Context: an optimization exercise on an open-source flow, tuned for small area. The choices shown serve that exercise and are no tape-out recipe. At most, simulation tests tie the RTL to the original design; equivalence was not proved. Some runs may be left out. An edit can pass the tests and still lose a function that they never use. For runs 3 and 4, only the layout was checked, not whether the RTL still works.

## flow/design.v in outline (module list and top-level ports)
// module dsp_top: 201 lines
// module dsp_fa: 4 lines
// module dsp_ha: 4 lines
// module dsp_xor: 3 lines
// module dsp_ao: 3 lines
// module dsp_sop0: 5539 lines
// module dsp_sop1: 5632 lines
module dsp_top #(
  parameter DATA_WIDTH = 16,
  parameter COEF_WIDTH = 16,
  parameter MAX_TAPS   = 8,
  parameter IIR_SECTIONS = 2,
  parameter FFT_N      = 8
)(
  input  logic clk,
  input  logic rst_n,
  input  logic [1:0] mode,
  input  logic signed [DATA_WIDTH-1:0] din_real,
  input  logic signed [DATA_WIDTH-1:0] din_imag,
  input  logic                         din_valid,
  output logic                         din_ready,
  output logic signed [DATA_WIDTH-1:0] dout_real,
  output logic signed [DATA_WIDTH-1:0] dout_imag,
  output logic                         dout_valid,
  input  logic                         fir_coeff_wr_en,
  input  logic [$clog2(MAX_TAPS)-1:0]  fir_coeff_index,
  input  logic signed [COEF_WIDTH-1:0] fir_coeff_value,
  input  logic                         iir_coeff_wr_en,
  input  logic [$clog2(IIR_SECTIONS)-1:0] iir_section_index,
  input  logic [2:0]                   iir_coeff_sel,
  input  logic signed [COEF_WIDTH-1:0] iir_coeff_value,
  input  logic start,
  output logic done
);
  // ...
==> flow/run.sh <==
#!/bin/bash
# synth_recipe.tcl (not shown) runs the flow's synth.tcl, then flattens the netlist and writes it again
# the make line also repeats each setting of config.mk as NAME=value (left out here)
make -C /OpenROAD-flow-scripts/flow DESIGN_CONFIG=/design/flow/config.mk WORK_HOME=/design/flow/orfs CLKGATE_MAP_FILE= SYNTH_SCRIPT=/design/flow/synth_recipe.tcl finish
==> flow/config.mk <==
export PLATFORM = sky130hd
export DESIGN_NAME = dsp_top
export DESIGN_NICKNAME = dsp_top
export VERILOG_FILES = /design/flow/design.v
export SDC_FILE = /design/flow/constraint.sdc
export NUM_CORES = 4
export LEC_CHECK = 0
export CAP_MARGIN = 20
export CORE_MARGIN = 2
export CORE_UTILIZATION = 40
export SLEW_MARGIN = 20
export SYNTH_HIERARCHICAL = 1
==> flow/constraint.sdc <==
create_clock -name core_clock -period 26.0 [get_ports {clk}]
set_input_delay 5.2000 -clock core_clock [delete_from_list [all_inputs] [get_ports {clk}]]
set_output_delay 5.2000 -clock core_clock [all_outputs]
set_load 0.01 [all_outputs]
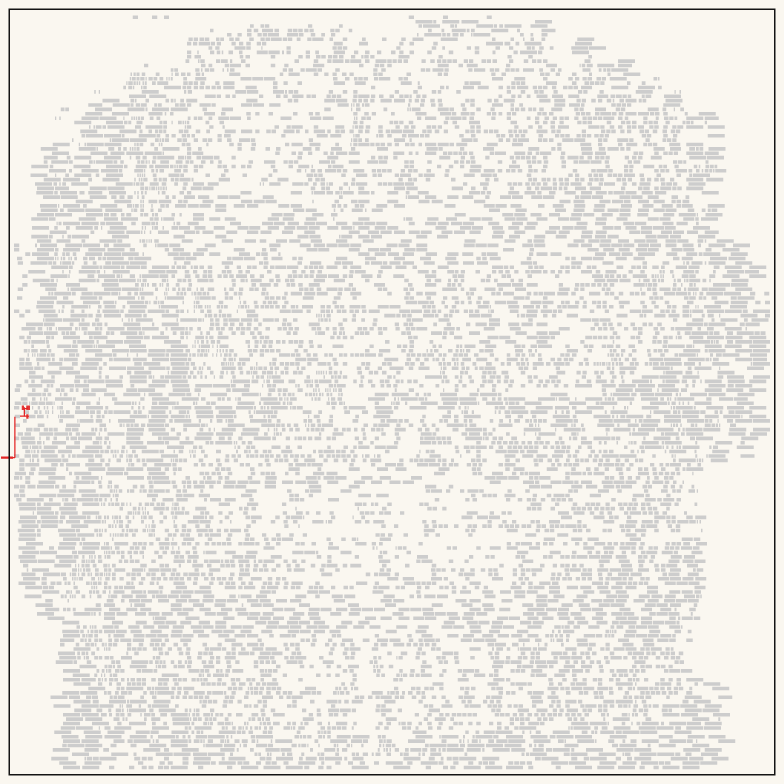
(run_1/port_trees.png)
iir_coeff_wr_en: shown in red, direction input, edge left, end cells 3, buffers 1, wire 41.3 um.
number of port buffers: 113
I/O pins: 114

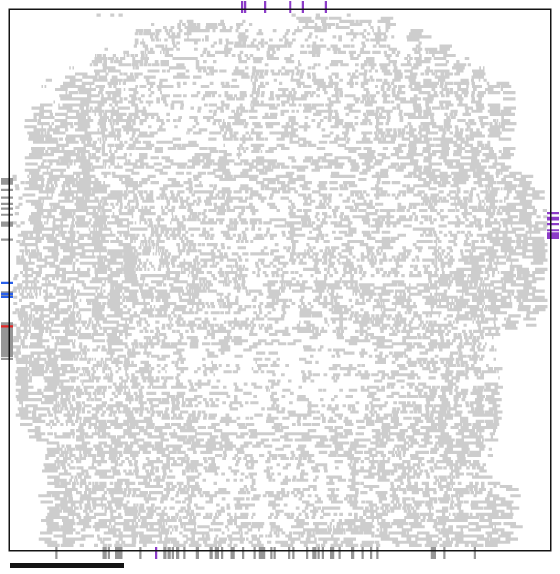
(run_1/pinout.png)
The bar under the picture is 100 um long. Pins as bars across the die edge, other pins in gray.
din_real: shown in purple, pins 16, direction input, edge 9 right, 6 top, 1 bottom. iir_coeff_wr_en: shown in red, pins 1, direction input, edge left. fir_coeff_index: shown in blue, pins 3, direction input, edge left.
Die H: 474 um
Die Span X: 474 um

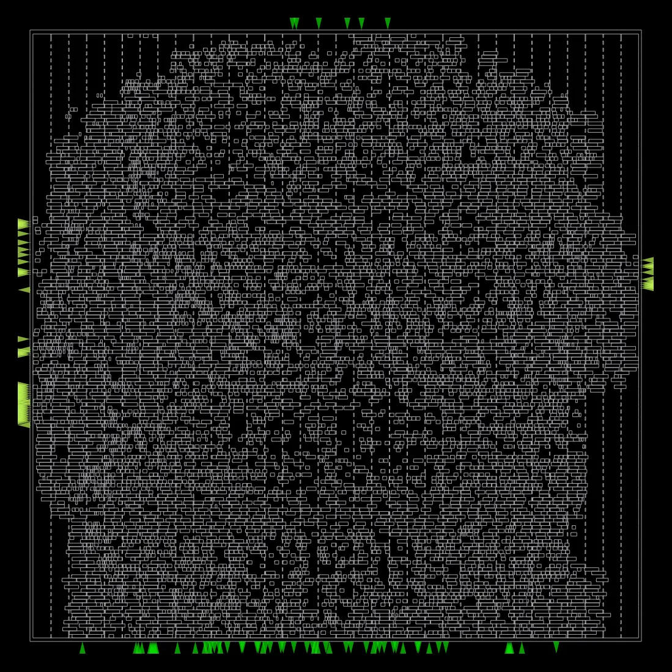
(run_1/placed.png)
core outline area: 220,000 um^2
Seq/total area: 23.9%
fin util: 46.3%
Tapcell Cnt: 2,871
row count: 172

==> metrics.md, run 1 <==
| Metric | Value |
|---|---|
| Fmax | 0.0390 GHz |
| Most used routing layer | met1 |
| Initial antenna violation count | 11 |
| Setup slack after layout | 366 ps |
| CTS tree | done |
| Fill count | 20.0k |
| Hold_buf cts | 0 |
| Routed wl met2 | 156 mm |
| DRT met1 WL | 160 mm |
| Slew Limit Fails | 0 |
| Total GRT Usage | 32.2% |
| Depth of the most critical reg-to-reg path | 47 |
| Setup CP Type | input port to output port |
| Nets | 9,303 |
| Worst path slowest cell | fa_1 |
| Hold_ws | 385 ps |
| Worst skew pair latency | 790 ps |
| Layout cells sized above 1 | 15.0% |
| Req. time, crit path | 20,800 ps |
| DRC errors left | 0 |
| CP Capture Type | output port |
| Multi-input comb cells | 5,858 |
| DRT Pass-1 Iters | 6 |
| First-pass GRT wire length | 509 mm |
| Vias per cell | 6.23 |
| DR iter-0 viols | 9,278 |
| Count of max-cap constraint violations | 0 |
| CTS max path bufs | 3 |
| Reg2Reg Setup Slack | 10,410 ps |
| Stages on worst setup path | 50 |
| Relative slew slack | 16.7% |
| Total CTS buffers | 91 |
| GR Util met2 | 46.8% |
| Warnings, synthesis | 23 |
| Delay-heaviest family, CP | adder cells |
| Sequential Area | 24,300 um^2 |
| Clock Sink Count | 820 |
| Drt wl/cell | 34.4 um |
| Outcome | no timing/DRC/antenna violations |
| Hold Path Depth | 0 |
| Footprint of the multi-input gates | 63,200 um^2 |
| Mean post-synth cell area | 12.6 um^2 |
| Post-CTS Setup Inserts | 0 |
| Pin count of the biggest net entering global routing | 87 |
| RSZ-0062 raised after global routing | no |
| Post-synthesis instance total | 7,004 |
| Multi-input logic portion of the cell area | 62.1% |
| Met1 usage | 47.5% |
| Final setup vio count | 0 |
| Worst-path clk slew | 60 ps |
| Post-DP Area | 97,800 um^2 |
| DRT antenna net count | 0 |
| DR vias | 66.6k |
| Inverters | 120 |
| Commonest non-fill, non-tap cell in the layout | fa_1 |
| Finished Layout Cells | 10.7k |
| Worst setup SP type | input port |
| Crit path time final | 25,630 ps |
| Area grow syn2layout | 15.2% |
| Routability Congestion | 0.998 |
| ANT cells | 7 |
| H-tree lvl count | 3 |
| Skew final | 70.2 ps |
| Final Cycle Share | 98.6% |
| Setup tns final | 0 ps |
| Number of global-route vias before repair | 66.4k |
| Starting Density | 40.2% |
| Hold Path Class | flip-flop to flip-flop |
| Detailed Route WL | 367 mm |
| CP peak stage delay | 560 ps |
| Slew @ Worst Pin | 1250 ps |
| Leading cell kind | multi-input combinational cells |
| Worst slack at placement | -620 ps |
| Crit path max fanout | 18 |
| Root buffer cell | clkbuf_16 |
| DP Cell Count | 10.5k |
| Synthesized cell area | 88,300 um^2 |
| Met3 WL post-DR | 34.3 mm |
| Cell mode on critical path | fa_1 |
| Worst Path Buf+Inv | 11 |
| Most frequent cells in the layout | fa_1 (1,345), xor2_1 (1,340), a22o_1 (1,298) |
| Buffers excl. clock | 833 |
| Final Hold Viols | 0 |
| Max layer used | met5 |
| Die Area | 224,000 um^2 |
| Design area | 102,000 um^2 |
| Clock network share of area | 3.04% |
| Non-clock buffer share | 6.96% |
| GR Overflow Total | 0 |
| Num sequential | 820 |
| CP arrival | 20,430 ps |
| Clkbuf count | 108 |
| CTS resizes | 9 |
| GR met3 Demand/Resource | 6.07% |
| Hpwl dp | 313 mm |
==> run 2: too many edits to list; what changed since run 1 <==
flow/design.v: 11386 -> 11175 lines; modules unchanged: 4
  dsp_top: edited, 201 -> 204 lines
  dsp_sop0: edited, 5539 -> 5405 lines
  dsp_sop1: edited, 5632 -> 5470 lines
  dsp_addsub16: new, 82 lines
==> module dsp_addsub16 as of run 2 <==
module dsp_addsub16 (input logic [15:0] x, input logic [15:0] t, input logic s, output logic [15:0] y);
  logic w0;
  logic w1;
  logic w2;
  logic w3;
  logic w4;
  logic w5;
  logic w6;
  logic w7;
  logic w8;
  logic w9;
  logic w10;
  logic w11;
  logic w12;
  logic w13;
  logic w14;
  logic w15;
  logic w16;
  logic w17;
  logic w18;
  logic w19;
  logic w20;
  logic w21;
  logic w22;
  logic w23;
  logic w24;
  logic w25;
  logic w26;
  logic w27;
  logic w28;
  logic w29;
  logic w30;
  logic w31;
  logic w32;
  logic w33;
  logic w34;
  logic w35;
  logic w36;
  logic w37;
  logic w38;
  logic w39;
  logic w40;
  logic w41;
  logic w42;
  logic w43;
  logic w44;
  logic w45;
  logic w46;
  assign w0 = t[0] ^ s;
  dsp_fa u3 (.a(x[0]), .b(w0), .c(s), .s(w1), .co(w2));
  assign w3 = t[1] ^ s;
  dsp_fa u6 (.a(x[1]), .b(w3), .c(w2), .s(w4), .co(w5));
  assign w6 = t[2] ^ s;
  dsp_fa u9 (.a(x[2]), .b(w6), .c(w5), .s(w7), .co(w8));
  assign w9 = t[3] ^ s;
  dsp_fa u12 (.a(x[3]), .b(w9), .c(w8), .s(w10), .co(w11));
  assign w12 = t[4] ^ s;
  dsp_fa u15 (.a(x[4]), .b(w12), .c(w11), .s(w13), .co(w14));
  assign w15 = t[5] ^ s;
  dsp_fa u18 (.a(x[5]), .b(w15), .c(w14), .s(w16), .co(w17));
  assign w18 = t[6] ^ s;
  dsp_fa u21 (.a(x[6]), .b(w18), .c(w17), .s(w19), .co(w20));
  assign w21 = t[7] ^ s;
  dsp_fa u24 (.a(x[7]), .b(w21), .c(w20), .s(w22), .co(w23));
  assign w24 = t[8] ^ s;
  dsp_fa u27 (.a(x[8]), .b(w24), .c(w23), .s(w25), .co(w26));
  assign w27 = t[9] ^ s;
  dsp_fa u30 (.a(x[9]), .b(w27), .c(w26), .s(w28), .co(w29));
  assign w30 = t[10] ^ s;
  dsp_fa u33 (.a(x[10]), .b(w30), .c(w29), .s(w31), .co(w32));
  assign w33 = t[11] ^ s;
  dsp_fa u36 (.a(x[11]), .b(w33), .c(w32), .s(w34), .co(w35));
  assign w36 = t[12] ^ s;
  dsp_fa u39 (.a(x[12]), .b(w36), .c(w35), .s(w37), .co(w38));
  assign w39 = t[13] ^ s;
  dsp_fa u42 (.a(x[13]), .b(w39), .c(w38), .s(w40), .co(w41));
  assign w42 = t[14] ^ s;
  dsp_fa u45 (.a(x[14]), .b(w42), .c(w41), .s(w43), .co(w44));
  assign w45 = t[15] ^ s;
  assign w46 = x[15] ^ w45 ^ w44;
  assign y = {w46, w43, w40, w37, w34, w31, w28, w25, w22, w19, w16, w13, w10, w7, w4, w1};
endmodule
==> module dsp_top as of run 2 <==
module dsp_top #(
  parameter DATA_WIDTH = 16,
  parameter COEF_WIDTH = 16,
  parameter MAX_TAPS   = 8,
  parameter IIR_SECTIONS = 2,
  parameter FFT_N      = 8
)(
  input  logic clk,
  input  logic rst_n,
  input  logic [1:0] mode,
  input  logic signed [DATA_WIDTH-1:0] din_real,
  input  logic signed [DATA_WIDTH-1:0] din_imag,
  input  logic                         din_valid,
  output logic                         din_ready,
  output logic signed [DATA_WIDTH-1:0] dout_real,
  output logic signed [DATA_WIDTH-1:0] dout_imag,
  output logic                         dout_valid,
  input  logic                         fir_coeff_wr_en,
  input  logic [$clog2(MAX_TAPS)-1:0]  fir_coeff_index,
  input  logic signed [COEF_WIDTH-1:0] fir_coeff_value,
  input  logic                         iir_coeff_wr_en,
  input  logic [$clog2(IIR_SECTIONS)-1:0] iir_section_index,
  input  logic [2:0]                   iir_coeff_sel,
  input  logic signed [COEF_WIDTH-1:0] iir_coeff_value,
  input  logic start,
  output logic done
);
  localparam logic [1:0] S_IDLE = 2'd0, S_LOAD = 2'd1, S_COMP = 2'd2, S_OUT = 2'd3;
  wire m_fir = (mode == 2'd0);
  wire m_iir = (mode == 2'd1);
  wire m_fft = (mode == 2'd2);
  wire fir_acc = din_valid & m_fir;
  wire iir_acc = din_valid & m_iir;
  logic [15:0] h [0:7];      
  logic [15:0] sr [0:7];     
  logic [7:0]  fh, fs;
  logic [15:0] fir_q;
  logic        fir_v;
  for (genvar i = 0; i < 8; i++) begin : g_fir
    always_ff @(posedge clk) begin
      if (fir_coeff_wr_en && fir_coeff_index == i) h[i] <= fir_coeff_value;
    end
    always_ff @(posedge clk) begin
      if (fir_acc) sr[i] <= (i == 0) ? din_real : sr[(i == 0) ? 0 : i-1];
    end
  end
  always_ff @(posedge clk or negedge rst_n) begin
    if (!rst_n) begin
      fh <= 8'd0;
      fs <= 8'd0;
    end else begin
      if (fir_coeff_wr_en) fh[fir_coeff_index] <= 1'b1;
      if (fir_acc) fs <= {fs[6:0], 1'b1};
    end
  end
  logic [15:0] hz [0:7];
  for (genvar i = 0; i < 8; i++) begin : g_hz
    assign hz[i] = {16{fh[i] & fs[i]}} & h[i];
  end
  logic [15:0] cb0 [0:1], cb1 [0:1], cb2 [0:1], ca1 [0:1], ca2 [0:1];
  logic [4:0]  fc [0:1];
  logic [15:0] x1, x2, y1a, y2a, y1b, y2b;
  logic        f1, f2;
  logic        iir_v;
  for (genvar s = 0; s < 2; s++) begin : g_iirc
    always_ff @(posedge clk) begin
      if (iir_coeff_wr_en && iir_section_index == s) begin
        case (iir_coeff_sel)
          3'd0: cb0[s] <= iir_coeff_value;
          3'd1: cb1[s] <= iir_coeff_value;
          3'd2: cb2[s] <= iir_coeff_value;
          3'd3: ca1[s] <= iir_coeff_value;
          3'd4: ca2[s] <= iir_coeff_value;
          default: ;
        endcase
      end
    end
    always_ff @(posedge clk or negedge rst_n) begin
      if (!rst_n) fc[s] <= 5'd0;
      else if (iir_coeff_wr_en && iir_section_index == s && iir_coeff_sel <= 3'd4)
        fc[s][iir_coeff_sel] <= 1'b1;
    end
  end
  always_ff @(posedge clk or negedge rst_n) begin
    if (!rst_n) begin
      f1 <= 1'b0;
      f2 <= 1'b0;
    end else if (iir_acc) begin
      f1 <= 1'b1;
      f2 <= f1;
    end
  end
  logic [15:0] eb0 [0:1], eb1 [0:1], eb2 [0:1], ea1 [0:1], ea2 [0:1];
  for (genvar s = 0; s < 2; s++) begin : g_iire
    assign eb0[s] = fc[s][0] ? cb0[s] : 16'd4096;
    assign eb1[s] = fc[s][1] ? cb1[s] : 16'd8192;
    assign eb2[s] = fc[s][2] ? cb2[s] : 16'd4096;
    assign ea1[s] = fc[s][3] ? ca1[s] : 16'd8192;
    assign ea2[s] = fc[s][4] ? ca2[s] : 16'd4096;
  end
  logic [1:0]  st;
  logic [2:0]  cnt;           
  logic        done_q;
  logic [15:0] fr [0:7], fi [0:7];
  wire fft_acc = din_valid & m_fft & (st == S_LOAD);
  wire fft_rot = (st == S_OUT);
  always_ff @(posedge clk or negedge rst_n) begin
    if (!rst_n) begin
      st <= S_IDLE;
      cnt <= 3'd0;
      done_q <= 1'b0;
    end else begin
      case (st)
        S_IDLE: if (start) begin st <= S_LOAD; done_q <= 1'b0; end
        S_LOAD: if (fft_acc) begin
                  cnt <= cnt + 3'd1;
                  if (cnt == 3'd7) st <= S_COMP;
                end
        S_COMP: st <= S_OUT;
        S_OUT:  begin
                  cnt <= cnt + 3'd1;
                  if (cnt == 3'd7) begin st <= S_IDLE; done_q <= 1'b1; end
                end
      endcase
    end
  end
  logic [15:0] tr, ti;    
  wire [15:0] ld_r = cnt[2] ? tr : din_real;
  wire [15:0] ld_i = cnt[2] ? ti : din_imag;
  for (genvar i = 0; i < 8; i++) begin : g_fft
    always_ff @(posedge clk) begin
      if (fft_acc || fft_rot) begin
        if (i == 0) begin
          fr[i] <= fft_acc ? ld_r : fr[3];
          fi[i] <= fft_acc ? ld_i : fi[3];
        end else if (i == 4) begin
          fr[i] <= fft_acc ? fr[3] : fr[7];
          fi[i] <= fft_acc ? fi[3] : fi[7];
        end else begin
          fr[i] <= fr[(i == 0) ? 0 : i-1];
          fi[i] <= fi[(i == 0) ? 0 : i-1];
        end
      end
    end
  end
  logic [15:0] wr, wi;
  always_comb begin
    case (cnt[1:0])
      2'd0: begin wr = 16'h8000; wi = 16'h0000; end
      2'd1: begin wr = 16'h5A82; wi = 16'hA57E; end
      2'd2: begin wr = 16'h0000; wi = 16'h8000; end
      default: begin wr = 16'hA57E; wi = 16'hA57E; end
    endcase
  end
  wire md1 = mode[1];
  wire md0 = mode[0];
  logic [31:0] acc0, acc1;   
  dsp_sop0 u_s0 (
    .a0(md1 ? wr : md0 ? eb0[0] : hz[0]),                           .b0(md1 | md0 ? din_real : sr[0]),
    .a1({16{~md1}} & (md0 ? ({16{f1}} & eb1[0]) : hz[1])),          .b1(md0 ? x1 : sr[1]),
    .a2({16{~md1}} & (md0 ? ({16{f2}} & eb2[0]) : hz[2])),          .b2(md0 ? x2 : sr[2]),
    .a3(md1 ? wi : md0 ? ({16{f1}} & ea1[0]) : hz[3]),              .b3(md1 ? din_imag : md0 ? y1a : sr[3]),
    .a4({16{~md1}} & (md0 ? ({16{f2}} & ea2[0]) : hz[4])),          .b4(md0 ? y2a : sr[4]),
    .sub34(md1 | md0),
    .y(acc0)
  );
  dsp_sop1 u_s1 (
    .a0({16{~md1}} & (md0 ? eb0[1] : hz[5])),                       .b0(md0 ? acc0[31:16] : sr[5]),
    .a1(md1 ? wi : md0 ? ({16{f1}} & eb1[1]) : hz[6]),              .b1(md1 ? din_real : md0 ? y1a : sr[6]),
    .a2(md1 ? wr : md0 ? ({16{f2}} & eb2[1]) : hz[7]),              .b2(md1 ? din_imag : md0 ? y2a : sr[7]),
    .a3({16{~md1 & md0 & f1}} & ea1[1]),                            .b3(y1b),
    .a4({16{~md1 & md0 & f2}} & ea2[1]),                            .b4(y2b),
    .e({32{m_fir}} & acc0),
    .y(acc1)
  );
  assign tr = acc0[30:15];
  assign ti = acc1[30:15];
  logic [15:0] xo_r, xo_i;
  dsp_addsub16 u_xr (.x(fr[7]), .t(fr[3]), .s(cnt[2]), .y(xo_r));
  dsp_addsub16 u_xi (.x(fi[7]), .t(fi[3]), .s(cnt[2]), .y(xo_i));
  always_ff @(posedge clk) fir_q <= acc1[31:16];
  always_ff @(posedge clk or negedge rst_n) begin
    if (!rst_n) begin
      fir_v <= 1'b0;
      iir_v <= 1'b0;
    end else begin
      fir_v <= fir_acc;
      iir_v <= iir_acc;
    end
  end
  always_ff @(posedge clk) begin
    if (iir_acc) begin
      x1 <= din_real; x2 <= x1;
      y1a <= acc0[31:16]; y2a <= y1a;
      y1b <= acc1[31:16]; y2b <= y1b;
    end
  end
  wire fft_valid = (st == S_OUT) && (cnt != 3'd0);
  assign done       = done_q;
  assign din_ready  = ~md1 | (~md0 & (st == S_LOAD));
  assign dout_valid = m_fir ? fir_v : m_iir ? iir_v : m_fft ? fft_valid : 1'b0;
  assign dout_real  = md1 ? xo_r : md0 ? y1b : fir_q;
  assign dout_imag  = {16{md1}} & xo_i;
endmodule
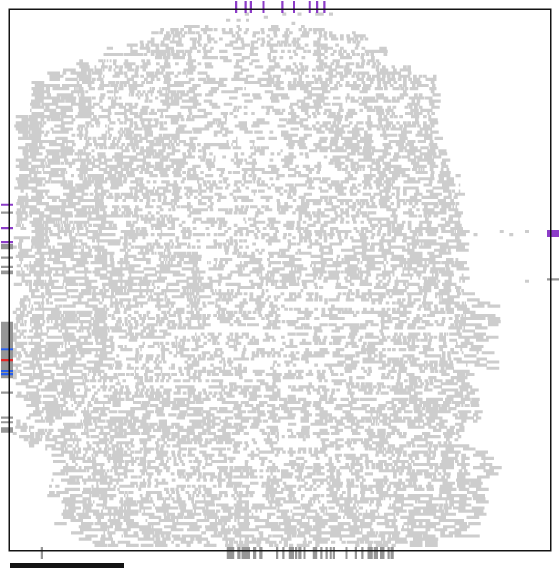
(run_2/pinout.png)
The bar under the picture is 100 um long. Pins as bars across the die edge, other pins in gray.
iir_coeff_wr_en: shown in red, pins 1, direction input, edge left. fir_coeff_index: shown in blue, pins 3, direction input, edge left. din_real: shown in purple, pins 16, direction input, edge 9 top, 4 right, 3 left.
All pins by edge: 53 left, 47 bottom, 9 top, 5 right.
Die Span X: 473 um
Die H: 473 um

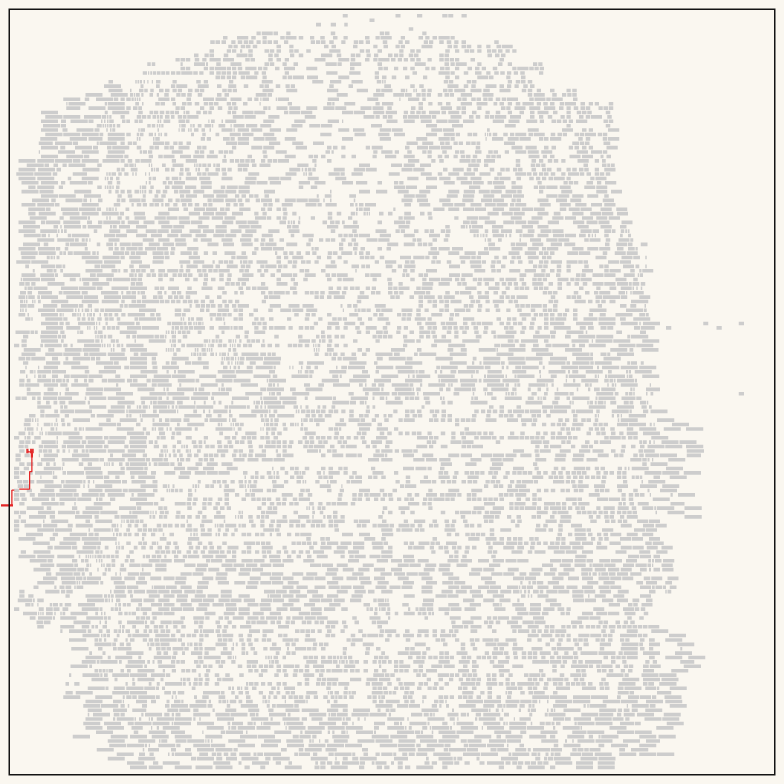
(run_2/port_trees.png)
iir_coeff_wr_en: shown in red, direction input, edge left, end cells 3, buffers 1, wire 46.6 um.

==> run 2 against run 1 <==
Against the previous run: die area shrank 0.39%; sequential share of layout area increased by 1.2 points; setup slack gained 4100 ps; core utilization fell by 2.1 points; still clean; non-clock buffer count decreased by 410; cell count down 6.3%; area after synthesis decreased by 0.40%.
==> metrics.md, run 2 <==
| Metric | Value |
|---|---|
| Final setup vio count | 0 (unchanged) |
| RSZ-0062 raised after global routing | no |
| GR Util met2 | 43.9% (-2.9 points) |
| Worst Path Buf+Inv | 2 (-9) |
| Post-synthesis instance total | 6,741 (-3.8%) |
| Crit path max fanout | 19 (+1) |
| Skew final | 86.3 ps (+16.1 ps) |
| Worst setup SP type | input port |
| Nets | 8,676 (-6.7%) |
| Count of max-cap constraint violations | 0 (unchanged) |
| Met1 usage | 40.6% (-7.0 points) |
| Fmax | 0.0465 GHz (+19%) |
| Die Area | 224,000 um^2 (-0.39%) |
| GR met3 Demand/Resource | 5.99% (-0.083 points) |
| DR iter-0 viols | 8,389 (-9.6%) |
| Num sequential | 820 (unchanged) |
| Outcome | no timing/DRC/antenna violations |
| Hold Path Depth | 0 (unchanged) |
| Pin count of the biggest net entering global routing | 77 (-11%) |
| Slew Limit Fails | 0 (unchanged) |
| Setup tns final | 0 ps (unchanged) |
| Delay-heaviest family, CP | adder cells |
| Vias per cell | 6.24 (about the same) |
| Final Hold Viols | 0 (unchanged) |
| H-tree lvl count | 3 (unchanged) |
| Clock Sink Count | 820 (unchanged) |
| Area grow syn2layout | 10.2% |
| Drt wl/cell | 32.8 um (-4.5%) |
| Final Cycle Share | 82.7% (-16 points) |
| Hpwl dp | 278 mm (-11%) |
| Hold_buf cts | 0 (unchanged) |
| Multi-input comb cells | 5,618 (-4.1%) |
| Setup CP Type | input port to flip-flop |
| Number of global-route vias before repair | 63.9k (-3.7%) |
| Most used routing layer | met2 |
| ANT cells | 4 (-3) |
| Max layer used | met4 |
| CP Capture Type | flip-flop |
| Worst skew pair latency | 760 ps (-30 ps) |
| Warnings, synthesis | 39 (+70%) |
| Relative slew slack | 22.0% (+5.3 points) |
| CTS tree | done |
| Number of port buffers | 113 (unchanged) |
| CP peak stage delay | 970 ps (+410 ps) |
| DR vias | 62.4k (-6.3%) |
| Reg2Reg Setup Slack | 8830 ps (-1580 ps) |
| DRT met1 WL | 135 mm (-16%) |
| Crit path time final | 21,500 ps (-4140 ps) |
| Routability Congestion | 1.01 (+1.1%) |
| Synthesized cell area | 87,900 um^2 (-0.40%) |
| Most frequent cells in the layout | xor2_1 (1,396), fa_1 (1,396), a22o_1 (1,355) |
| Met3 WL post-DR | 31.3 mm (-8.7%) |
| Core outline area | 219,000 um^2 (-0.20%) |
| First-pass GRT wire length | 466 mm (-8.4%) |
| Total GRT Usage | 29.1% (-3.1 points) |
| Hold Path Class | flip-flop to flip-flop |
| Sequential Area | 24,300 um^2 (about the same) |
| DRC errors left | 0 (unchanged) |
| DRT antenna net count | 0 (unchanged) |
| GR Overflow Total | 0 (unchanged) |
| Req. time, crit path | 26,450 ps (+5650 ps) |
| CTS resizes | 0 (-9) |
| Root buffer cell | clkbuf_16 |
| Cell mode on critical path | fa_1 |
| Non-clock buffer share | 3.57% (-3.4 points) |
| Stages on worst setup path | 48 (-4.0%) |
| Worst slack at placement | 3870 ps (+4490 ps) |
| DRT Pass-1 Iters | 8 (+2) |
| Multi-input logic portion of the cell area | 64.3% (+2.1 points) |
| CP arrival | 21,950 ps (+1520 ps) |
| Post-DP Area | 94,000 um^2 (-3.9%) |
| Row count | 172 (unchanged) |
| Routed wl met2 | 145 mm (-7.0%) |
| Worst-path clk slew | 60 ps (about the same) |
| Depth of the most critical reg-to-reg path | 50 (+6.4%) |
| Design area | 96,900 um^2 (-4.7%) |
| Total CTS buffers | 89 (-2.2%) |
| Mean post-synth cell area | 13.0 um^2 (+3.5%) |
| Initial antenna violation count | 2 (-9) |
| Setup slack after layout | 4500 ps (+4140 ps) |
| Detailed Route WL | 328 mm (-11%) |
| Buffers excl. clock | 423 (-49%) |
| Inverters | 100 (-17%) |
| Footprint of the multi-input gates | 62,300 um^2 (-1.5%) |
| Leading cell kind | multi-input combinational cells |
| Layout cells sized above 1 | 9.25% (-5.7 points) |
| Post-CTS Setup Inserts | 0 (unchanged) |
| CTS max path bufs | 3 (unchanged) |
| DP Cell Count | 9,832 (-6.1%) |
| I/O pins | 114 (unchanged) |
| Slew @ Worst Pin | 1170 ps (-79.0 ps) |
| Clock network share of area | 2.99% (-0.046 points) |
| Tapcell Cnt | 2,871 (unchanged) |
| Clkbuf count | 112 (+3.7%) |
| Worst path slowest cell | a22o_1 |
| Hold_ws | 411 ps (+25.4 ps) |
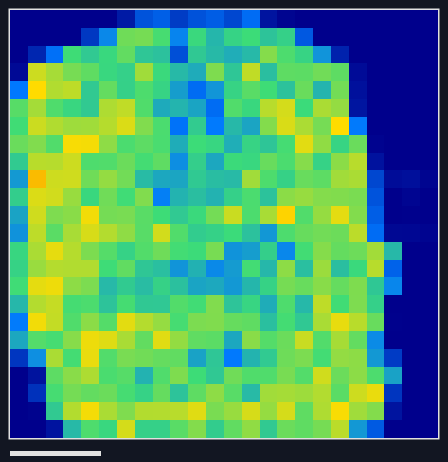
(run_2/util_map.png)
The bar under the picture is 100 um long. The die is cut into 24 by 24 equal tiles; dark blue is low, red is high, 0 to 100% covered.
The fullest tile reaches 79%. 0.50% of the tiles are over 75% full. The mean over all tiles is 42%.
fin util: 44.2%
Starting Density: 40.1%

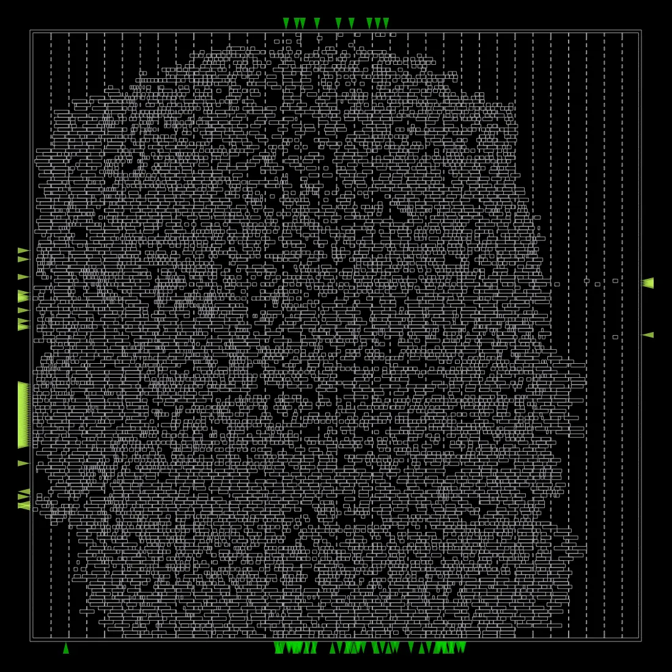
(run_2/placed.png)
fill count: 20.2k
Finished Layout Cells: 10.0k
Seq/total area: 25.1%

==> run 3: a larger rewrite; changed files in full <==
==> flow/design.v <==
module dsp_top #(
  parameter DATA_WIDTH = 16,
  parameter COEF_WIDTH = 16,
  parameter MAX_TAPS   = 8,
  parameter IIR_SECTIONS = 2,
  parameter FFT_N      = 8
)(
  input  logic clk,
  input  logic rst_n,
  input  logic [1:0] mode,
  input  logic signed [DATA_WIDTH-1:0] din_real,
  input  logic signed [DATA_WIDTH-1:0] din_imag,
  input  logic                         din_valid,
  output logic                         din_ready,
  output logic signed [DATA_WIDTH-1:0] dout_real,
  output logic signed [DATA_WIDTH-1:0] dout_imag,
  output logic                         dout_valid,
  input  logic                         fir_coeff_wr_en,
  input  logic [$clog2(MAX_TAPS)-1:0]  fir_coeff_index,
  input  logic signed [COEF_WIDTH-1:0] fir_coeff_value,
  input  logic                         iir_coeff_wr_en,
  input  logic [$clog2(IIR_SECTIONS)-1:0] iir_section_index,
  input  logic [2:0]                   iir_coeff_sel,
  input  logic signed [COEF_WIDTH-1:0] iir_coeff_value,
  input  logic start,
  output logic done
);
  logic fir_valid_out;
  logic signed [DATA_WIDTH-1:0] fir_dout;
  fir #(
    .DATA_WIDTH(DATA_WIDTH), .COEF_WIDTH(COEF_WIDTH), .MAX_TAPS(MAX_TAPS)
  ) u_fir (
    .clk(clk), .rst_n(rst_n),
    .din(din_real), .din_valid(din_valid && (mode == 2'd0)),
    .dout(fir_dout), .dout_valid(fir_valid_out),
    .coeff_wr_en(fir_coeff_wr_en), .coeff_index(fir_coeff_index), .coeff_value(fir_coeff_value)
  );
  logic iir_valid_out;
  logic signed [DATA_WIDTH-1:0] iir_dout;
  iir #(
    .DATA_WIDTH(DATA_WIDTH), .COEF_WIDTH(COEF_WIDTH), .NUM_SECTIONS(IIR_SECTIONS)
  ) u_iir (
    .clk(clk), .rst_n(rst_n),
    .din(din_real), .din_valid(din_valid && (mode == 2'd1)),
    .dout(iir_dout), .dout_valid(iir_valid_out),
    .coeff_wr_en(iir_coeff_wr_en), .section_index(iir_section_index),
    .coeff_sel(iir_coeff_sel), .coeff_value(iir_coeff_value)
  );
  logic fft_valid_out;
  logic signed [DATA_WIDTH-1:0] fft_dout_real, fft_dout_imag;
  logic fft_din_ready;
  fft_radix2 #(
    .N(FFT_N), .DATA_WIDTH(DATA_WIDTH), .TWID_WIDTH(COEF_WIDTH)
  ) u_fft (
    .clk(clk), .rst_n(rst_n),
    .din_ready(fft_din_ready),
    .din_real(din_real), .din_imag(din_imag),
    .din_valid(din_valid && (mode == 2'd2)),
    .dout_real(fft_dout_real), .dout_imag(fft_dout_imag),
    .dout_valid(fft_valid_out),
    .start(start), .done(done)
  );
  always_comb begin
    case (mode)
      2'd0: begin
        dout_real  = fir_dout;
        dout_imag  = 0;
        dout_valid = fir_valid_out;
        din_ready  = 1;
      end
      2'd1: begin
        dout_real  = iir_dout;
        dout_imag  = 0;
        dout_valid = iir_valid_out;
        din_ready  = 1;
      end
      2'd2: begin
        dout_real  = fft_dout_real;
        dout_imag  = fft_dout_imag;
        dout_valid = fft_valid_out;
        din_ready  = fft_din_ready; 
      end
      default: begin
        dout_real  = 0;
        dout_imag  = 0;
        dout_valid = 0;
        din_ready  = 0;
      end
    endcase
  end
endmodule
module fir #(
  parameter DATA_WIDTH = 16,
  parameter COEF_WIDTH = 16,
  parameter MAX_TAPS   = 8
)(
  input  logic                      clk,
  input  logic                      rst_n,
  input  logic signed [DATA_WIDTH-1:0] din,
  input  logic                          din_valid,
  output logic                         dout_valid,
  output logic signed [DATA_WIDTH-1:0] dout,
  input  logic                          coeff_wr_en,
  input  logic [$clog2(MAX_TAPS)-1:0]   coeff_index,
  input  logic signed [COEF_WIDTH-1:0]  coeff_value
);
  logic signed [DATA_WIDTH-1:0] shift_reg [0:MAX_TAPS-1];
  logic signed [COEF_WIDTH-1:0] coeffs    [0:MAX_TAPS-1];
  always_ff @(posedge clk or negedge rst_n) begin
    if (!rst_n) begin
      for (int i = 0; i < MAX_TAPS; i++) coeffs[i] <= 0;
    end else if (coeff_wr_en) begin
      coeffs[coeff_index] <= coeff_value;
    end
  end
  logic signed [DATA_WIDTH + COEF_WIDTH - 1:0] acc;
  always_ff @(posedge clk or negedge rst_n) begin
    if (!rst_n) begin
      for (int i = 0; i < MAX_TAPS; i++) shift_reg[i] <= 0;
      dout <= 0;
      dout_valid <= 0;
    end else if (din_valid) begin
      for (int i = MAX_TAPS-1; i > 0; i--)
        shift_reg[i] <= shift_reg[i-1];
      shift_reg[0] <= din;
      acc = 0;
      for (int i = 0; i < MAX_TAPS; i++)
        acc += shift_reg[i] * coeffs[i];
      dout <= acc >>> COEF_WIDTH;  
      dout_valid <= 1;
    end else begin
      dout_valid <= 0;
    end
  end
endmodule
module iir #(
  parameter DATA_WIDTH   = 16,
  parameter COEF_WIDTH   = 16,
  parameter NUM_SECTIONS = 2
)(
  input  logic clk,
  input  logic rst_n,
  input  logic signed [DATA_WIDTH-1:0] din,
  input  logic                         din_valid,
  output logic signed [DATA_WIDTH-1:0] dout,
  output logic                         dout_valid,
  input  logic                         coeff_wr_en,
  input  logic [$clog2(NUM_SECTIONS)-1:0] section_index,
  input  logic [2:0]                   coeff_sel,   
  input  logic signed [COEF_WIDTH-1:0] coeff_value
);
  logic signed [DATA_WIDTH-1:0] x1 [0:NUM_SECTIONS-1];
  logic signed [DATA_WIDTH-1:0] x2 [0:NUM_SECTIONS-1];
  logic signed [DATA_WIDTH-1:0] y1 [0:NUM_SECTIONS-1];
  logic signed [DATA_WIDTH-1:0] y2 [0:NUM_SECTIONS-1];
  logic signed [COEF_WIDTH-1:0] b0 [0:NUM_SECTIONS-1];
  logic signed [COEF_WIDTH-1:0] b1 [0:NUM_SECTIONS-1];
  logic signed [COEF_WIDTH-1:0] b2 [0:NUM_SECTIONS-1];
  logic signed [COEF_WIDTH-1:0] a1 [0:NUM_SECTIONS-1];
  logic signed [COEF_WIDTH-1:0] a2 [0:NUM_SECTIONS-1];
  always_ff @(posedge clk or negedge rst_n) begin
    if (!rst_n) begin
      for (int s = 0; s < NUM_SECTIONS; s++) begin
        b0[s] <= 16'sd4096;
        b1[s] <= 16'sd8192;
        b2[s] <= 16'sd4096;
        a1[s] <= 16'sd8192;
        a2[s] <= 16'sd4096;
      end
    end else if (coeff_wr_en) begin
      case (coeff_sel)
        3'd0: b0[section_index] <= coeff_value;
        3'd1: b1[section_index] <= coeff_value;
        3'd2: b2[section_index] <= coeff_value;
        3'd3: a1[section_index] <= coeff_value;
        3'd4: a2[section_index] <= coeff_value;
        default: ; 
      endcase
    end
  end
  logic signed [DATA_WIDTH-1:0] section_in, section_out;
  logic signed [DATA_WIDTH+COEF_WIDTH-1:0] acc;
  assign dout = section_out;
  always_ff @(posedge clk or negedge rst_n) begin
    if (!rst_n) begin
      for (int s = 0; s < NUM_SECTIONS; s++) begin
        x1[s] <= 0; x2[s] <= 0;
        y1[s] <= 0; y2[s] <= 0;
      end
      dout_valid <= 0;
    end else if (din_valid) begin
      section_in = din;
      for (int s = 0; s < NUM_SECTIONS; s++) begin
        acc =  b0[s] * section_in +
               b1[s] * x1[s] +
               b2[s] * x2[s] -
               a1[s] * y1[s] -
               a2[s] * y2[s];
        section_out = acc >>> COEF_WIDTH;
        x2[s] <= x1[s];
        x1[s] <= section_in;
        y2[s] <= y1[s];
        y1[s] <= section_out;
        section_in = section_out; 
      end
      dout_valid <= 1;
    end else begin
      dout_valid <= 0;
    end
  end
endmodule
module fft_radix2 #(
  parameter N = 8,
  parameter DATA_WIDTH = 16,
  parameter TWID_WIDTH = 16
)(
  input  logic clk,
  input  logic rst_n,
  input  logic signed [DATA_WIDTH-1:0] din_real,
  input  logic signed [DATA_WIDTH-1:0] din_imag,
  input  logic                         din_valid,
  output logic                         din_ready,
  output logic signed [DATA_WIDTH-1:0] dout_real,
  output logic signed [DATA_WIDTH-1:0] dout_imag,
  output logic                         dout_valid,
  input  logic start,
  output logic done
);
  localparam STAGES = $clog2(N);
  logic signed [DATA_WIDTH-1:0] real_buf [0:N-1];
  logic signed [DATA_WIDTH-1:0] imag_buf [0:N-1];
  logic [$clog2(N)-1:0] sample_idx;
  logic [$clog2(N)-1:0] output_idx;
  logic loading, computing, outputting;
  assign din_ready = loading;
  assign dout_real = real_buf[output_idx];
  assign dout_imag = imag_buf[output_idx];
  function automatic [2*TWID_WIDTH-1:0] get_twiddle(input integer k);
    case (k)
      0:       get_twiddle = {16'sh8000,  16'sd0};
      1:       get_twiddle = {16'sd23170, -16'sd23170};
      2:       get_twiddle = {16'sd0,     16'sh8000};
      3:       get_twiddle = {-16'sd23170, -16'sd23170};
      default: get_twiddle = {2*TWID_WIDTH{1'b0}};
    endcase
  endfunction
  typedef enum logic [1:0] {IDLE, LOAD, COMPUTE, OUTPUT} state_t;
  state_t state;
  logic signed [DATA_WIDTH+TWID_WIDTH-1:0] tempr, tempi;
  logic signed [TWID_WIDTH-1:0] wr, wi;
  integer fs, fk, fj, fh, fi1, fi2;
  always_ff @(posedge clk or negedge rst_n) begin
    if (!rst_n) begin
      state <= IDLE;
      sample_idx <= 0;
      output_idx <= 0;
      loading <= 0;
      computing <= 0;
      outputting <= 0;
      done <= 0;
      dout_valid <= 0;
    end else begin
      case (state)
        IDLE: begin
          if (start) begin
            loading <= 1;
            sample_idx <= 0;
            state <= LOAD;
            done <= 0;
          end
        end
        LOAD: begin
          if (din_valid && loading) begin
            real_buf[sample_idx] <= din_real;
            imag_buf[sample_idx] <= din_imag;
            sample_idx <= sample_idx + 1;
            if (sample_idx == N - 1) begin
              loading <= 0;
              state <= COMPUTE;
            end
          end
        end
        COMPUTE: begin
          for (fs = 0; fs < STAGES; fs = fs + 1) begin
            for (fk = 0; fk < N / 2; fk = fk + 1) begin
              fh  = 1 << fs;                           
              fj  = fk % fh;                           
              fi1 = (fk / fh) * (2 * fh) + fj;         
              fi2 = fi1 + fh;                          
              {wr, wi} = get_twiddle(fj << (STAGES - fs - 1));
              tempr = (real_buf[fi2] * wr - imag_buf[fi2] * wi) >>> (TWID_WIDTH - 1);
              tempi = (real_buf[fi2] * wi + imag_buf[fi2] * wr) >>> (TWID_WIDTH - 1);
              real_buf[fi2] <= real_buf[fi1] - tempr;
              imag_buf[fi2] <= imag_buf[fi1] - tempi;
              real_buf[fi1] <= real_buf[fi1] + tempr;
              imag_buf[fi1] <= imag_buf[fi1] + tempi;
            end
          end
          state <= OUTPUT;
          output_idx <= 0;
        end
        OUTPUT: begin
          dout_valid <= 1;
          output_idx <= output_idx + 1;
          if (output_idx == N - 1) begin
            state <= IDLE;
            dout_valid <= 0;
            done <= 1;
          end
        end
      endcase
    end
  end
endmodule
==> flow/config.mk <==
export PLATFORM = sky130hd
export DESIGN_NAME = dsp_top
export DESIGN_NICKNAME = dsp_top
export VERILOG_FILES = /design/flow/design.v
export SDC_FILE = /design/flow/constraint.sdc
export NUM_CORES = 4
export LEC_CHECK = 0
export CAP_MARGIN = 20
export CORE_MARGIN = 2
export CORE_UTILIZATION = 40
export SLEW_MARGIN = 20
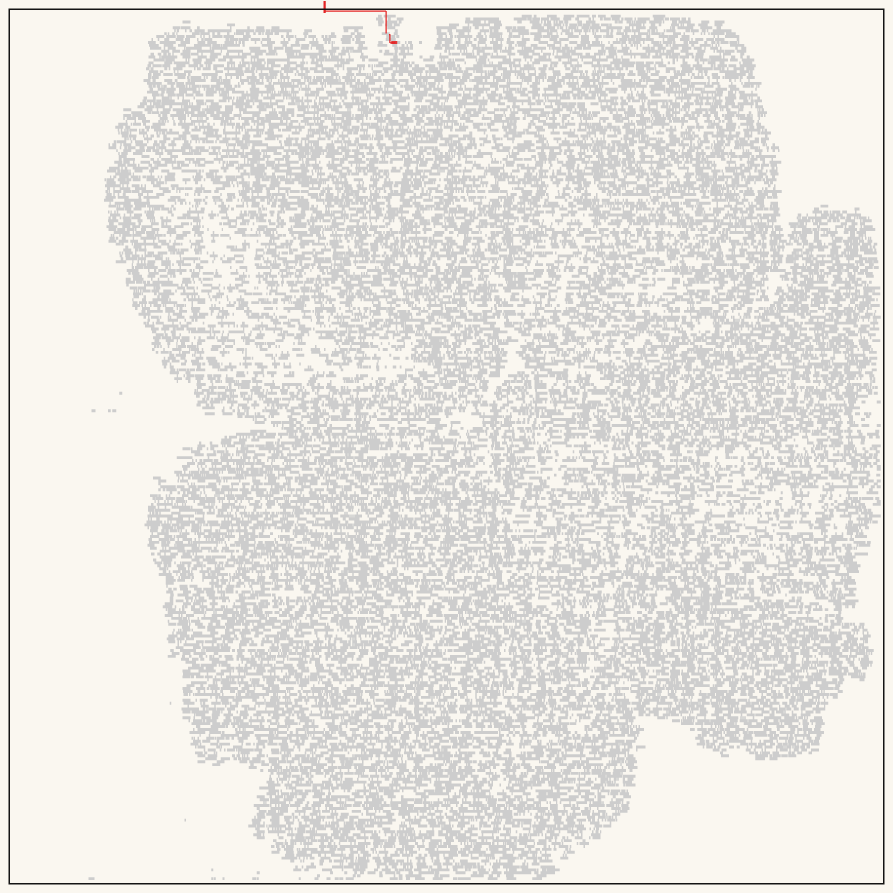
(run_3/port_trees.png)
iir_coeff_wr_en: shown in red, direction input, edge top, end cells 3, buffers 1, wire 92.5 um.

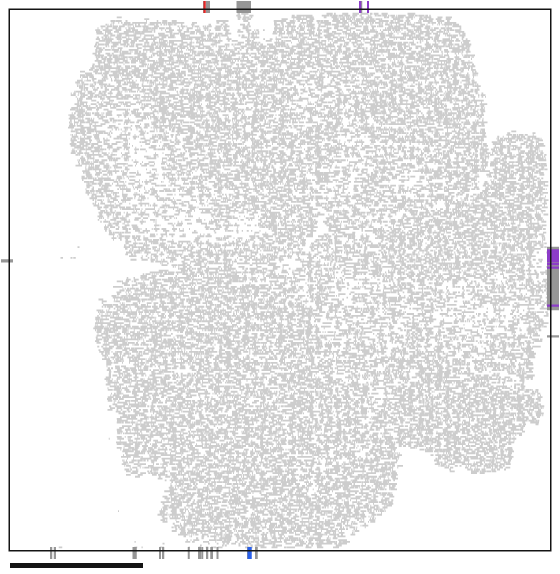
(run_3/pinout.png)
The bar under the picture is 200 um long. Pins as bars across the die edge, other pins in gray.
din_real: shown in purple, pins 16, direction input, edge 14 right, 2 top. iir_coeff_wr_en: shown in red, pins 1, direction input, edge top. fir_coeff_index: shown in blue, pins 3, direction input, edge bottom.
All pins by edge: 70 right, 22 bottom, 20 top, 2 left.
Die H: 812 um
Die Span X: 812 um

==> run 3 against run 2 <==
Against the previous run: count of clock-buffer cells in the layout rose by 43; via count grew to 2.8 times the previous value; still clean; first-iteration DRC count is 55% higher; clock skew up 14 ps; design area rose to 2.9 times the previous value.
==> metrics.md, run 3 <==
| Metric | Value |
|---|---|
| Setup CP Type | input port to flip-flop |
| Synthesized flop and latch total | 813 |
| Mean post-synth cell area | 9.78 um^2 (-25%) |
| Stages on worst setup path | 58 (+21%) |
| DR iter-0 viols | 13.0k (+55%) |
| Total CTS buffers | 120 (+35%) |
| Clock Sink Count | 813 (-0.85%) |
| Most used routing layer | met2 |
| Sequential Area | 21,700 um^2 (-11%) |
| Fmax | 0.0440 GHz (-5.5%) |
| GR Util met2 | 41.2% (-2.7 points) |
| Number of synthesized flops with an enable pin | 272 |
| Non-clock buffer share | 1.49% (-2.1 points) |
| Worst slack at placement | 2330 ps (-1540 ps) |
| Drt wl/cell | 23.1 um (-29%) |
| Routability Congestion | 0.952 (-5.7%) |
| Hold_ws | 479 ps (+68.0 ps) |
| Hold Path Class | flip-flop to flip-flop |
| Buffers excl. clock | 512 (+21%) |
| Number of port buffers | 113 (unchanged) |
| Met3 WL post-DR | 64.3 mm (+100%) |
| Inverters | 7,694 (+7600%) |
| Final Cycle Share | 87.5% (+4.8 points) |
| Clock network share of area | 1.46% (-1.5 points) |
| Final setup vio count | 0 (unchanged) |
| Area share of the largest cell type after synthesis | 50.5% |
| Routed wl met2 | 379 mm (+160%) |
| Design area | 277,000 um^2 (+190%) |
| ANT cells | 37 (+33) |
| Post-synthesis mux area share | 1.62% |
| GR met3 Demand/Resource | 4.74% (-1.3 points) |
| Worst Path Buf+Inv | 14 (+12) |
| Skew final | 100 ps (+13.8 ps) |
| Slew Limit Fails | 0 (unchanged) |
| Hold Path Depth | 2 (+2) |
| Relative slew slack | 17.5% (-4.5 points) |
| Row count | 296 (+72%) |
| Total GRT Usage | 25.4% (-3.7 points) |
| Root buffer cell | clkbuf_16 |
| Post-CTS Setup Inserts | 0 (unchanged) |
| CP Capture Type | flip-flop |
| Multi-input logic portion of the cell area | 74.8% (+11 points) |
| GR Overflow Total | 0 (unchanged) |
| Depth of the most critical reg-to-reg path | 53 (+6.0%) |
| Compound-Gate Fraction of Synth Area | 2.77% |
| DRC errors left | 0 (unchanged) |
| Delay-heaviest family, CP | adder cells |
| Outcome | no timing/DRC/antenna violations |
| DR vias | 177k (+180%) |
| Nets | 35.3k (+310%) |
| Setup tns final | 0 ps (unchanged) |
| Top post-synthesis cells by count | inv_1 (7,688), fa_1 (6,595), nand2_1 (3,504) |
| Largest area contributor in the netlist | fa_1 |
| Count leader, synth | inv_1 |
| First-pass GRT wire length | 1260 mm (+170%) |
| Crit path time final | 22,750 ps (+1260 ps) |
| Detailed Route WL | 813 mm (+150%) |
| Num sequential | 813 (-0.85%) |
| DP Cell Count | 34.9k (+250%) |
| DRT Pass-1 Iters | 12 (+4) |
| Area grow syn2layout | 5.96% |
| Met1 usage | 34.7% (-5.9 points) |
| CTS resizes | 0 (unchanged) |
| Req. time, crit path | 26,850 ps (+400 ps) |
| CTS max path bufs | 4 (+1) |
| Post-DP Area | 273,000 um^2 (+190%) |
| Multi-input comb cells | 17.2k (+210%) |
| Setup slack after layout | 3250 ps (-1260 ps) |
| Crit path max fanout | 13 (-6) |
| Largest family of logic cells by synthesized area | adder cells |
| Count of max-cap constraint violations | 0 (unchanged) |
| Most frequent cells in the layout | inv_1 (7,687), fa_1 (6,594), nand2_1 (3,504) |
| Reg2Reg Setup Slack | 7280 ps (-1550 ps) |
| Warnings, synthesis | 17 (-56%) |
| Worst setup SP type | input port |
| Hold_buf cts | 0 (unchanged) |
| Post-synthesis instance total | 26.7k (+300%) |
| Hpwl dp | 685 mm (+150%) |
| DRT antenna net count | 0 (unchanged) |
| Leading cell kind | multi-input combinational cells |
| Adder-cell share of the synthesized area | 61.4% |
| I/O pins | 114 (unchanged) |
| Slew @ Worst Pin | 1240 ps (+67.2 ps) |
| Most used DFF post-synth | dfrtp_1 |
| Layout cells sized above 1 | 4.01% (-5.2 points) |
| DRT met1 WL | 339 mm (+150%) |
| Final Hold Viols | 0 (unchanged) |
| Worst path slowest cell | clkdlybuf4s50_1 |
| Worst skew pair latency | 980 ps (+220 ps) |
| Unique cell type count in the Yosys netlist | 92 |
| Footprint of the multi-input gates | 207,000 um^2 (+230%) |
| Number of global-route vias before repair | 196k (+210%) |
| Cell mode on critical path | fa_1 |
| CTS tree | done |
| Worst-path clk slew | 60 ps (about the same) |
| Die Area | 660,000 um^2 (+200%) |
| Vias per cell | 5.05 (-19%) |
| Pin count of the biggest net entering global routing | 70 (-9.1%) |
| Synthesized cell area | 261,000 um^2 (+200%) |
| Max layer used | met5 |
| CP peak stage delay | 1260 ps (+290 ps) |
| CP arrival | 23,600 ps (+1650 ps) |
| RSZ-0062 raised after global routing | no |
| Initial antenna violation count | 59 (+57) |
| Clkbuf count | 155 (+38%) |
| H-tree lvl count | 3 (unchanged) |
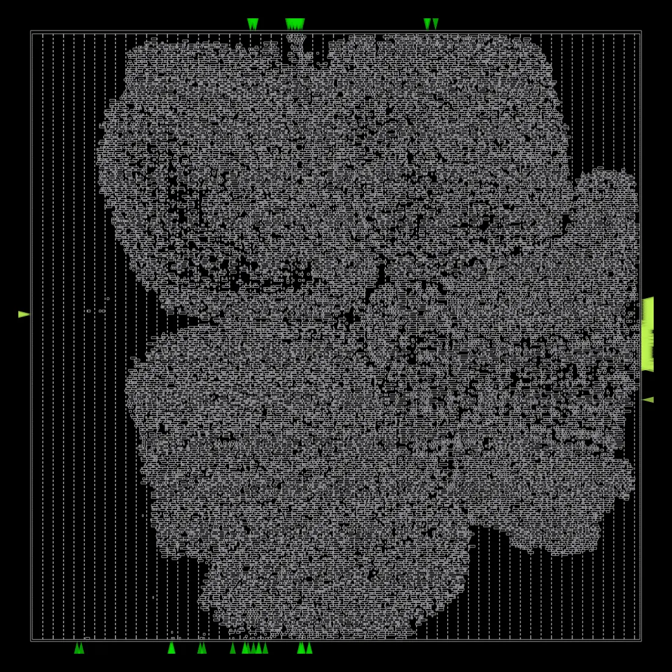
(run_3/placed.png)
Seq/total area: 7.85%
fin util: 42.6%
Finished Layout Cells: 35.1k
fill count: 63.4k
Tapcell Cnt: 8,642

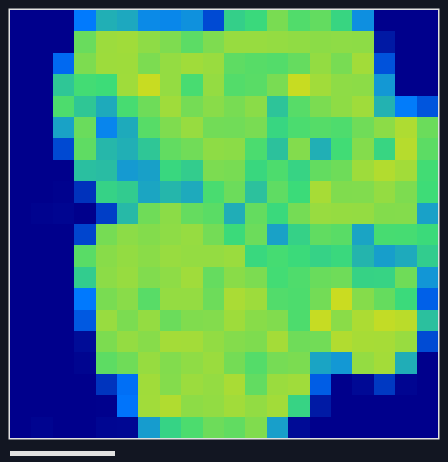
(run_3/util_map.png)
The bar under the picture is 200 um long. The die is cut into 20 by 20 equal tiles; dark blue is low, red is high, 0 to 100% covered.
The fullest tile reaches 68%. The mean over all tiles is 40%. 22% of the tiles are nearly empty. The emptiest ninth of the die: bottom left.
Starting Density: 40.2%
core outline area: 650,000 um^2

## Run 4: large edit since run 3, in outline
flow/design.v: 314 -> 11355 lines; modules unchanged: 0
  dsp_top: edited, 91 -> 170 lines
  dsp_fa: new, 4 lines
  dsp_ha: new, 4 lines
  dsp_xor: new, 3 lines
  dsp_ao: new, 3 lines
  dsp_sop0: new, 5539 lines
  dsp_sop1: new, 5632 lines
  removed: fir, iir, fft_radix2
==> module dsp_ha as of run 4 <==
module dsp_ha (input logic a, input logic b, output logic s, output logic co);
  assign s = a ^ b;
  assign co = a & b;
endmodule
==> module dsp_xor as of run 4 <==
module dsp_xor (input logic a, input logic b, output logic y);
  assign y = a ^ b;
endmodule
==> module dsp_top as of run 4 <==
module dsp_top #(
  parameter DATA_WIDTH = 16,
  parameter COEF_WIDTH = 16,
  parameter MAX_TAPS   = 8,
  parameter IIR_SECTIONS = 2,
  parameter FFT_N      = 8
)(
  input  logic clk,
  input  logic rst_n,
  input  logic [1:0] mode,
  input  logic signed [DATA_WIDTH-1:0] din_real,
  input  logic signed [DATA_WIDTH-1:0] din_imag,
  input  logic                         din_valid,
  output logic                         din_ready,
  output logic signed [DATA_WIDTH-1:0] dout_real,
  output logic signed [DATA_WIDTH-1:0] dout_imag,
  output logic                         dout_valid,
  input  logic                         fir_coeff_wr_en,
  input  logic [$clog2(MAX_TAPS)-1:0]  fir_coeff_index,
  input  logic signed [COEF_WIDTH-1:0] fir_coeff_value,
  input  logic                         iir_coeff_wr_en,
  input  logic [$clog2(IIR_SECTIONS)-1:0] iir_section_index,
  input  logic [2:0]                   iir_coeff_sel,
  input  logic signed [COEF_WIDTH-1:0] iir_coeff_value,
  input  logic start,
  output logic done
);
  localparam logic [1:0] S_IDLE = 2'd0, S_LOAD = 2'd1, S_COMP = 2'd2, S_OUT = 2'd3;
  wire m_fir = (mode == 2'd0);
  wire m_iir = (mode == 2'd1);
  wire m_fft = (mode == 2'd2);
  wire fir_acc = din_valid & m_fir;
  wire iir_acc = din_valid & m_iir;
  logic [15:0] h [0:7];      
  logic [15:0] sr [0:7];     
  logic [15:0] fir_q;
  logic        fir_v;
  for (genvar i = 0; i < 8; i++) begin : g_fir
    always_ff @(posedge clk or negedge rst_n) begin
      if (!rst_n) h[i] <= 16'd0;
      else if (fir_coeff_wr_en && fir_coeff_index == i) h[i] <= fir_coeff_value;
    end
    always_ff @(posedge clk or negedge rst_n) begin
      if (!rst_n) sr[i] <= 16'd0;
      else if (fir_acc) sr[i] <= (i == 0) ? din_real : sr[(i == 0) ? 0 : i-1];
    end
  end
  logic [15:0] cb0 [0:1], cb1 [0:1], cb2 [0:1], ca1 [0:1], ca2 [0:1];
  logic [15:0] x1, x2, y1a, y2a, y1b, y2b;
  logic        iir_v;
  for (genvar s = 0; s < 2; s++) begin : g_iirc
    always_ff @(posedge clk or negedge rst_n) begin
      if (!rst_n) begin
        cb0[s] <= 16'd4096; cb1[s] <= 16'd8192; cb2[s] <= 16'd4096;
        ca1[s] <= 16'd8192; ca2[s] <= 16'd4096;
      end else if (iir_coeff_wr_en && iir_section_index == s) begin
        case (iir_coeff_sel)
          3'd0: cb0[s] <= iir_coeff_value;
          3'd1: cb1[s] <= iir_coeff_value;
          3'd2: cb2[s] <= iir_coeff_value;
          3'd3: ca1[s] <= iir_coeff_value;
          3'd4: ca2[s] <= iir_coeff_value;
          default: ;
        endcase
      end
    end
  end
  logic [1:0]  st;
  logic [2:0]  cnt;           
  logic        done_q;
  logic [15:0] fr [0:7], fi [0:7];
  wire fft_acc = din_valid & m_fft & (st == S_LOAD);
  wire fft_rot = (st == S_OUT);
  always_ff @(posedge clk or negedge rst_n) begin
    if (!rst_n) begin
      st <= S_IDLE;
      cnt <= 3'd0;
      done_q <= 1'b0;
    end else begin
      case (st)
        S_IDLE: if (start) begin st <= S_LOAD; done_q <= 1'b0; end
        S_LOAD: if (fft_acc) begin
                  cnt <= cnt + 3'd1;
                  if (cnt == 3'd7) st <= S_COMP;
                end
        S_COMP: st <= S_OUT;
        S_OUT:  begin
                  cnt <= cnt + 3'd1;
                  if (cnt == 3'd7) begin st <= S_IDLE; done_q <= 1'b1; end
                end
      endcase
    end
  end
  for (genvar i = 0; i < 8; i++) begin : g_fft
    always_ff @(posedge clk) begin
      if (fft_acc || fft_rot) begin
        if (i == 0) begin
          fr[i] <= fft_acc ? din_real : fr[3];
          fi[i] <= fft_acc ? din_imag : fi[3];
        end else if (i == 4) begin
          fr[i] <= fft_acc ? fr[3] : fr[7];
          fi[i] <= fft_acc ? fi[3] : fi[7];
        end else begin
          fr[i] <= fr[(i == 0) ? 0 : i-1];
          fi[i] <= fi[(i == 0) ? 0 : i-1];
        end
      end
    end
  end
  logic [15:0] wr, wi;
  always_comb begin
    case (cnt[1:0])
      2'd0: begin wr = 16'h8000; wi = 16'h0000; end
      2'd1: begin wr = 16'h5A82; wi = 16'hA57E; end
      2'd2: begin wr = 16'h0000; wi = 16'h8000; end
      default: begin wr = 16'hA57E; wi = 16'hA57E; end
    endcase
  end
  wire md1 = mode[1];
  wire md0 = mode[0];
  wire fk2 = md1 & cnt[2];
  wire [15:0] rnd = {1'b0, {15{fk2}}};
  logic [31:0] acc0, acc1;
  dsp_sop0 u_s0 (
    .a0(md1 ? wr : md0 ? cb0[0] : h[0]),            .b0(md1 ? fr[3] : md0 ? din_real : sr[0]),
    .a1(md1 ? 16'h0001 : md0 ? cb1[0] : h[1]),      .b1(md1 ? rnd : md0 ? x1 : sr[1]),
    .a2({16{~md1}} & (md0 ? cb2[0] : h[2])),        .b2(md0 ? x2 : sr[2]),
    .a3(md1 ? wi : md0 ? ca1[0] : h[3]),            .b3(md1 ? fi[3] : md0 ? y1a : sr[3]),
    .a4(md1 ? 16'h8000 : md0 ? ca2[0] : h[4]),      .b4(md1 ? fr[7] : md0 ? y2a : sr[4]),
    .sub0(fk2),
    .sub3((md1 | md0) & ~fk2),
    .sub4(md1 | md0),
    .y(acc0)
  );
  dsp_sop1 u_s1 (
    .a0({16{~md1}} & (md0 ? cb0[1] : h[5])),        .b0(md0 ? acc0[31:16] : sr[5]),
    .a1(md1 ? wi : md0 ? cb1[1] : h[6]),            .b1(md1 ? fr[3] : md0 ? y1a : sr[6]),
    .a2(md1 ? wr : md0 ? cb2[1] : h[7]),            .b2(md1 ? fi[3] : md0 ? y2a : sr[7]),
    .a3(md1 ? 16'h8000 : {16{md0}} & ca1[1]),       .b3(md1 ? fi[7] : y1b),
    .a4(md1 ? 16'hFFFF : {16{md0}} & ca2[1]),       .b4(md1 ? rnd : y2b),
    .sub12(fk2),
    .e({32{m_fir}} & acc0),
    .y(acc1)
  );
  always_ff @(posedge clk) fir_q <= acc1[31:16];
  always_ff @(posedge clk or negedge rst_n) begin
    if (!rst_n) begin
      fir_v <= 1'b0;
      iir_v <= 1'b0;
    end else begin
      fir_v <= fir_acc;
      iir_v <= iir_acc;
    end
  end
  always_ff @(posedge clk or negedge rst_n) begin
    if (!rst_n) begin
      x1 <= 16'd0; x2 <= 16'd0; y1a <= 16'd0; y2a <= 16'd0; y1b <= 16'd0; y2b <= 16'd0;
    end else if (iir_acc) begin
      x1 <= din_real; x2 <= x1;
      y1a <= acc0[31:16]; y2a <= y1a;
      y1b <= acc1[31:16]; y2b <= y1b;
    end
  end
  wire fft_valid = (st == S_OUT) && (cnt != 3'd0);
  assign done       = done_q;
  assign din_ready  = ~md1 | (~md0 & (st == S_LOAD));
  assign dout_valid = m_fir ? fir_v : m_iir ? iir_v : m_fft ? fft_valid : 1'b0;
  assign dout_real  = md1 ? acc0[30:15] : md0 ? y1b : fir_q;
  assign dout_imag  = {16{md1}} & acc1[30:15];
endmodule
==> module dsp_ao as of run 4 <==
module dsp_ao (input logic a, input logic b, input logic c, input logic d, output logic y);
  assign y = (a & b) | (c & d);
endmodule
==> module dsp_fa as of run 4 <==
module dsp_fa (input logic a, input logic b, input logic c, output logic s, output logic co);
  assign s = a ^ b ^ c;
  assign co = (a & b) | (a & c) | (b & c);
endmodule
--- a/flow/config.mk
+++ b/flow/config.mk
@@ -10,2 +10,3 @@
 export CORE_UTILIZATION = 40
 export SLEW_MARGIN = 20
+export SYNTH_HIERARCHICAL = 1
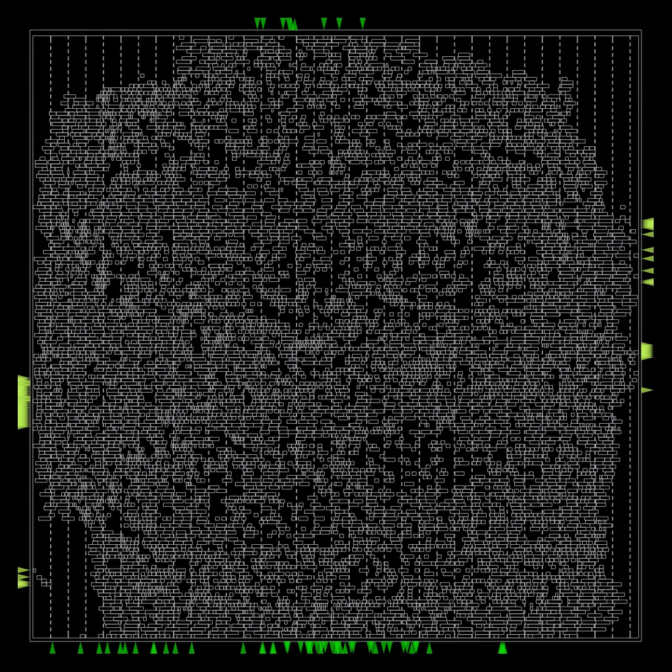
(run_4/placed.png)
fin util: 46.2%
row count: 174
Finished Layout Cells: 11.2k
Tapcell Cnt: 2,992
fill count: 20.8k

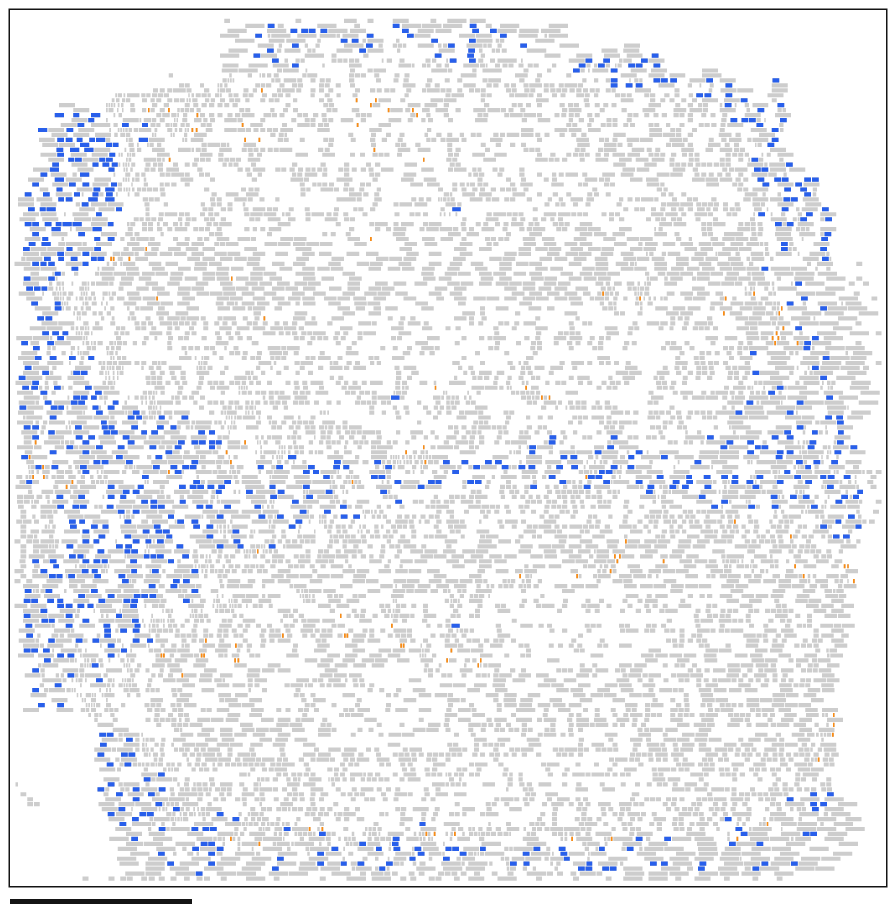
(run_4/gates.png)
The bar under the picture is 100 um long.
inv cells: shown in orange, cells 111, where all over the die. mux cells: shown in blue, cells 727, where all over the die.
multi-input logic portion of the cell area: 66.0%
commonest non-fill, non-tap cell in the layout: xor2_1

==> run 4 against run 3 <==
Against the previous run: still clean on timing, DRC and antenna; sequential cell count down 21; non-clock buffer count up 314; hold slack worse by 77 ps; critical path depth down 11; critical path type is now input port to output port; critical endpoint is now dout_imag[4]; largest cell class unchanged; highest routed layer unchanged.
==> metrics.md, run 4 <==
| Metric | Value |
|---|---|
| Outcome | no timing/DRC/antenna violations |
| H-tree lvl count | 3 (unchanged) |
| Final Hold Viols | 0 (unchanged) |
| Worst path slowest cell | fa_1 |
| I/O pins | 114 (unchanged) |
| Reg2Reg Setup Slack | 10,300 ps (+3020 ps) |
| Number of port buffers | 113 (unchanged) |
| DRT met1 WL | 170 mm (-50%) |
| Post-CTS Setup Inserts | 0 (unchanged) |
| Cell mode on critical path | fa_1 |
| Hold_buf cts | 0 (unchanged) |
| Setup tns final | 0 ps (unchanged) |
| Slew @ Worst Pin | 1270 ps (+29.8 ps) |
| Worst-path clk slew | 60 ps (about the same) |
| Worst setup SP type | input port |
| CP peak stage delay | 560 ps (-700 ps) |
| Skew final | 59.7 ps (-40.4 ps) |
| Clock network share of area | 3.10% (+1.6 points) |
| GR Util met2 | 46.7% (+5.5 points) |
| CTS max path bufs | 3 (-1) |
| Mean post-synth cell area | 12.1 um^2 (+24%) |
| Setup CP Type | input port to output port |
| Initial antenna violation count | 14 (-76%) |
| GR met3 Demand/Resource | 7.21% (+2.5 points) |
| DRT Pass-1 Iters | 6 (-6) |
| Crit path max fanout | 44 (+31) |
| Hold_ws | 402 ps (-76.5 ps) |
| Total CTS buffers | 91 (-24%) |
| Leading cell kind | multi-input combinational cells |
| Most used routing layer | met1 |
| Most frequent cells in the layout | xor2_1 (1,351), fa_1 (1,349), a22o_1 (1,280) |
| Final Cycle Share | 98.7% (+11 points) |
| Delay-heaviest family, CP | adder cells |
| Die H | 481 um (-41%) |
| DP Cell Count | 11.1k (-68%) |
| DR vias | 69.3k (-61%) |
| Pin count of the biggest net entering global routing | 162 (+130%) |
| DRC errors left | 0 (unchanged) |
| CTS tree | done |
| Clock Sink Count | 792 (-2.6%) |
| Inverters | 111 (-99%) |
| Clkbuf count | 119 (-23%) |
| Die Span X | 481 um (-41%) |
| Routed wl met2 | 160 mm (-58%) |
| Slew Limit Fails | 0 (unchanged) |
| Seq/total area | 20.2% (+12 points) |
| Footprint of the multi-input gates | 68,700 um^2 (-67%) |
| Buffers excl. clock | 826 (+61%) |
| Depth of the most critical reg-to-reg path | 49 (-7.5%) |
| Design area | 104,000 um^2 (-62%) |
| Area grow syn2layout | 14.5% |
| Vias per cell | 6.16 (+22%) |
| Hpwl dp | 326 mm (-52%) |
| Req. time, crit path | 20,800 ps (-6050 ps) |
| Count of max-cap constraint violations | 0 (unchanged) |
| Multi-input comb cells | 6,347 (-63%) |
| Nets | 9,735 (-72%) |
| Synthesized cell area | 90,900 um^2 (-65%) |
| Post-synthesis instance total | 7,514 (-72%) |
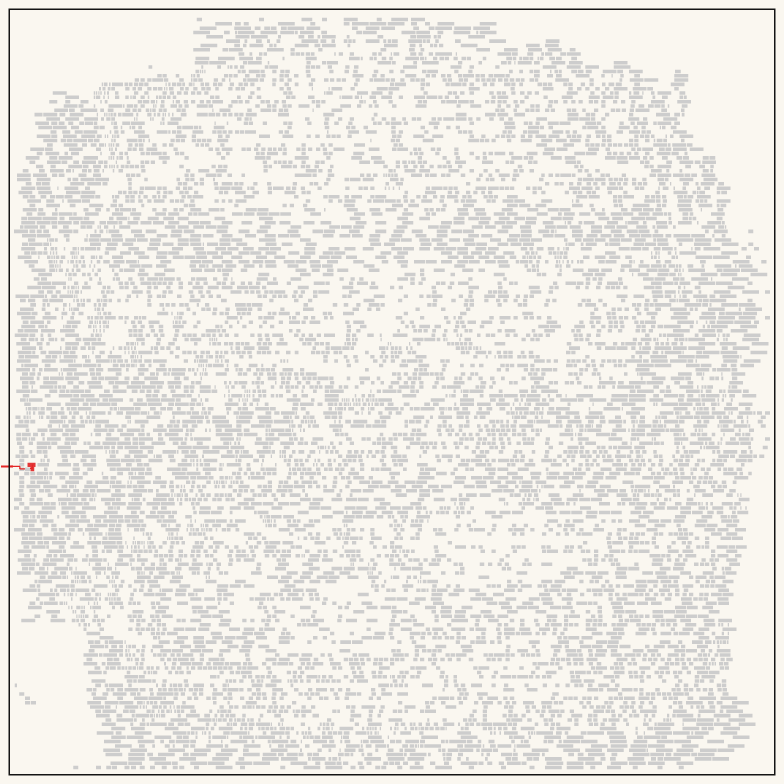
(run_4/port_trees.png)
iir_coeff_wr_en: shown in red, direction input, edge left, end cells 2, buffers 1, wire 15.1 um.

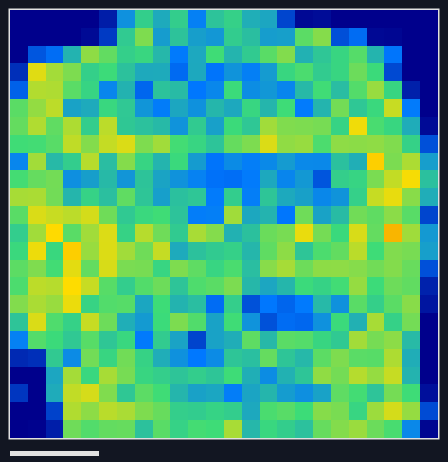
(run_4/util_map.png)
The bar under the picture is 100 um long. The die is cut into 24 by 24 equal tiles; dark blue is low, red is high, 0 to 100% covered.
The emptiest ninth of the die: top right. 0.70% of the tiles are over 75% full. 6.9% of the tiles are nearly empty.
core outline area: 225,000 um^2
Starting Density: 40.3%

--- run 5: outline of the changes from run 4 ---
flow/design.v: 11355 -> 11655 lines; modules unchanged: 2
  dsp_top: edited, 170 -> 204 lines
  dsp_xnor: new, 3 lines
  dsp_oai: new, 3 lines
  dsp_sop0: edited, 5539 -> 5645 lines
  dsp_sop1: edited, 5632 -> 5710 lines
  dsp_addsub16: new, 82 lines
  removed: dsp_xor, dsp_ao
==> module dsp_addsub16 as of run 5 <==
module dsp_addsub16 (input logic [15:0] x, input logic [15:0] t, input logic s, output logic [15:0] y);
  logic w0;
  logic w1;
  logic w2;
  logic w3;
  logic w4;
  logic w5;
  logic w6;
  logic w7;
  logic w8;
  logic w9;
  logic w10;
  logic w11;
  logic w12;
  logic w13;
  logic w14;
  logic w15;
  logic w16;
  logic w17;
  logic w18;
  logic w19;
  logic w20;
  logic w21;
  logic w22;
  logic w23;
  logic w24;
  logic w25;
  logic w26;
  logic w27;
  logic w28;
  logic w29;
  logic w30;
  logic w31;
  logic w32;
  logic w33;
  logic w34;
  logic w35;
  logic w36;
  logic w37;
  logic w38;
  logic w39;
  logic w40;
  logic w41;
  logic w42;
  logic w43;
  logic w44;
  logic w45;
  logic w46;
  assign w0 = t[0] ^ s;
  dsp_fa u3 (.a(x[0]), .b(w0), .c(s), .s(w1), .co(w2));
  assign w3 = t[1] ^ s;
  dsp_fa u6 (.a(x[1]), .b(w3), .c(w2), .s(w4), .co(w5));
  assign w6 = t[2] ^ s;
  dsp_fa u9 (.a(x[2]), .b(w6), .c(w5), .s(w7), .co(w8));
  assign w9 = t[3] ^ s;
  dsp_fa u12 (.a(x[3]), .b(w9), .c(w8), .s(w10), .co(w11));
  assign w12 = t[4] ^ s;
  dsp_fa u15 (.a(x[4]), .b(w12), .c(w11), .s(w13), .co(w14));
  assign w15 = t[5] ^ s;
  dsp_fa u18 (.a(x[5]), .b(w15), .c(w14), .s(w16), .co(w17));
  assign w18 = t[6] ^ s;
  dsp_fa u21 (.a(x[6]), .b(w18), .c(w17), .s(w19), .co(w20));
  assign w21 = t[7] ^ s;
  dsp_fa u24 (.a(x[7]), .b(w21), .c(w20), .s(w22), .co(w23));
  assign w24 = t[8] ^ s;
  dsp_fa u27 (.a(x[8]), .b(w24), .c(w23), .s(w25), .co(w26));
  assign w27 = t[9] ^ s;
  dsp_fa u30 (.a(x[9]), .b(w27), .c(w26), .s(w28), .co(w29));
  assign w30 = t[10] ^ s;
  dsp_fa u33 (.a(x[10]), .b(w30), .c(w29), .s(w31), .co(w32));
  assign w33 = t[11] ^ s;
  dsp_fa u36 (.a(x[11]), .b(w33), .c(w32), .s(w34), .co(w35));
  assign w36 = t[12] ^ s;
  dsp_fa u39 (.a(x[12]), .b(w36), .c(w35), .s(w37), .co(w38));
  assign w39 = t[13] ^ s;
  dsp_fa u42 (.a(x[13]), .b(w39), .c(w38), .s(w40), .co(w41));
  assign w42 = t[14] ^ s;
  dsp_fa u45 (.a(x[14]), .b(w42), .c(w41), .s(w43), .co(w44));
  assign w45 = t[15] ^ s;
  assign w46 = x[15] ^ w45 ^ w44;
  assign y = {w46, w43, w40, w37, w34, w31, w28, w25, w22, w19, w16, w13, w10, w7, w4, w1};
endmodule
==> module dsp_top as of run 5 <==
module dsp_top #(
  parameter DATA_WIDTH = 16,
  parameter COEF_WIDTH = 16,
  parameter MAX_TAPS   = 8,
  parameter IIR_SECTIONS = 2,
  parameter FFT_N      = 8
)(
  input  logic clk,
  input  logic rst_n,
  input  logic [1:0] mode,
  input  logic signed [DATA_WIDTH-1:0] din_real,
  input  logic signed [DATA_WIDTH-1:0] din_imag,
  input  logic                         din_valid,
  output logic                         din_ready,
  output logic signed [DATA_WIDTH-1:0] dout_real,
  output logic signed [DATA_WIDTH-1:0] dout_imag,
  output logic                         dout_valid,
  input  logic                         fir_coeff_wr_en,
  input  logic [$clog2(MAX_TAPS)-1:0]  fir_coeff_index,
  input  logic signed [COEF_WIDTH-1:0] fir_coeff_value,
  input  logic                         iir_coeff_wr_en,
  input  logic [$clog2(IIR_SECTIONS)-1:0] iir_section_index,
  input  logic [2:0]                   iir_coeff_sel,
  input  logic signed [COEF_WIDTH-1:0] iir_coeff_value,
  input  logic start,
  output logic done
);
  localparam logic [1:0] S_IDLE = 2'd0, S_LOAD = 2'd1, S_COMP = 2'd2, S_OUT = 2'd3;
  wire m_fir = (mode == 2'd0);
  wire m_iir = (mode == 2'd1);
  wire m_fft = (mode == 2'd2);
  wire fir_acc = din_valid & m_fir;
  wire iir_acc = din_valid & m_iir;
  logic [15:0] h [0:7];      
  logic [15:0] sr [0:7];     
  logic [7:0]  fh, fs;
  logic [15:0] fir_q;
  logic        fir_v;
  for (genvar i = 0; i < 8; i++) begin : g_fir
    always_ff @(posedge clk) begin
      if (fir_coeff_wr_en && fir_coeff_index == i) h[i] <= fir_coeff_value;
    end
    always_ff @(posedge clk) begin
      if (fir_acc) sr[i] <= (i == 0) ? din_real : sr[(i == 0) ? 0 : i-1];
    end
  end
  always_ff @(posedge clk or negedge rst_n) begin
    if (!rst_n) begin
      fh <= 8'd0;
      fs <= 8'd0;
    end else begin
      if (fir_coeff_wr_en) fh[fir_coeff_index] <= 1'b1;
      if (fir_acc) fs <= {fs[6:0], 1'b1};
    end
  end
  logic [15:0] hz [0:7];
  for (genvar i = 0; i < 8; i++) begin : g_hz
    assign hz[i] = {16{fh[i] & fs[i]}} & h[i];
  end
  logic [15:0] cb0 [0:1], cb1 [0:1], cb2 [0:1], ca1 [0:1], ca2 [0:1];
  logic [4:0]  fc [0:1];
  logic [15:0] x1, x2, y1a, y2a, y1b, y2b;
  logic        f1, f2;
  logic        iir_v;
  for (genvar s = 0; s < 2; s++) begin : g_iirc
    always_ff @(posedge clk) begin
      if (iir_coeff_wr_en && iir_section_index == s) begin
        case (iir_coeff_sel)
          3'd0: cb0[s] <= iir_coeff_value;
          3'd1: cb1[s] <= iir_coeff_value;
          3'd2: cb2[s] <= iir_coeff_value;
          3'd3: ca1[s] <= iir_coeff_value;
          3'd4: ca2[s] <= iir_coeff_value;
          default: ;
        endcase
      end
    end
    always_ff @(posedge clk or negedge rst_n) begin
      if (!rst_n) fc[s] <= 5'd0;
      else if (iir_coeff_wr_en && iir_section_index == s && iir_coeff_sel <= 3'd4)
        fc[s][iir_coeff_sel] <= 1'b1;
    end
  end
  always_ff @(posedge clk or negedge rst_n) begin
    if (!rst_n) begin
      f1 <= 1'b0;
      f2 <= 1'b0;
    end else if (iir_acc) begin
      f1 <= 1'b1;
      f2 <= f1;
    end
  end
  logic [15:0] eb0 [0:1], eb1 [0:1], eb2 [0:1], ea1 [0:1], ea2 [0:1];
  for (genvar s = 0; s < 2; s++) begin : g_iire
    assign eb0[s] = fc[s][0] ? cb0[s] : 16'd4096;
    assign eb1[s] = fc[s][1] ? cb1[s] : 16'd8192;
    assign eb2[s] = fc[s][2] ? cb2[s] : 16'd4096;
    assign ea1[s] = fc[s][3] ? ca1[s] : 16'd8192;
    assign ea2[s] = fc[s][4] ? ca2[s] : 16'd4096;
  end
  logic [1:0]  st;
  logic [2:0]  cnt;           
  logic        done_q;
  logic [15:0] fr [0:7], fi [0:7];
  wire fft_acc = din_valid & m_fft & (st == S_LOAD);
  wire fft_rot = (st == S_OUT);
  always_ff @(posedge clk or negedge rst_n) begin
    if (!rst_n) begin
      st <= S_IDLE;
      cnt <= 3'd0;
      done_q <= 1'b0;
    end else begin
      case (st)
        S_IDLE: if (start) begin st <= S_LOAD; done_q <= 1'b0; end
        S_LOAD: if (fft_acc) begin
                  cnt <= cnt + 3'd1;
                  if (cnt == 3'd7) st <= S_COMP;
                end
        S_COMP: st <= S_OUT;
        S_OUT:  begin
                  cnt <= cnt + 3'd1;
                  if (cnt == 3'd7) begin st <= S_IDLE; done_q <= 1'b1; end
                end
      endcase
    end
  end
  logic [15:0] tr, ti;    
  wire [15:0] ld_r = cnt[2] ? tr : din_real;
  wire [15:0] ld_i = cnt[2] ? ti : din_imag;
  for (genvar i = 0; i < 8; i++) begin : g_fft
    always_ff @(posedge clk) begin
      if (fft_acc || fft_rot) begin
        if (i == 0) begin
          fr[i] <= fft_acc ? ld_r : fr[3];
          fi[i] <= fft_acc ? ld_i : fi[3];
        end else if (i == 4) begin
          fr[i] <= fft_acc ? fr[3] : fr[7];
          fi[i] <= fft_acc ? fi[3] : fi[7];
        end else begin
          fr[i] <= fr[(i == 0) ? 0 : i-1];
          fi[i] <= fi[(i == 0) ? 0 : i-1];
        end
      end
    end
  end
  logic [15:0] wr, wi;
  always_comb begin
    case (cnt[1:0])
      2'd0: begin wr = 16'h8000; wi = 16'h0000; end
      2'd1: begin wr = 16'h5A82; wi = 16'hA57E; end
      2'd2: begin wr = 16'h0000; wi = 16'h8000; end
      default: begin wr = 16'hA57E; wi = 16'hA57E; end
    endcase
  end
  wire md1 = mode[1];
  wire md0 = mode[0];
  logic [31:0] acc0, acc1;   
  dsp_sop0 u_s0 (
    .a0(md1 ? wr : md0 ? eb0[0] : hz[0]),                           .b0(md1 | md0 ? din_real : sr[0]),
    .a1({16{~md1}} & (md0 ? ({16{f1}} & eb1[0]) : hz[1])),          .b1(md0 ? x1 : sr[1]),
    .a2({16{~md1}} & (md0 ? ({16{f2}} & eb2[0]) : hz[2])),          .b2(md0 ? x2 : sr[2]),
    .a3(md1 ? wi : md0 ? ({16{f1}} & ea1[0]) : hz[3]),              .b3(md1 ? din_imag : md0 ? y1a : sr[3]),
    .a4({16{~md1}} & (md0 ? ({16{f2}} & ea2[0]) : hz[4])),          .b4(md0 ? y2a : sr[4]),
    .sub34(md1 | md0),
    .y(acc0)
  );
  dsp_sop1 u_s1 (
    .a0({16{~md1}} & (md0 ? eb0[1] : hz[5])),                       .b0(md0 ? acc0[31:16] : sr[5]),
    .a1(md1 ? wi : md0 ? ({16{f1}} & eb1[1]) : hz[6]),              .b1(md1 ? din_real : md0 ? y1a : sr[6]),
    .a2(md1 ? wr : md0 ? ({16{f2}} & eb2[1]) : hz[7]),              .b2(md1 ? din_imag : md0 ? y2a : sr[7]),
    .a3({16{~md1 & md0 & f1}} & ea1[1]),                            .b3(y1b),
    .a4({16{~md1 & md0 & f2}} & ea2[1]),                            .b4(y2b),
    .e({32{m_fir}} & acc0),
    .y(acc1)
  );
  assign tr = acc0[30:15];
  assign ti = acc1[30:15];
  logic [15:0] xo_r, xo_i;
  dsp_addsub16 u_xr (.x(fr[7]), .t(fr[3]), .s(cnt[2]), .y(xo_r));
  dsp_addsub16 u_xi (.x(fi[7]), .t(fi[3]), .s(cnt[2]), .y(xo_i));
  always_ff @(posedge clk) fir_q <= acc1[31:16];
  always_ff @(posedge clk or negedge rst_n) begin
    if (!rst_n) begin
      fir_v <= 1'b0;
      iir_v <= 1'b0;
    end else begin
      fir_v <= fir_acc;
      iir_v <= iir_acc;
    end
  end
  always_ff @(posedge clk) begin
    if (iir_acc) begin
      x1 <= din_real; x2 <= x1;
      y1a <= acc0[31:16]; y2a <= y1a;
      y1b <= acc1[31:16]; y2b <= y1b;
    end
  end
  wire fft_valid = (st == S_OUT) && (cnt != 3'd0);
  assign done       = done_q;
  assign din_ready  = ~md1 | (~md0 & (st == S_LOAD));
  assign dout_valid = m_fir ? fir_v : m_iir ? iir_v : m_fft ? fft_valid : 1'b0;
  assign dout_real  = md1 ? xo_r : md0 ? y1b : fir_q;
  assign dout_imag  = {16{md1}} & xo_i;
endmodule
==> module dsp_xnor as of run 5 <==
module dsp_xnor (input logic a, input logic b, output logic y);
  assign y = ~(a ^ b);
endmodule
==> module dsp_oai as of run 5 <==
module dsp_oai (input logic a, input logic b, input logic c, input logic d, output logic y);
  assign y = ~((a | b) & (c | d));
endmodule
--- a/flow/config.mk
+++ b/flow/config.mk
@@ -6,7 +6,10 @@
 export NUM_CORES = 4
 export LEC_CHECK = 0
-export CAP_MARGIN = 20
+export CAP_MARGIN = 10
 export CORE_MARGIN = 2
-export CORE_UTILIZATION = 40
-export SLEW_MARGIN = 20
+export CORE_UTILIZATION = 60
+export CTS_BUF_LIST = sky130_fd_sc_hd__clkbuf_16
+export CTS_CLUSTER_DIAMETER = 100
+export CTS_CLUSTER_SIZE = 24
+export SLEW_MARGIN = 10
 export SYNTH_HIERARCHICAL = 1
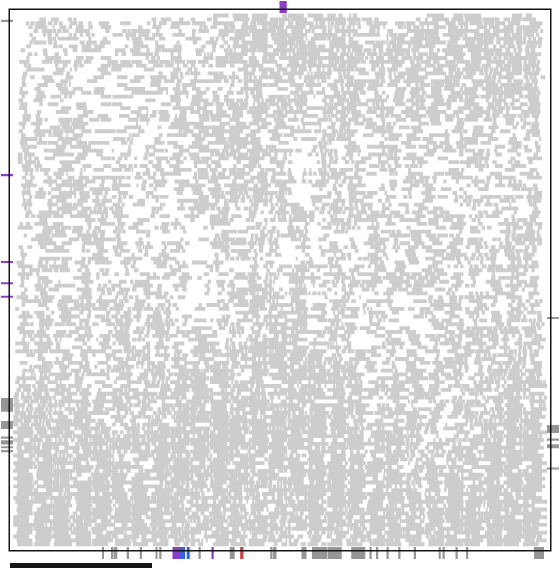
(run_5/pinout.png)
The bar under the picture is 100 um long. Pins as bars across the die edge, other pins in gray.
din_real: shown in purple, pins 16, direction input, edge 7 bottom, 5 top, 4 left. fir_coeff_index: shown in blue, pins 3, direction input, edge bottom. iir_coeff_wr_en: shown in red, pins 1, direction input, edge bottom.
All pins by edge: 79 bottom, 21 left, 9 right, 5 top.
Die Span X: 381 um
Die H: 381 um

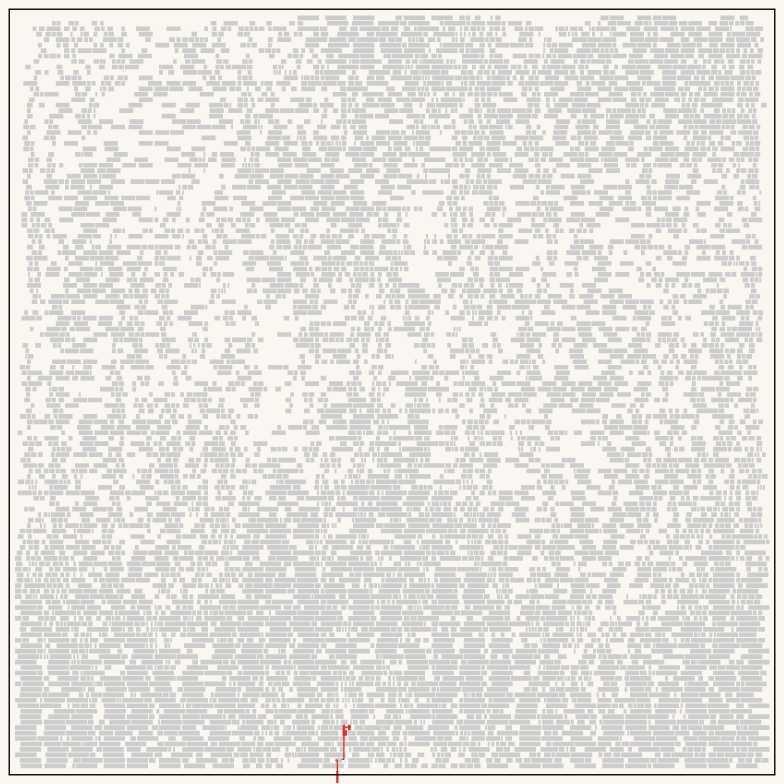
(run_5/port_trees.png)
iir_coeff_wr_en: shown in red, direction input, edge bottom, end cells 3, buffers 1, wire 28.4 um.

==> run 5 against run 4 <==
Against the previous run: non-clock buffer count fell by 442; register-to-register slack got worse by 3100 ps; still clean on timing, DRC and antenna; design area fell by 12%; sequential cell count rose by 28; core utilization rose by 18 points; routed wire length fell by 4.7%; cell count fell by 20%; critical path depth did not move; setup slack improved by 1900 ps.
==> metrics.md, run 5 <==
| Metric | Value |
|---|---|
| Outcome | no timing/DRC/antenna violations |
| DRC errors left | 0 (unchanged) |
| Number of port buffers | 113 (unchanged) |
| Delay-heaviest family, CP | adder cells |
| Area grow syn2layout | 7.02% |
| Seq/total area | 26.7% (+6.4 points) |
| I/O pins | 114 (unchanged) |
| Depth of the most critical reg-to-reg path | 47 (-4.1%) |
| Clkbuf count | 46 (-61%) |
| Count of max-cap constraint violations | 0 (unchanged) |
| DRT met1 WL | 116 mm (-32%) |
| Most used routing layer | met2 |
| Crit path time final | 23,730 ps |
| Nets | 8,664 (-11%) |
| GR Util met2 | 74.0% (+27 points) |
| Pin count of the biggest net entering global routing | 88 (-46%) |
| CTS tree | done |
| Mean post-synth cell area | 12.5 um^2 (+3.2%) |
| Row count | 138 (-21%) |
| Post-CTS Setup Inserts | 0 (unchanged) |
| Hold_ws | 422 ps (+20.1 ps) |
| Max layer used | met5 |
| Slew @ Worst Pin | 1430 ps (+163 ps) |
| Initial antenna violation count | 18 (+4) |
| Num sequential | 820 |
| Crit path max fanout | 50 (+14%) |
| Slew Limit Fails | 0 (unchanged) |
| Worst setup SP type | input port |
| Leading cell kind | multi-input combinational cells |
| Design area | 91,100 um^2 (-12%) |
| Clock network share of area | 1.64% (-1.5 points) |
| H-tree lvl count | 2 (-1) |
| Routed wl met2 | 156 mm (-2.3%) |
| GR met3 Demand/Resource | 16.3% (+9.0 points) |
| Reg2Reg Setup Slack | 7220 ps (-3080 ps) |
| CP peak stage delay | 1220 ps (+660 ps) |
| Clock Sink Count | 820 (+3.5%) |
| Worst path slowest cell | xnor2_1 |
| Final Hold Viols | 0 (unchanged) |
| CTS max path bufs | 3 (unchanged) |
| Cell mode on critical path | fa_1 |
| DP Cell Count | 8,879 (-20%) |
| Post-synthesis instance total | 6,817 (-9.3%) |
| Total CTS buffers | 46 (-49%) |
| Multi-input comb cells | 5,599 (-12%) |
| Most frequent cells in the layout | fa_1 (1,396), xnor2_1 (1,364), o22ai_1 (1,280) |
| Skew final | 52.7 ps (-7.03 ps) |
| Hold_buf cts | 0 (unchanged) |
| Setup tns final | 0 ps (unchanged) |
| DRT Pass-1 Iters | 8 (+2) |
| Final Cycle Share | 91.3% (-7.4 points) |
| Hpwl dp | 295 mm (-9.4%) |
| Post-DP Area | 89,500 um^2 |
| Fill count | 10.8k (-48%) |
| Synthesized cell area | 85,100 um^2 (-6.3%) |
| DR vias | 66.1k (-4.6%) |
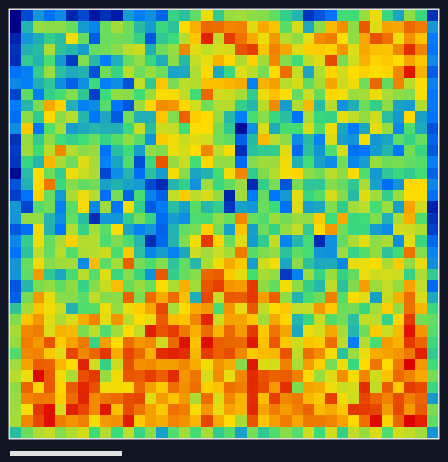
(run_5/util_map.png)
The bar under the picture is 100 um long. The die is cut into 38 by 38 equal tiles; dark blue is low, red is high, 0 to 100% covered.
The fullest tile reaches 100%. 30% of the tiles are over 75% full. The mean over all tiles is 61%. 0.10% of the tiles are nearly empty.
core outline area: 141,000 um^2
fin util: 64.5%
Starting Density: 60.3%

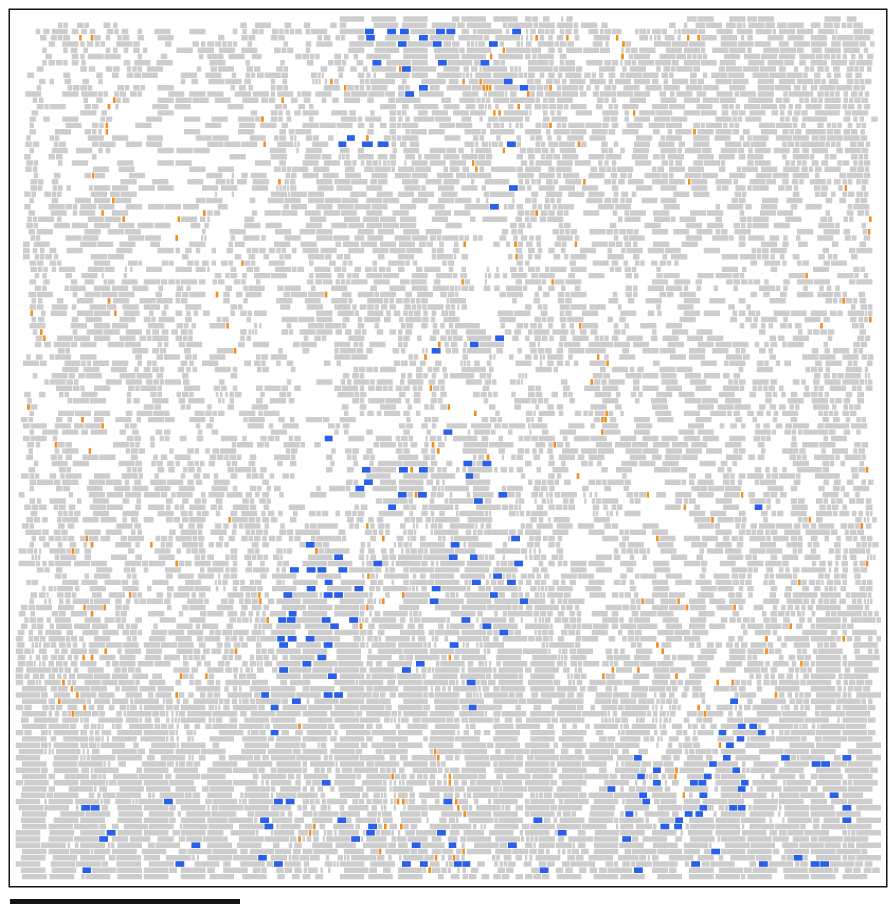
(run_5/gates.png)
The bar under the picture is 100 um long.
inv cells: shown in orange, cells 188, where all over the die. mux cells: shown in blue, cells 177.
commonest non-fill, non-tap cell in the layout: fa_1
Finished Layout Cells: 8,969
multi-input logic portion of the cell area: 64.8%

==> run 6: changes to the inputs <==
--- a/flow/config.mk
+++ b/flow/config.mk
@@ -6,5 +6,5 @@
 export NUM_CORES = 4
 export LEC_CHECK = 0
-export CAP_MARGIN = 10
+export CAP_MARGIN = 20
 export CORE_MARGIN = 2
 export CORE_UTILIZATION = 60
@@ -12,4 +12,4 @@
 export CTS_CLUSTER_DIAMETER = 100
 export CTS_CLUSTER_SIZE = 24
-export SLEW_MARGIN = 10
+export SLEW_MARGIN = 20
 export SYNTH_HIERARCHICAL = 1
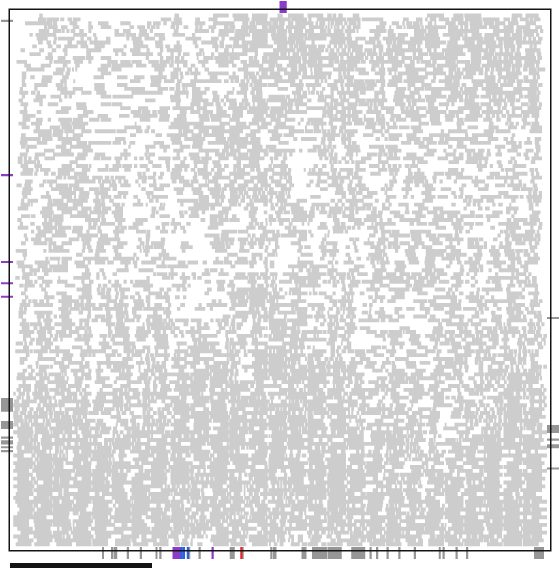
(run_6/pinout.png)
The bar under the picture is 100 um long. Pins as bars across the die edge, other pins in gray.
din_real: shown in purple, pins 16, direction input, edge 7 bottom, 5 top, 4 left. iir_coeff_wr_en: shown in red, pins 1, direction input, edge bottom. fir_coeff_index: shown in blue, pins 3, direction input, edge bottom.
All pins by edge: 79 bottom, 21 left, 9 right, 5 top.

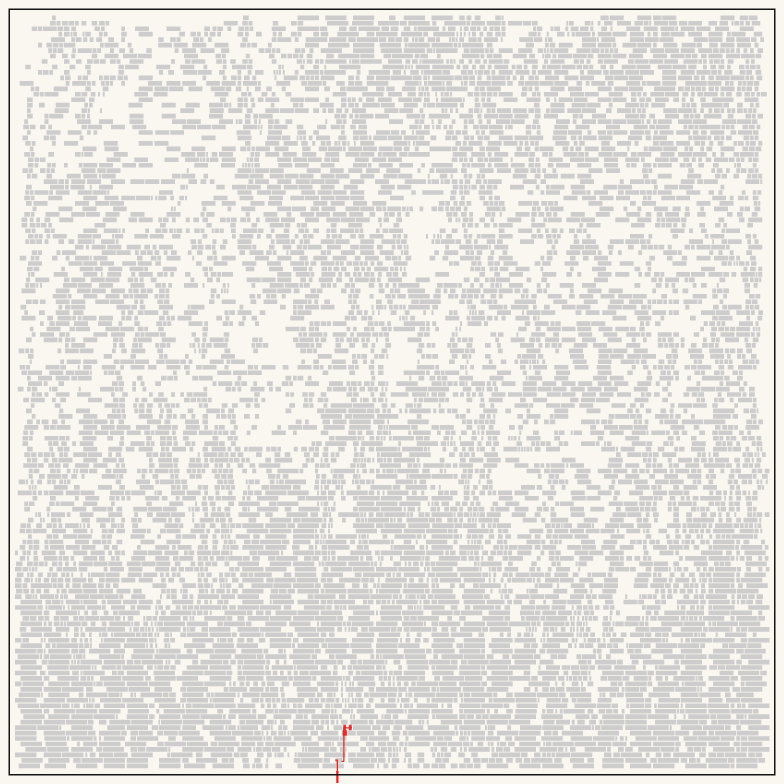
(run_6/port_trees.png)
iir_coeff_wr_en: shown in red, direction input, edge bottom, end cells 3, buffers 1, wire 29.8 um.

==> run 6 against run 5 <==
Against the previous run: still clean; via count is 0.42% lower; register-to-register slack better by 550 ps; die area stayed put; core utilization hardly changed; count of clock-buffer cells in the layout stayed put; critical path type unchanged; cell count is 0.11% higher; sequential share of layout area hardly changed; routed wire length hardly changed; synthesized cell count stayed put; critical endpoint unchanged; clock skew hardly changed.
==> metrics.md, run 6 <==
| Metric | Value |
|---|---|
| Multi-input comb cells | 5,599 (unchanged) |
| CTS tree | done |
| Warnings, synthesis | 39 |
| Initial antenna violation count | 16 (-2) |
| GR Util met2 | 74.5% (+0.50 points) |
| Outcome | no timing/DRC/antenna violations |
| Synthesized cell area | 85,100 um^2 (unchanged) |
| Starting Density | 60.3% (unchanged) |
| DRC errors left | 0 (unchanged) |
| DP Cell Count | 8,880 (+0.011%) |
| Final Cycle Share | 89.1% (-2.1 points) |
| Depth of the most critical reg-to-reg path | 47 (unchanged) |
| Design area | 91,100 um^2 (about the same) |
| Crit path time final | 23,180 ps (-557 ps) |
| DR vias | 65.8k (-0.42%) |
| Delay-heaviest family, CP | adder cells |
| Crit path max fanout | 50 (unchanged) |
| Clock network share of area | 1.64% (about the same) |
| DRT met1 WL | 116 mm (-0.60%) |
| Most used routing layer | met2 |
| CP peak stage delay | 1190 ps (-30 ps) |
| Routed wl met2 | 156 mm (+0.16%) |
| DRT Pass-1 Iters | 9 (+1) |
| Number of port buffers | 113 (unchanged) |
| Worst path slowest cell | xnor2_1 |
| Worst Path Buf+Inv | 3 |
| Row count | 138 (unchanged) |
| CP Capture Type | flip-flop |
| Slew Limit Fails | 0 (unchanged) |
| Commonest non-fill, non-tap cell in the layout | fa_1 |
| Die H | 381 um (unchanged) |
| Post-DP Area | 89,500 um^2 (about the same) |
| Clock Sink Count | 820 (unchanged) |
| Cell mode on critical path | fa_1 |
| Pin count of the biggest net entering global routing | 88 (unchanged) |
| Clkbuf count | 46 (unchanged) |
| Most frequent cells in the layout | fa_1 (1,396), xnor2_1 (1,362), o22ai_1 (1,279) |
| Count of max-cap constraint violations | 0 (unchanged) |
| GR met3 Demand/Resource | 17.3% (+1.1 points) |
| Non-clock buffer share | 3.50% |
| Num sequential | 820 (unchanged) |
| Slew @ Worst Pin | 1320 ps (-111 ps) |
| Worst skew pair latency | 710 ps |
| Routability Congestion | 1.14 |
| Post-CTS Setup Inserts | 0 (unchanged) |
| Hold_ws | 416 ps (-6.51 ps) |
| Die Span X | 381 um (unchanged) |
| Fin util | 64.5% (about the same) |
| Nets | 8,666 (+0.023%) |
| Area grow syn2layout | 7.09% (about the same) |
| H-tree lvl count | 2 (unchanged) |
| Worst setup SP type | input port |
| Reg2Reg Setup Slack | 7770 ps (+550 ps) |
| Leading cell kind | multi-input combinational cells |
| Mean post-synth cell area | 12.5 um^2 (unchanged) |
| Post-synthesis instance total | 6,817 (unchanged) |
| CTS max path bufs | 3 (unchanged) |
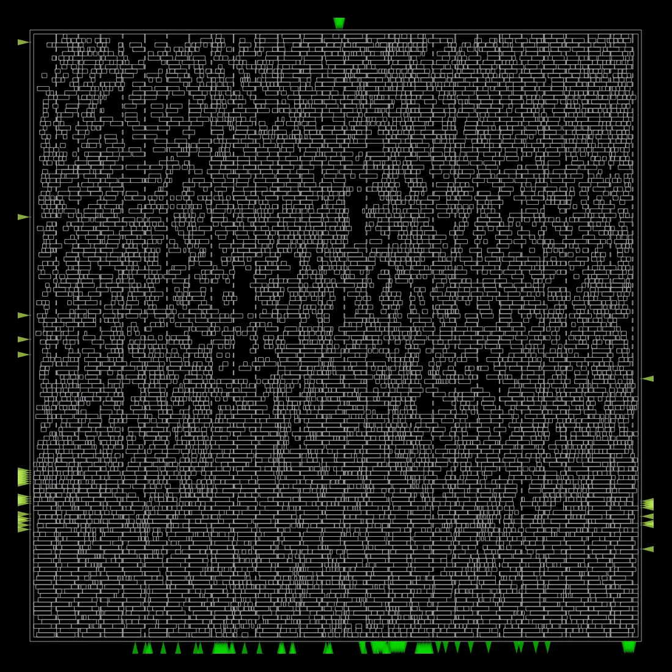
(run_6/placed.png)
Tapcell Cnt: 1,890
Finished Layout Cells: 8,979
fill count: 10.8k

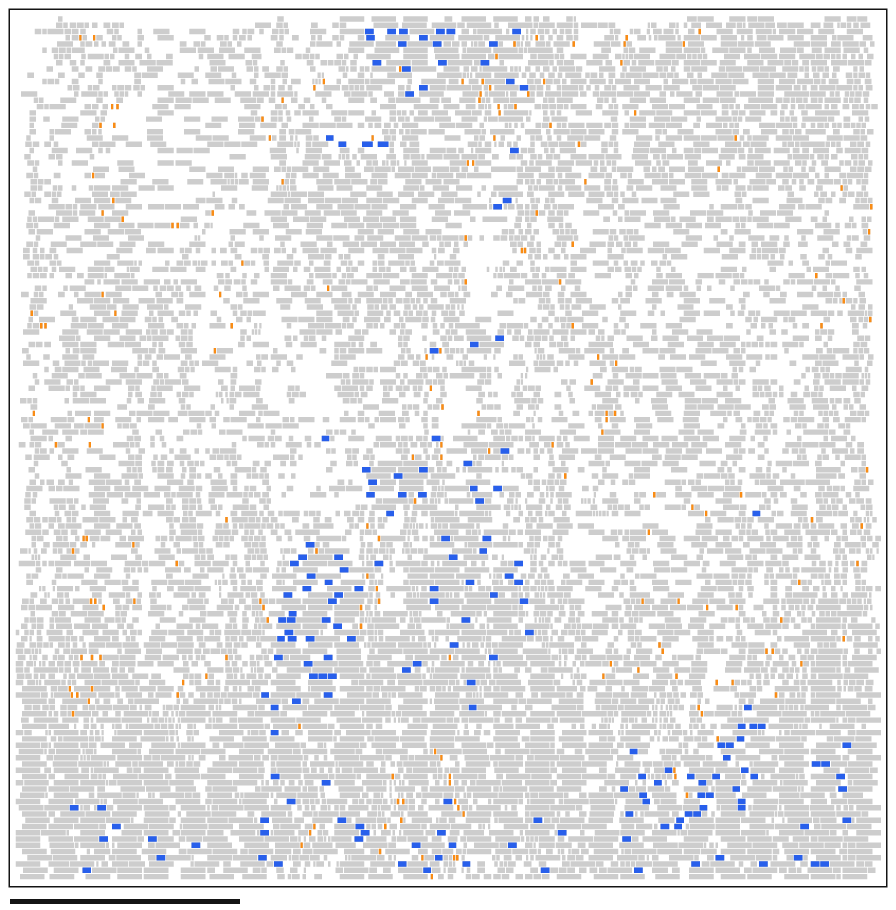
(run_6/gates.png)
The bar under the picture is 100 um long.
mux cells: shown in blue, cells 177. inv cells: shown in orange, cells 188, where all over the die.
multi-input logic portion of the cell area: 64.8%

## Run 7: large edit since run 6, in outline
flow/design.v: 11655 -> 10236 lines; modules unchanged: 4
  dsp_top: edited, 204 -> 204 lines
  dsp_nor: new, 3 lines
  dsp_xor: new, 3 lines
  dsp_or: new, 3 lines
  dsp_aoi3: new, 3 lines
  dsp_ao: new, 3 lines
  dsp_oa: new, 3 lines
  dsp_sop0: edited, 5645 -> 4927 lines
  dsp_sop1: edited, 5710 -> 4994 lines
  removed: dsp_oai
==> module dsp_or as of run 7 <==
module dsp_or (input logic a, input logic b, output logic y);
  assign y = a | b;
endmodule
==> module dsp_oa as of run 7 <==
module dsp_oa (input logic a, input logic b, input logic c, input logic d, output logic y);
  assign y = (a | b) & (c | d);
endmodule
==> module dsp_nor as of run 7 <==
module dsp_nor (input logic a, input logic b, output logic y);
  assign y = ~(a | b);
endmodule
==> module dsp_aoi3 as of run 7 <==
module dsp_aoi3 (input logic a, input logic b, input logic c, input logic d, input logic e, input logic f, output logic y);
  assign y = ~((a & b) | (c & d) | (e & f));
endmodule
==> module dsp_xor as of run 7 <==
module dsp_xor (input logic a, input logic b, output logic y);
  assign y = a ^ b;
endmodule
==> module dsp_ao as of run 7 <==
module dsp_ao (input logic a, input logic b, input logic c, input logic d, output logic y);
  assign y = (a & b) | (c & d);
endmodule
--- a/flow/config.mk
+++ b/flow/config.mk
@@ -6,10 +6,12 @@
 export NUM_CORES = 4
 export LEC_CHECK = 0
-export CAP_MARGIN = 20
+export CAP_MARGIN = 10
+export CELL_PAD_IN_SITES_DETAIL_PLACEMENT = 1
+export CELL_PAD_IN_SITES_GLOBAL_PLACEMENT = 1
 export CORE_MARGIN = 2
-export CORE_UTILIZATION = 60
+export CORE_UTILIZATION = 45
 export CTS_BUF_LIST = sky130_fd_sc_hd__clkbuf_16
 export CTS_CLUSTER_DIAMETER = 100
 export CTS_CLUSTER_SIZE = 24
-export SLEW_MARGIN = 20
+export SLEW_MARGIN = 10
 export SYNTH_HIERARCHICAL = 1
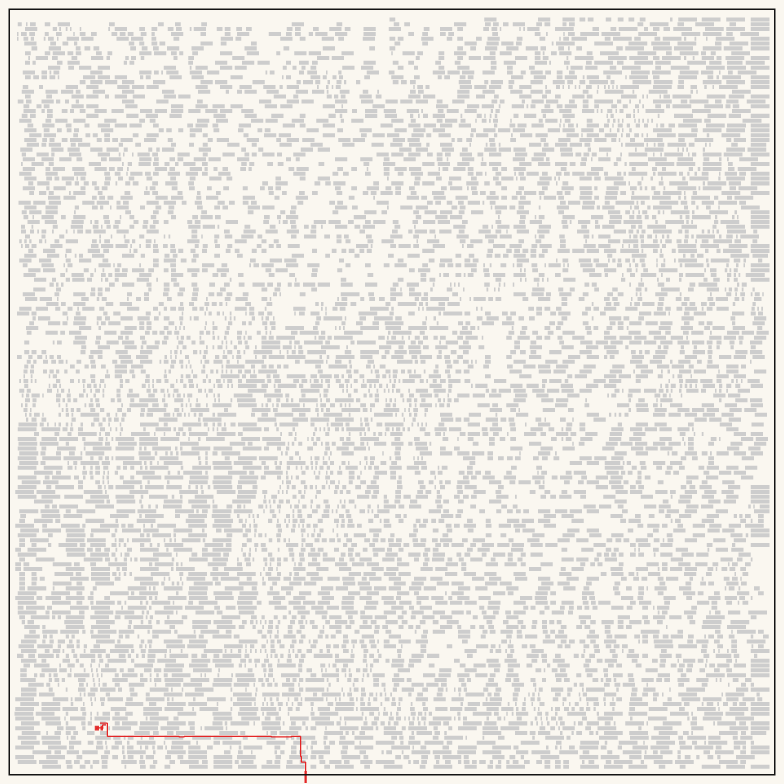
(run_7/port_trees.png)
iir_coeff_wr_en: shown in red, direction input, edge bottom, end cells 2, buffers 1, wire 154 um.

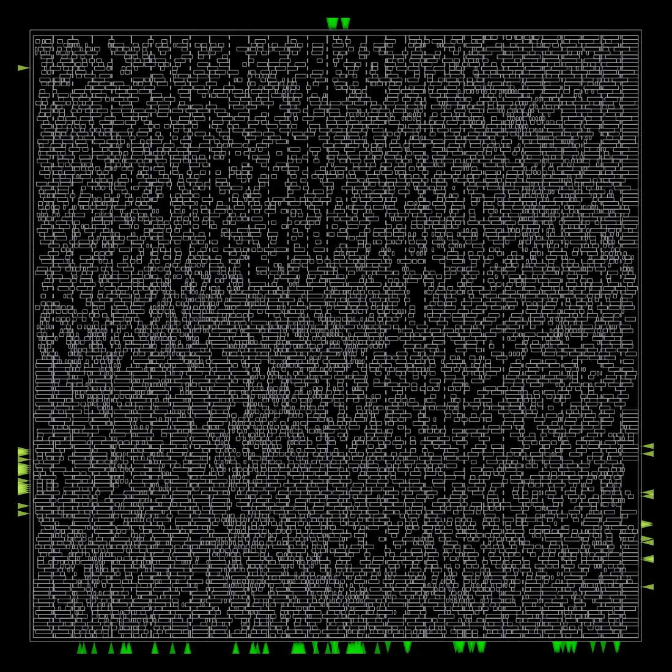
(run_7/placed.png)
row count: 156
num sequential: 820

==> run 7 against run 6 <==
Against the previous run: cell count rose by 0.52%; via count grew 8.7%; setup slack worse by 1500 ps; global-route usage fell by 3.8 points; fmax down 6.1%; critical path depth increased by 4.
==> metrics.md, run 7 <==
| Metric | Value |
|---|---|
| Outcome | no timing/DRC/antenna violations |
| Count of max-cap constraint violations | 0 (unchanged) |
| Most frequent cells in the layout | fa_1 (1,371), a222oi_1 (1,120), edfxtp_1 (768) |
| CP peak stage delay | 830 ps (-360 ps) |
| Setup tns final | 0 ps |
| Nets | 8,107 (-6.5%) |
| DRT met1 WL | 160 mm (+38%) |
| DR vias | 71.5k (+8.7%) |
| Post-DP Area | 87,900 um^2 (-1.9%) |
| Post-CTS Setup Inserts | 0 (unchanged) |
| Worst setup SP type | input port |
| Post-synthesis instance total | 6,236 (-8.5%) |
| Design area | 89,400 um^2 (-1.9%) |
| Drt wl/cell | 48.8 um |
| Worst path slowest cell | xor2_1 |
| Final Cycle Share | 95.0% (+5.8 points) |
| CTS max path bufs | 3 (unchanged) |
| Depth of the most critical reg-to-reg path | 49 (+4.3%) |
| Final setup vio count | 0 |
| Worst slack at placement | 1340 ps |
| CP Capture Type | flip-flop |
| Reg2Reg Setup Slack | 5980 ps (-1790 ps) |
| Commonest non-fill, non-tap cell in the layout | fa_1 |
| Crit path max fanout | 38 (-24%) |
| GR Overflow Total | 0 |
| Routed wl met2 | 178 mm (+14%) |
| Number of port buffers | 113 (unchanged) |
| Fill count | 18.3k (+69%) |
| Delay-heaviest family, CP | adder cells |
| Finished Layout Cells | 9,026 (+0.52%) |
| Slew Limit Fails | 0 (unchanged) |
| Met1 usage | 60.3% |
| DP Cell Count | 8,936 (+0.63%) |
| Pin count of the biggest net entering global routing | 77 (-13%) |
| Hold_buf cts | 0 |
| Multi-input logic portion of the cell area | 62.4% (-2.4 points) |
| DRT Pass-1 Iters | 19 (+10) |
| Clock Sink Count | 820 (unchanged) |
| Most used routing layer | met2 |
| Hold Path Depth | 0 |
| GR met3 Demand/Resource | 18.6% (+1.2 points) |
| Initial antenna violation count | 33 (+17) |
| Clkbuf count | 45 (-2.2%) |
| I/O pins | 114 |
| Slew @ Worst Pin | 1320 ps (+0.785 ps) |
| Fmax | 0.0405 GHz |
| GR Util met2 | 65.0% (-9.4 points) |
| H-tree lvl count | 2 (unchanged) |
| Routability Congestion | 1.08 (-5.2%) |
| Worst Path Buf+Inv | 4 (+1) |
| Warnings, synthesis | 39 (unchanged) |
| Relative slew slack | 11.9% |
| Synthesized cell area | 82,100 um^2 (-3.6%) |
| Crit path time final | 24,690 ps (+1520 ps) |
| Mean post-synth cell area | 13.2 um^2 (+5.4%) |
| Leading cell kind | multi-input combinational cells |
| Clock network share of area | 1.61% (-0.033 points) |
| Worst skew pair latency | 750 ps (+40 ps) |
| Cell mode on critical path | fa_1 |
| Max layer used | met5 |
| Multi-input comb cells | 4,977 (-11%) |
| DRC errors left | 0 (unchanged) |
| CTS tree | done |
| Non-clock buffer share | 4.07% (+0.57 points) |
| Tapcell Cnt | 2,370 (+25%) |
| Area grow syn2layout | 8.91% |
| Hold_ws | 398 ps (-17.4 ps) |
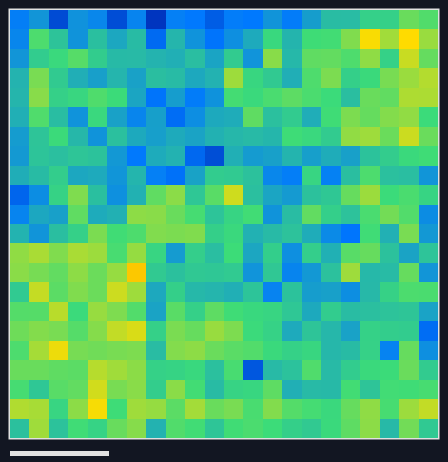
(run_7/util_map.png)
The bar under the picture is 100 um long. The die is cut into 22 by 22 equal tiles; dark blue is low, red is high, 0 to 100% covered.
The mean over all tiles is 47%. The fullest tile reaches 77%. 0.40% of the tiles are over 75% full.
core outline area: 181,000 um^2
fin util: 49.4%
Starting Density: 45.3%

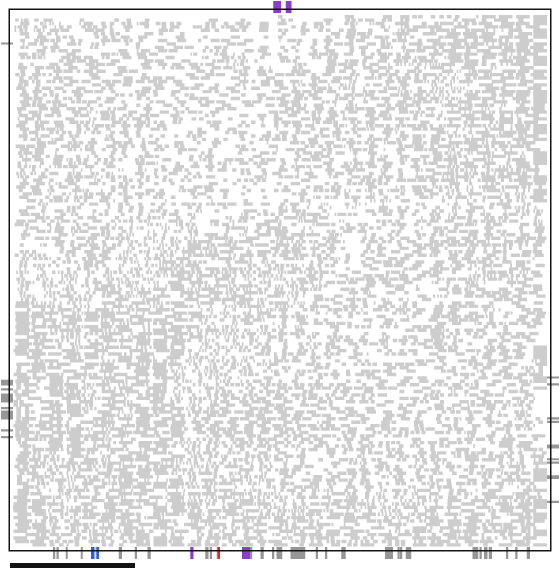
(run_7/pinout.png)
The bar under the picture is 100 um long. Pins as bars across the die edge, other pins in gray.
din_real: shown in purple, pins 16, direction input, edge 10 top, 6 bottom. iir_coeff_wr_en: shown in red, pins 1, direction input, edge bottom. fir_coeff_index: shown in blue, pins 3, direction input, edge bottom.
Die Span X: 431 um
Die H: 431 um


==> notes/layouts.md <==
Pictures saved along the way, in no particular order.

Gate-type map.
The bar under the picture is 100 um long.
shot_01.png
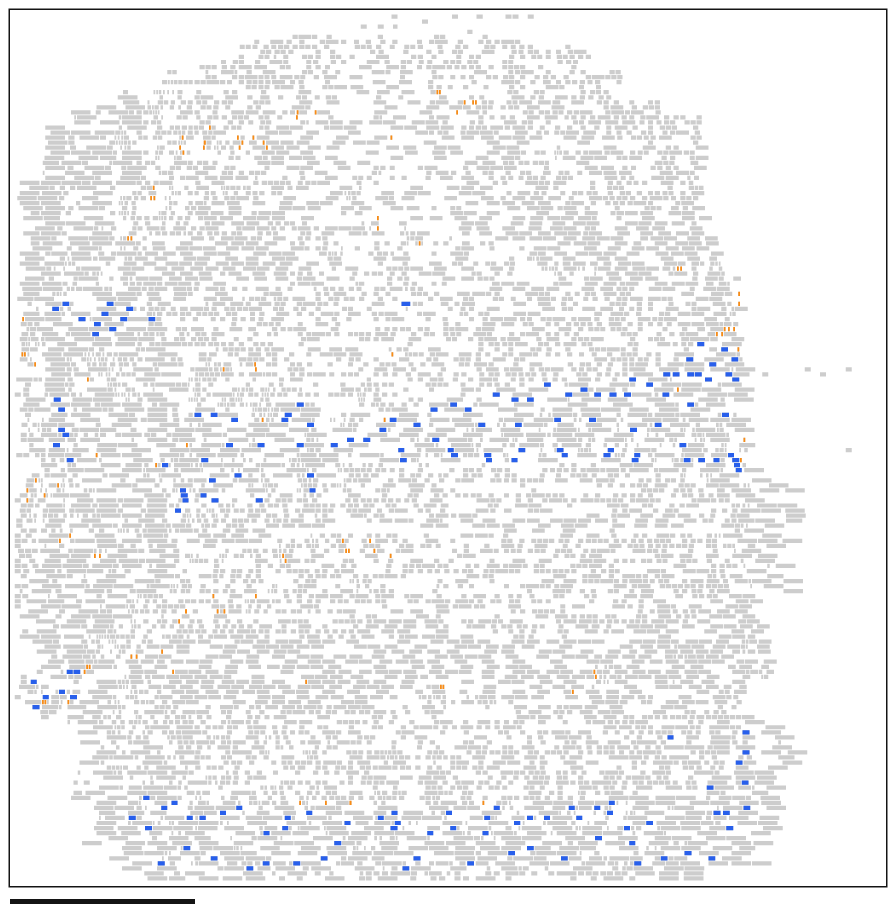
shot_02.png
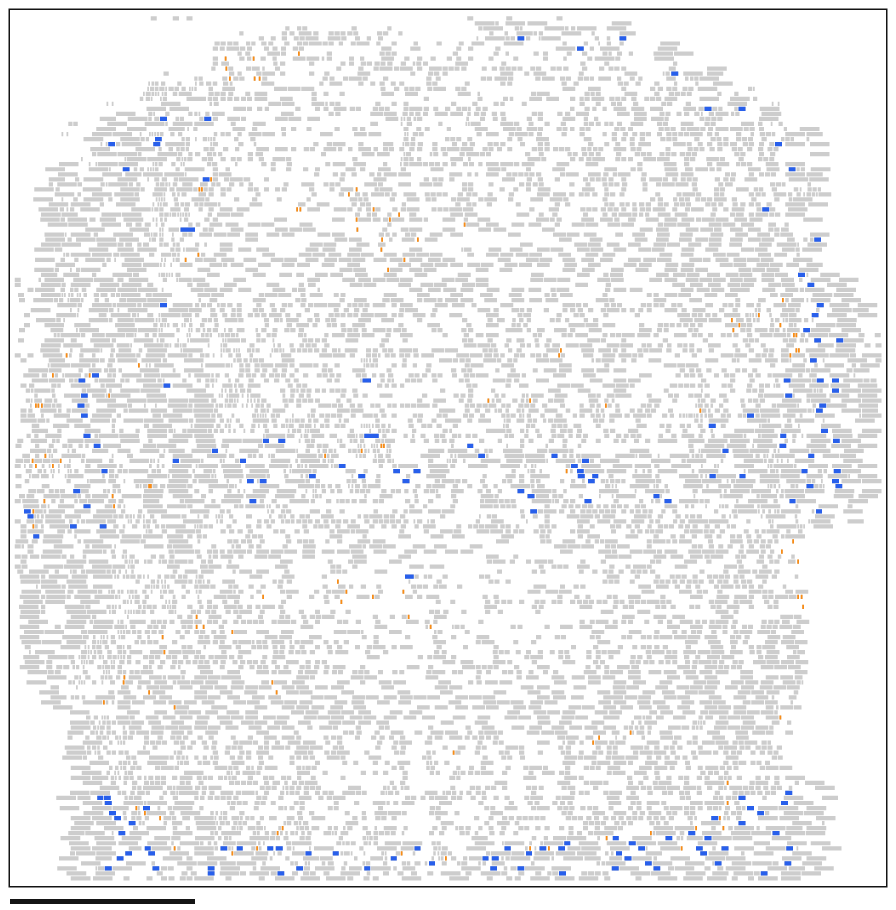
shot_03.png
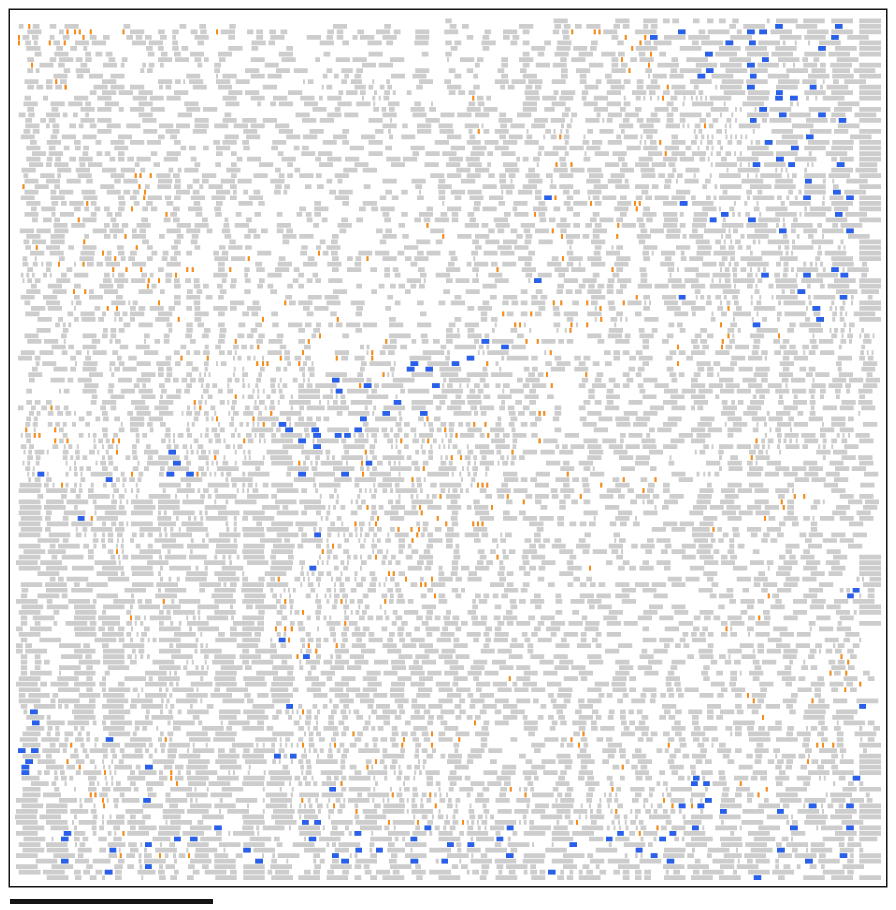
shot_03.png: run 7
shot_01.png: run 2
shot_02.png: run 1

Key to shot_03.png:
inv cells: shown in orange, cells 322, where all over the die. mux cells: shown in blue, cells 167, where all over the die.

separate check: timing with driven ports:
No port has a modelled driver above. Below, the same layouts with a new extraction and two added sets of constraints. Step 1 assumes that a clkbuf_16 drives the clock port and a buf_2 every other input. Step 2 times the ports against the registers' clock, not the clock port: input delays grow and output delays shrink by t, the midpoint of the rising clock arrivals with the driver on. Slacks: ideal ports / drivers / drivers and shift; pairs: ideal ports / drivers.
| run | shift t [ns] | setup WS [ns] | latest minus earliest clock arrival (ns) |
|---|---|---|---|
| run 1 | 0.850 | 0.366 / 0.313 / 0.313 | 0.070 / 0.070 |
| run 2 | 0.803 | 4.504 / 4.551 / 3.748 | 0.086 / 0.086 |
| run 3 | 1.059 | 3.247 / 3.267 / 2.208 | 0.109 / 0.109 |
| run 4 | 0.846 | 0.342 / 0.295 / 0.295 | 0.061 / 0.060 |
| run 5 | 0.777 | 2.267 / 2.321 / 1.544 | 0.054 / 0.054 |
| run 6 | 0.778 | 2.824 / 2.877 / 2.099 | 0.053 / 0.053 |
| run 7 | 0.807 | 1.309 / 1.355 / 0.548 | 0.075 / 0.075 |
After both steps every run listed still meets setup and hold. For run 3, which loses most, drivers alone change the setup slack by +0.020 ns; drivers and shift together by -1.039 ns.
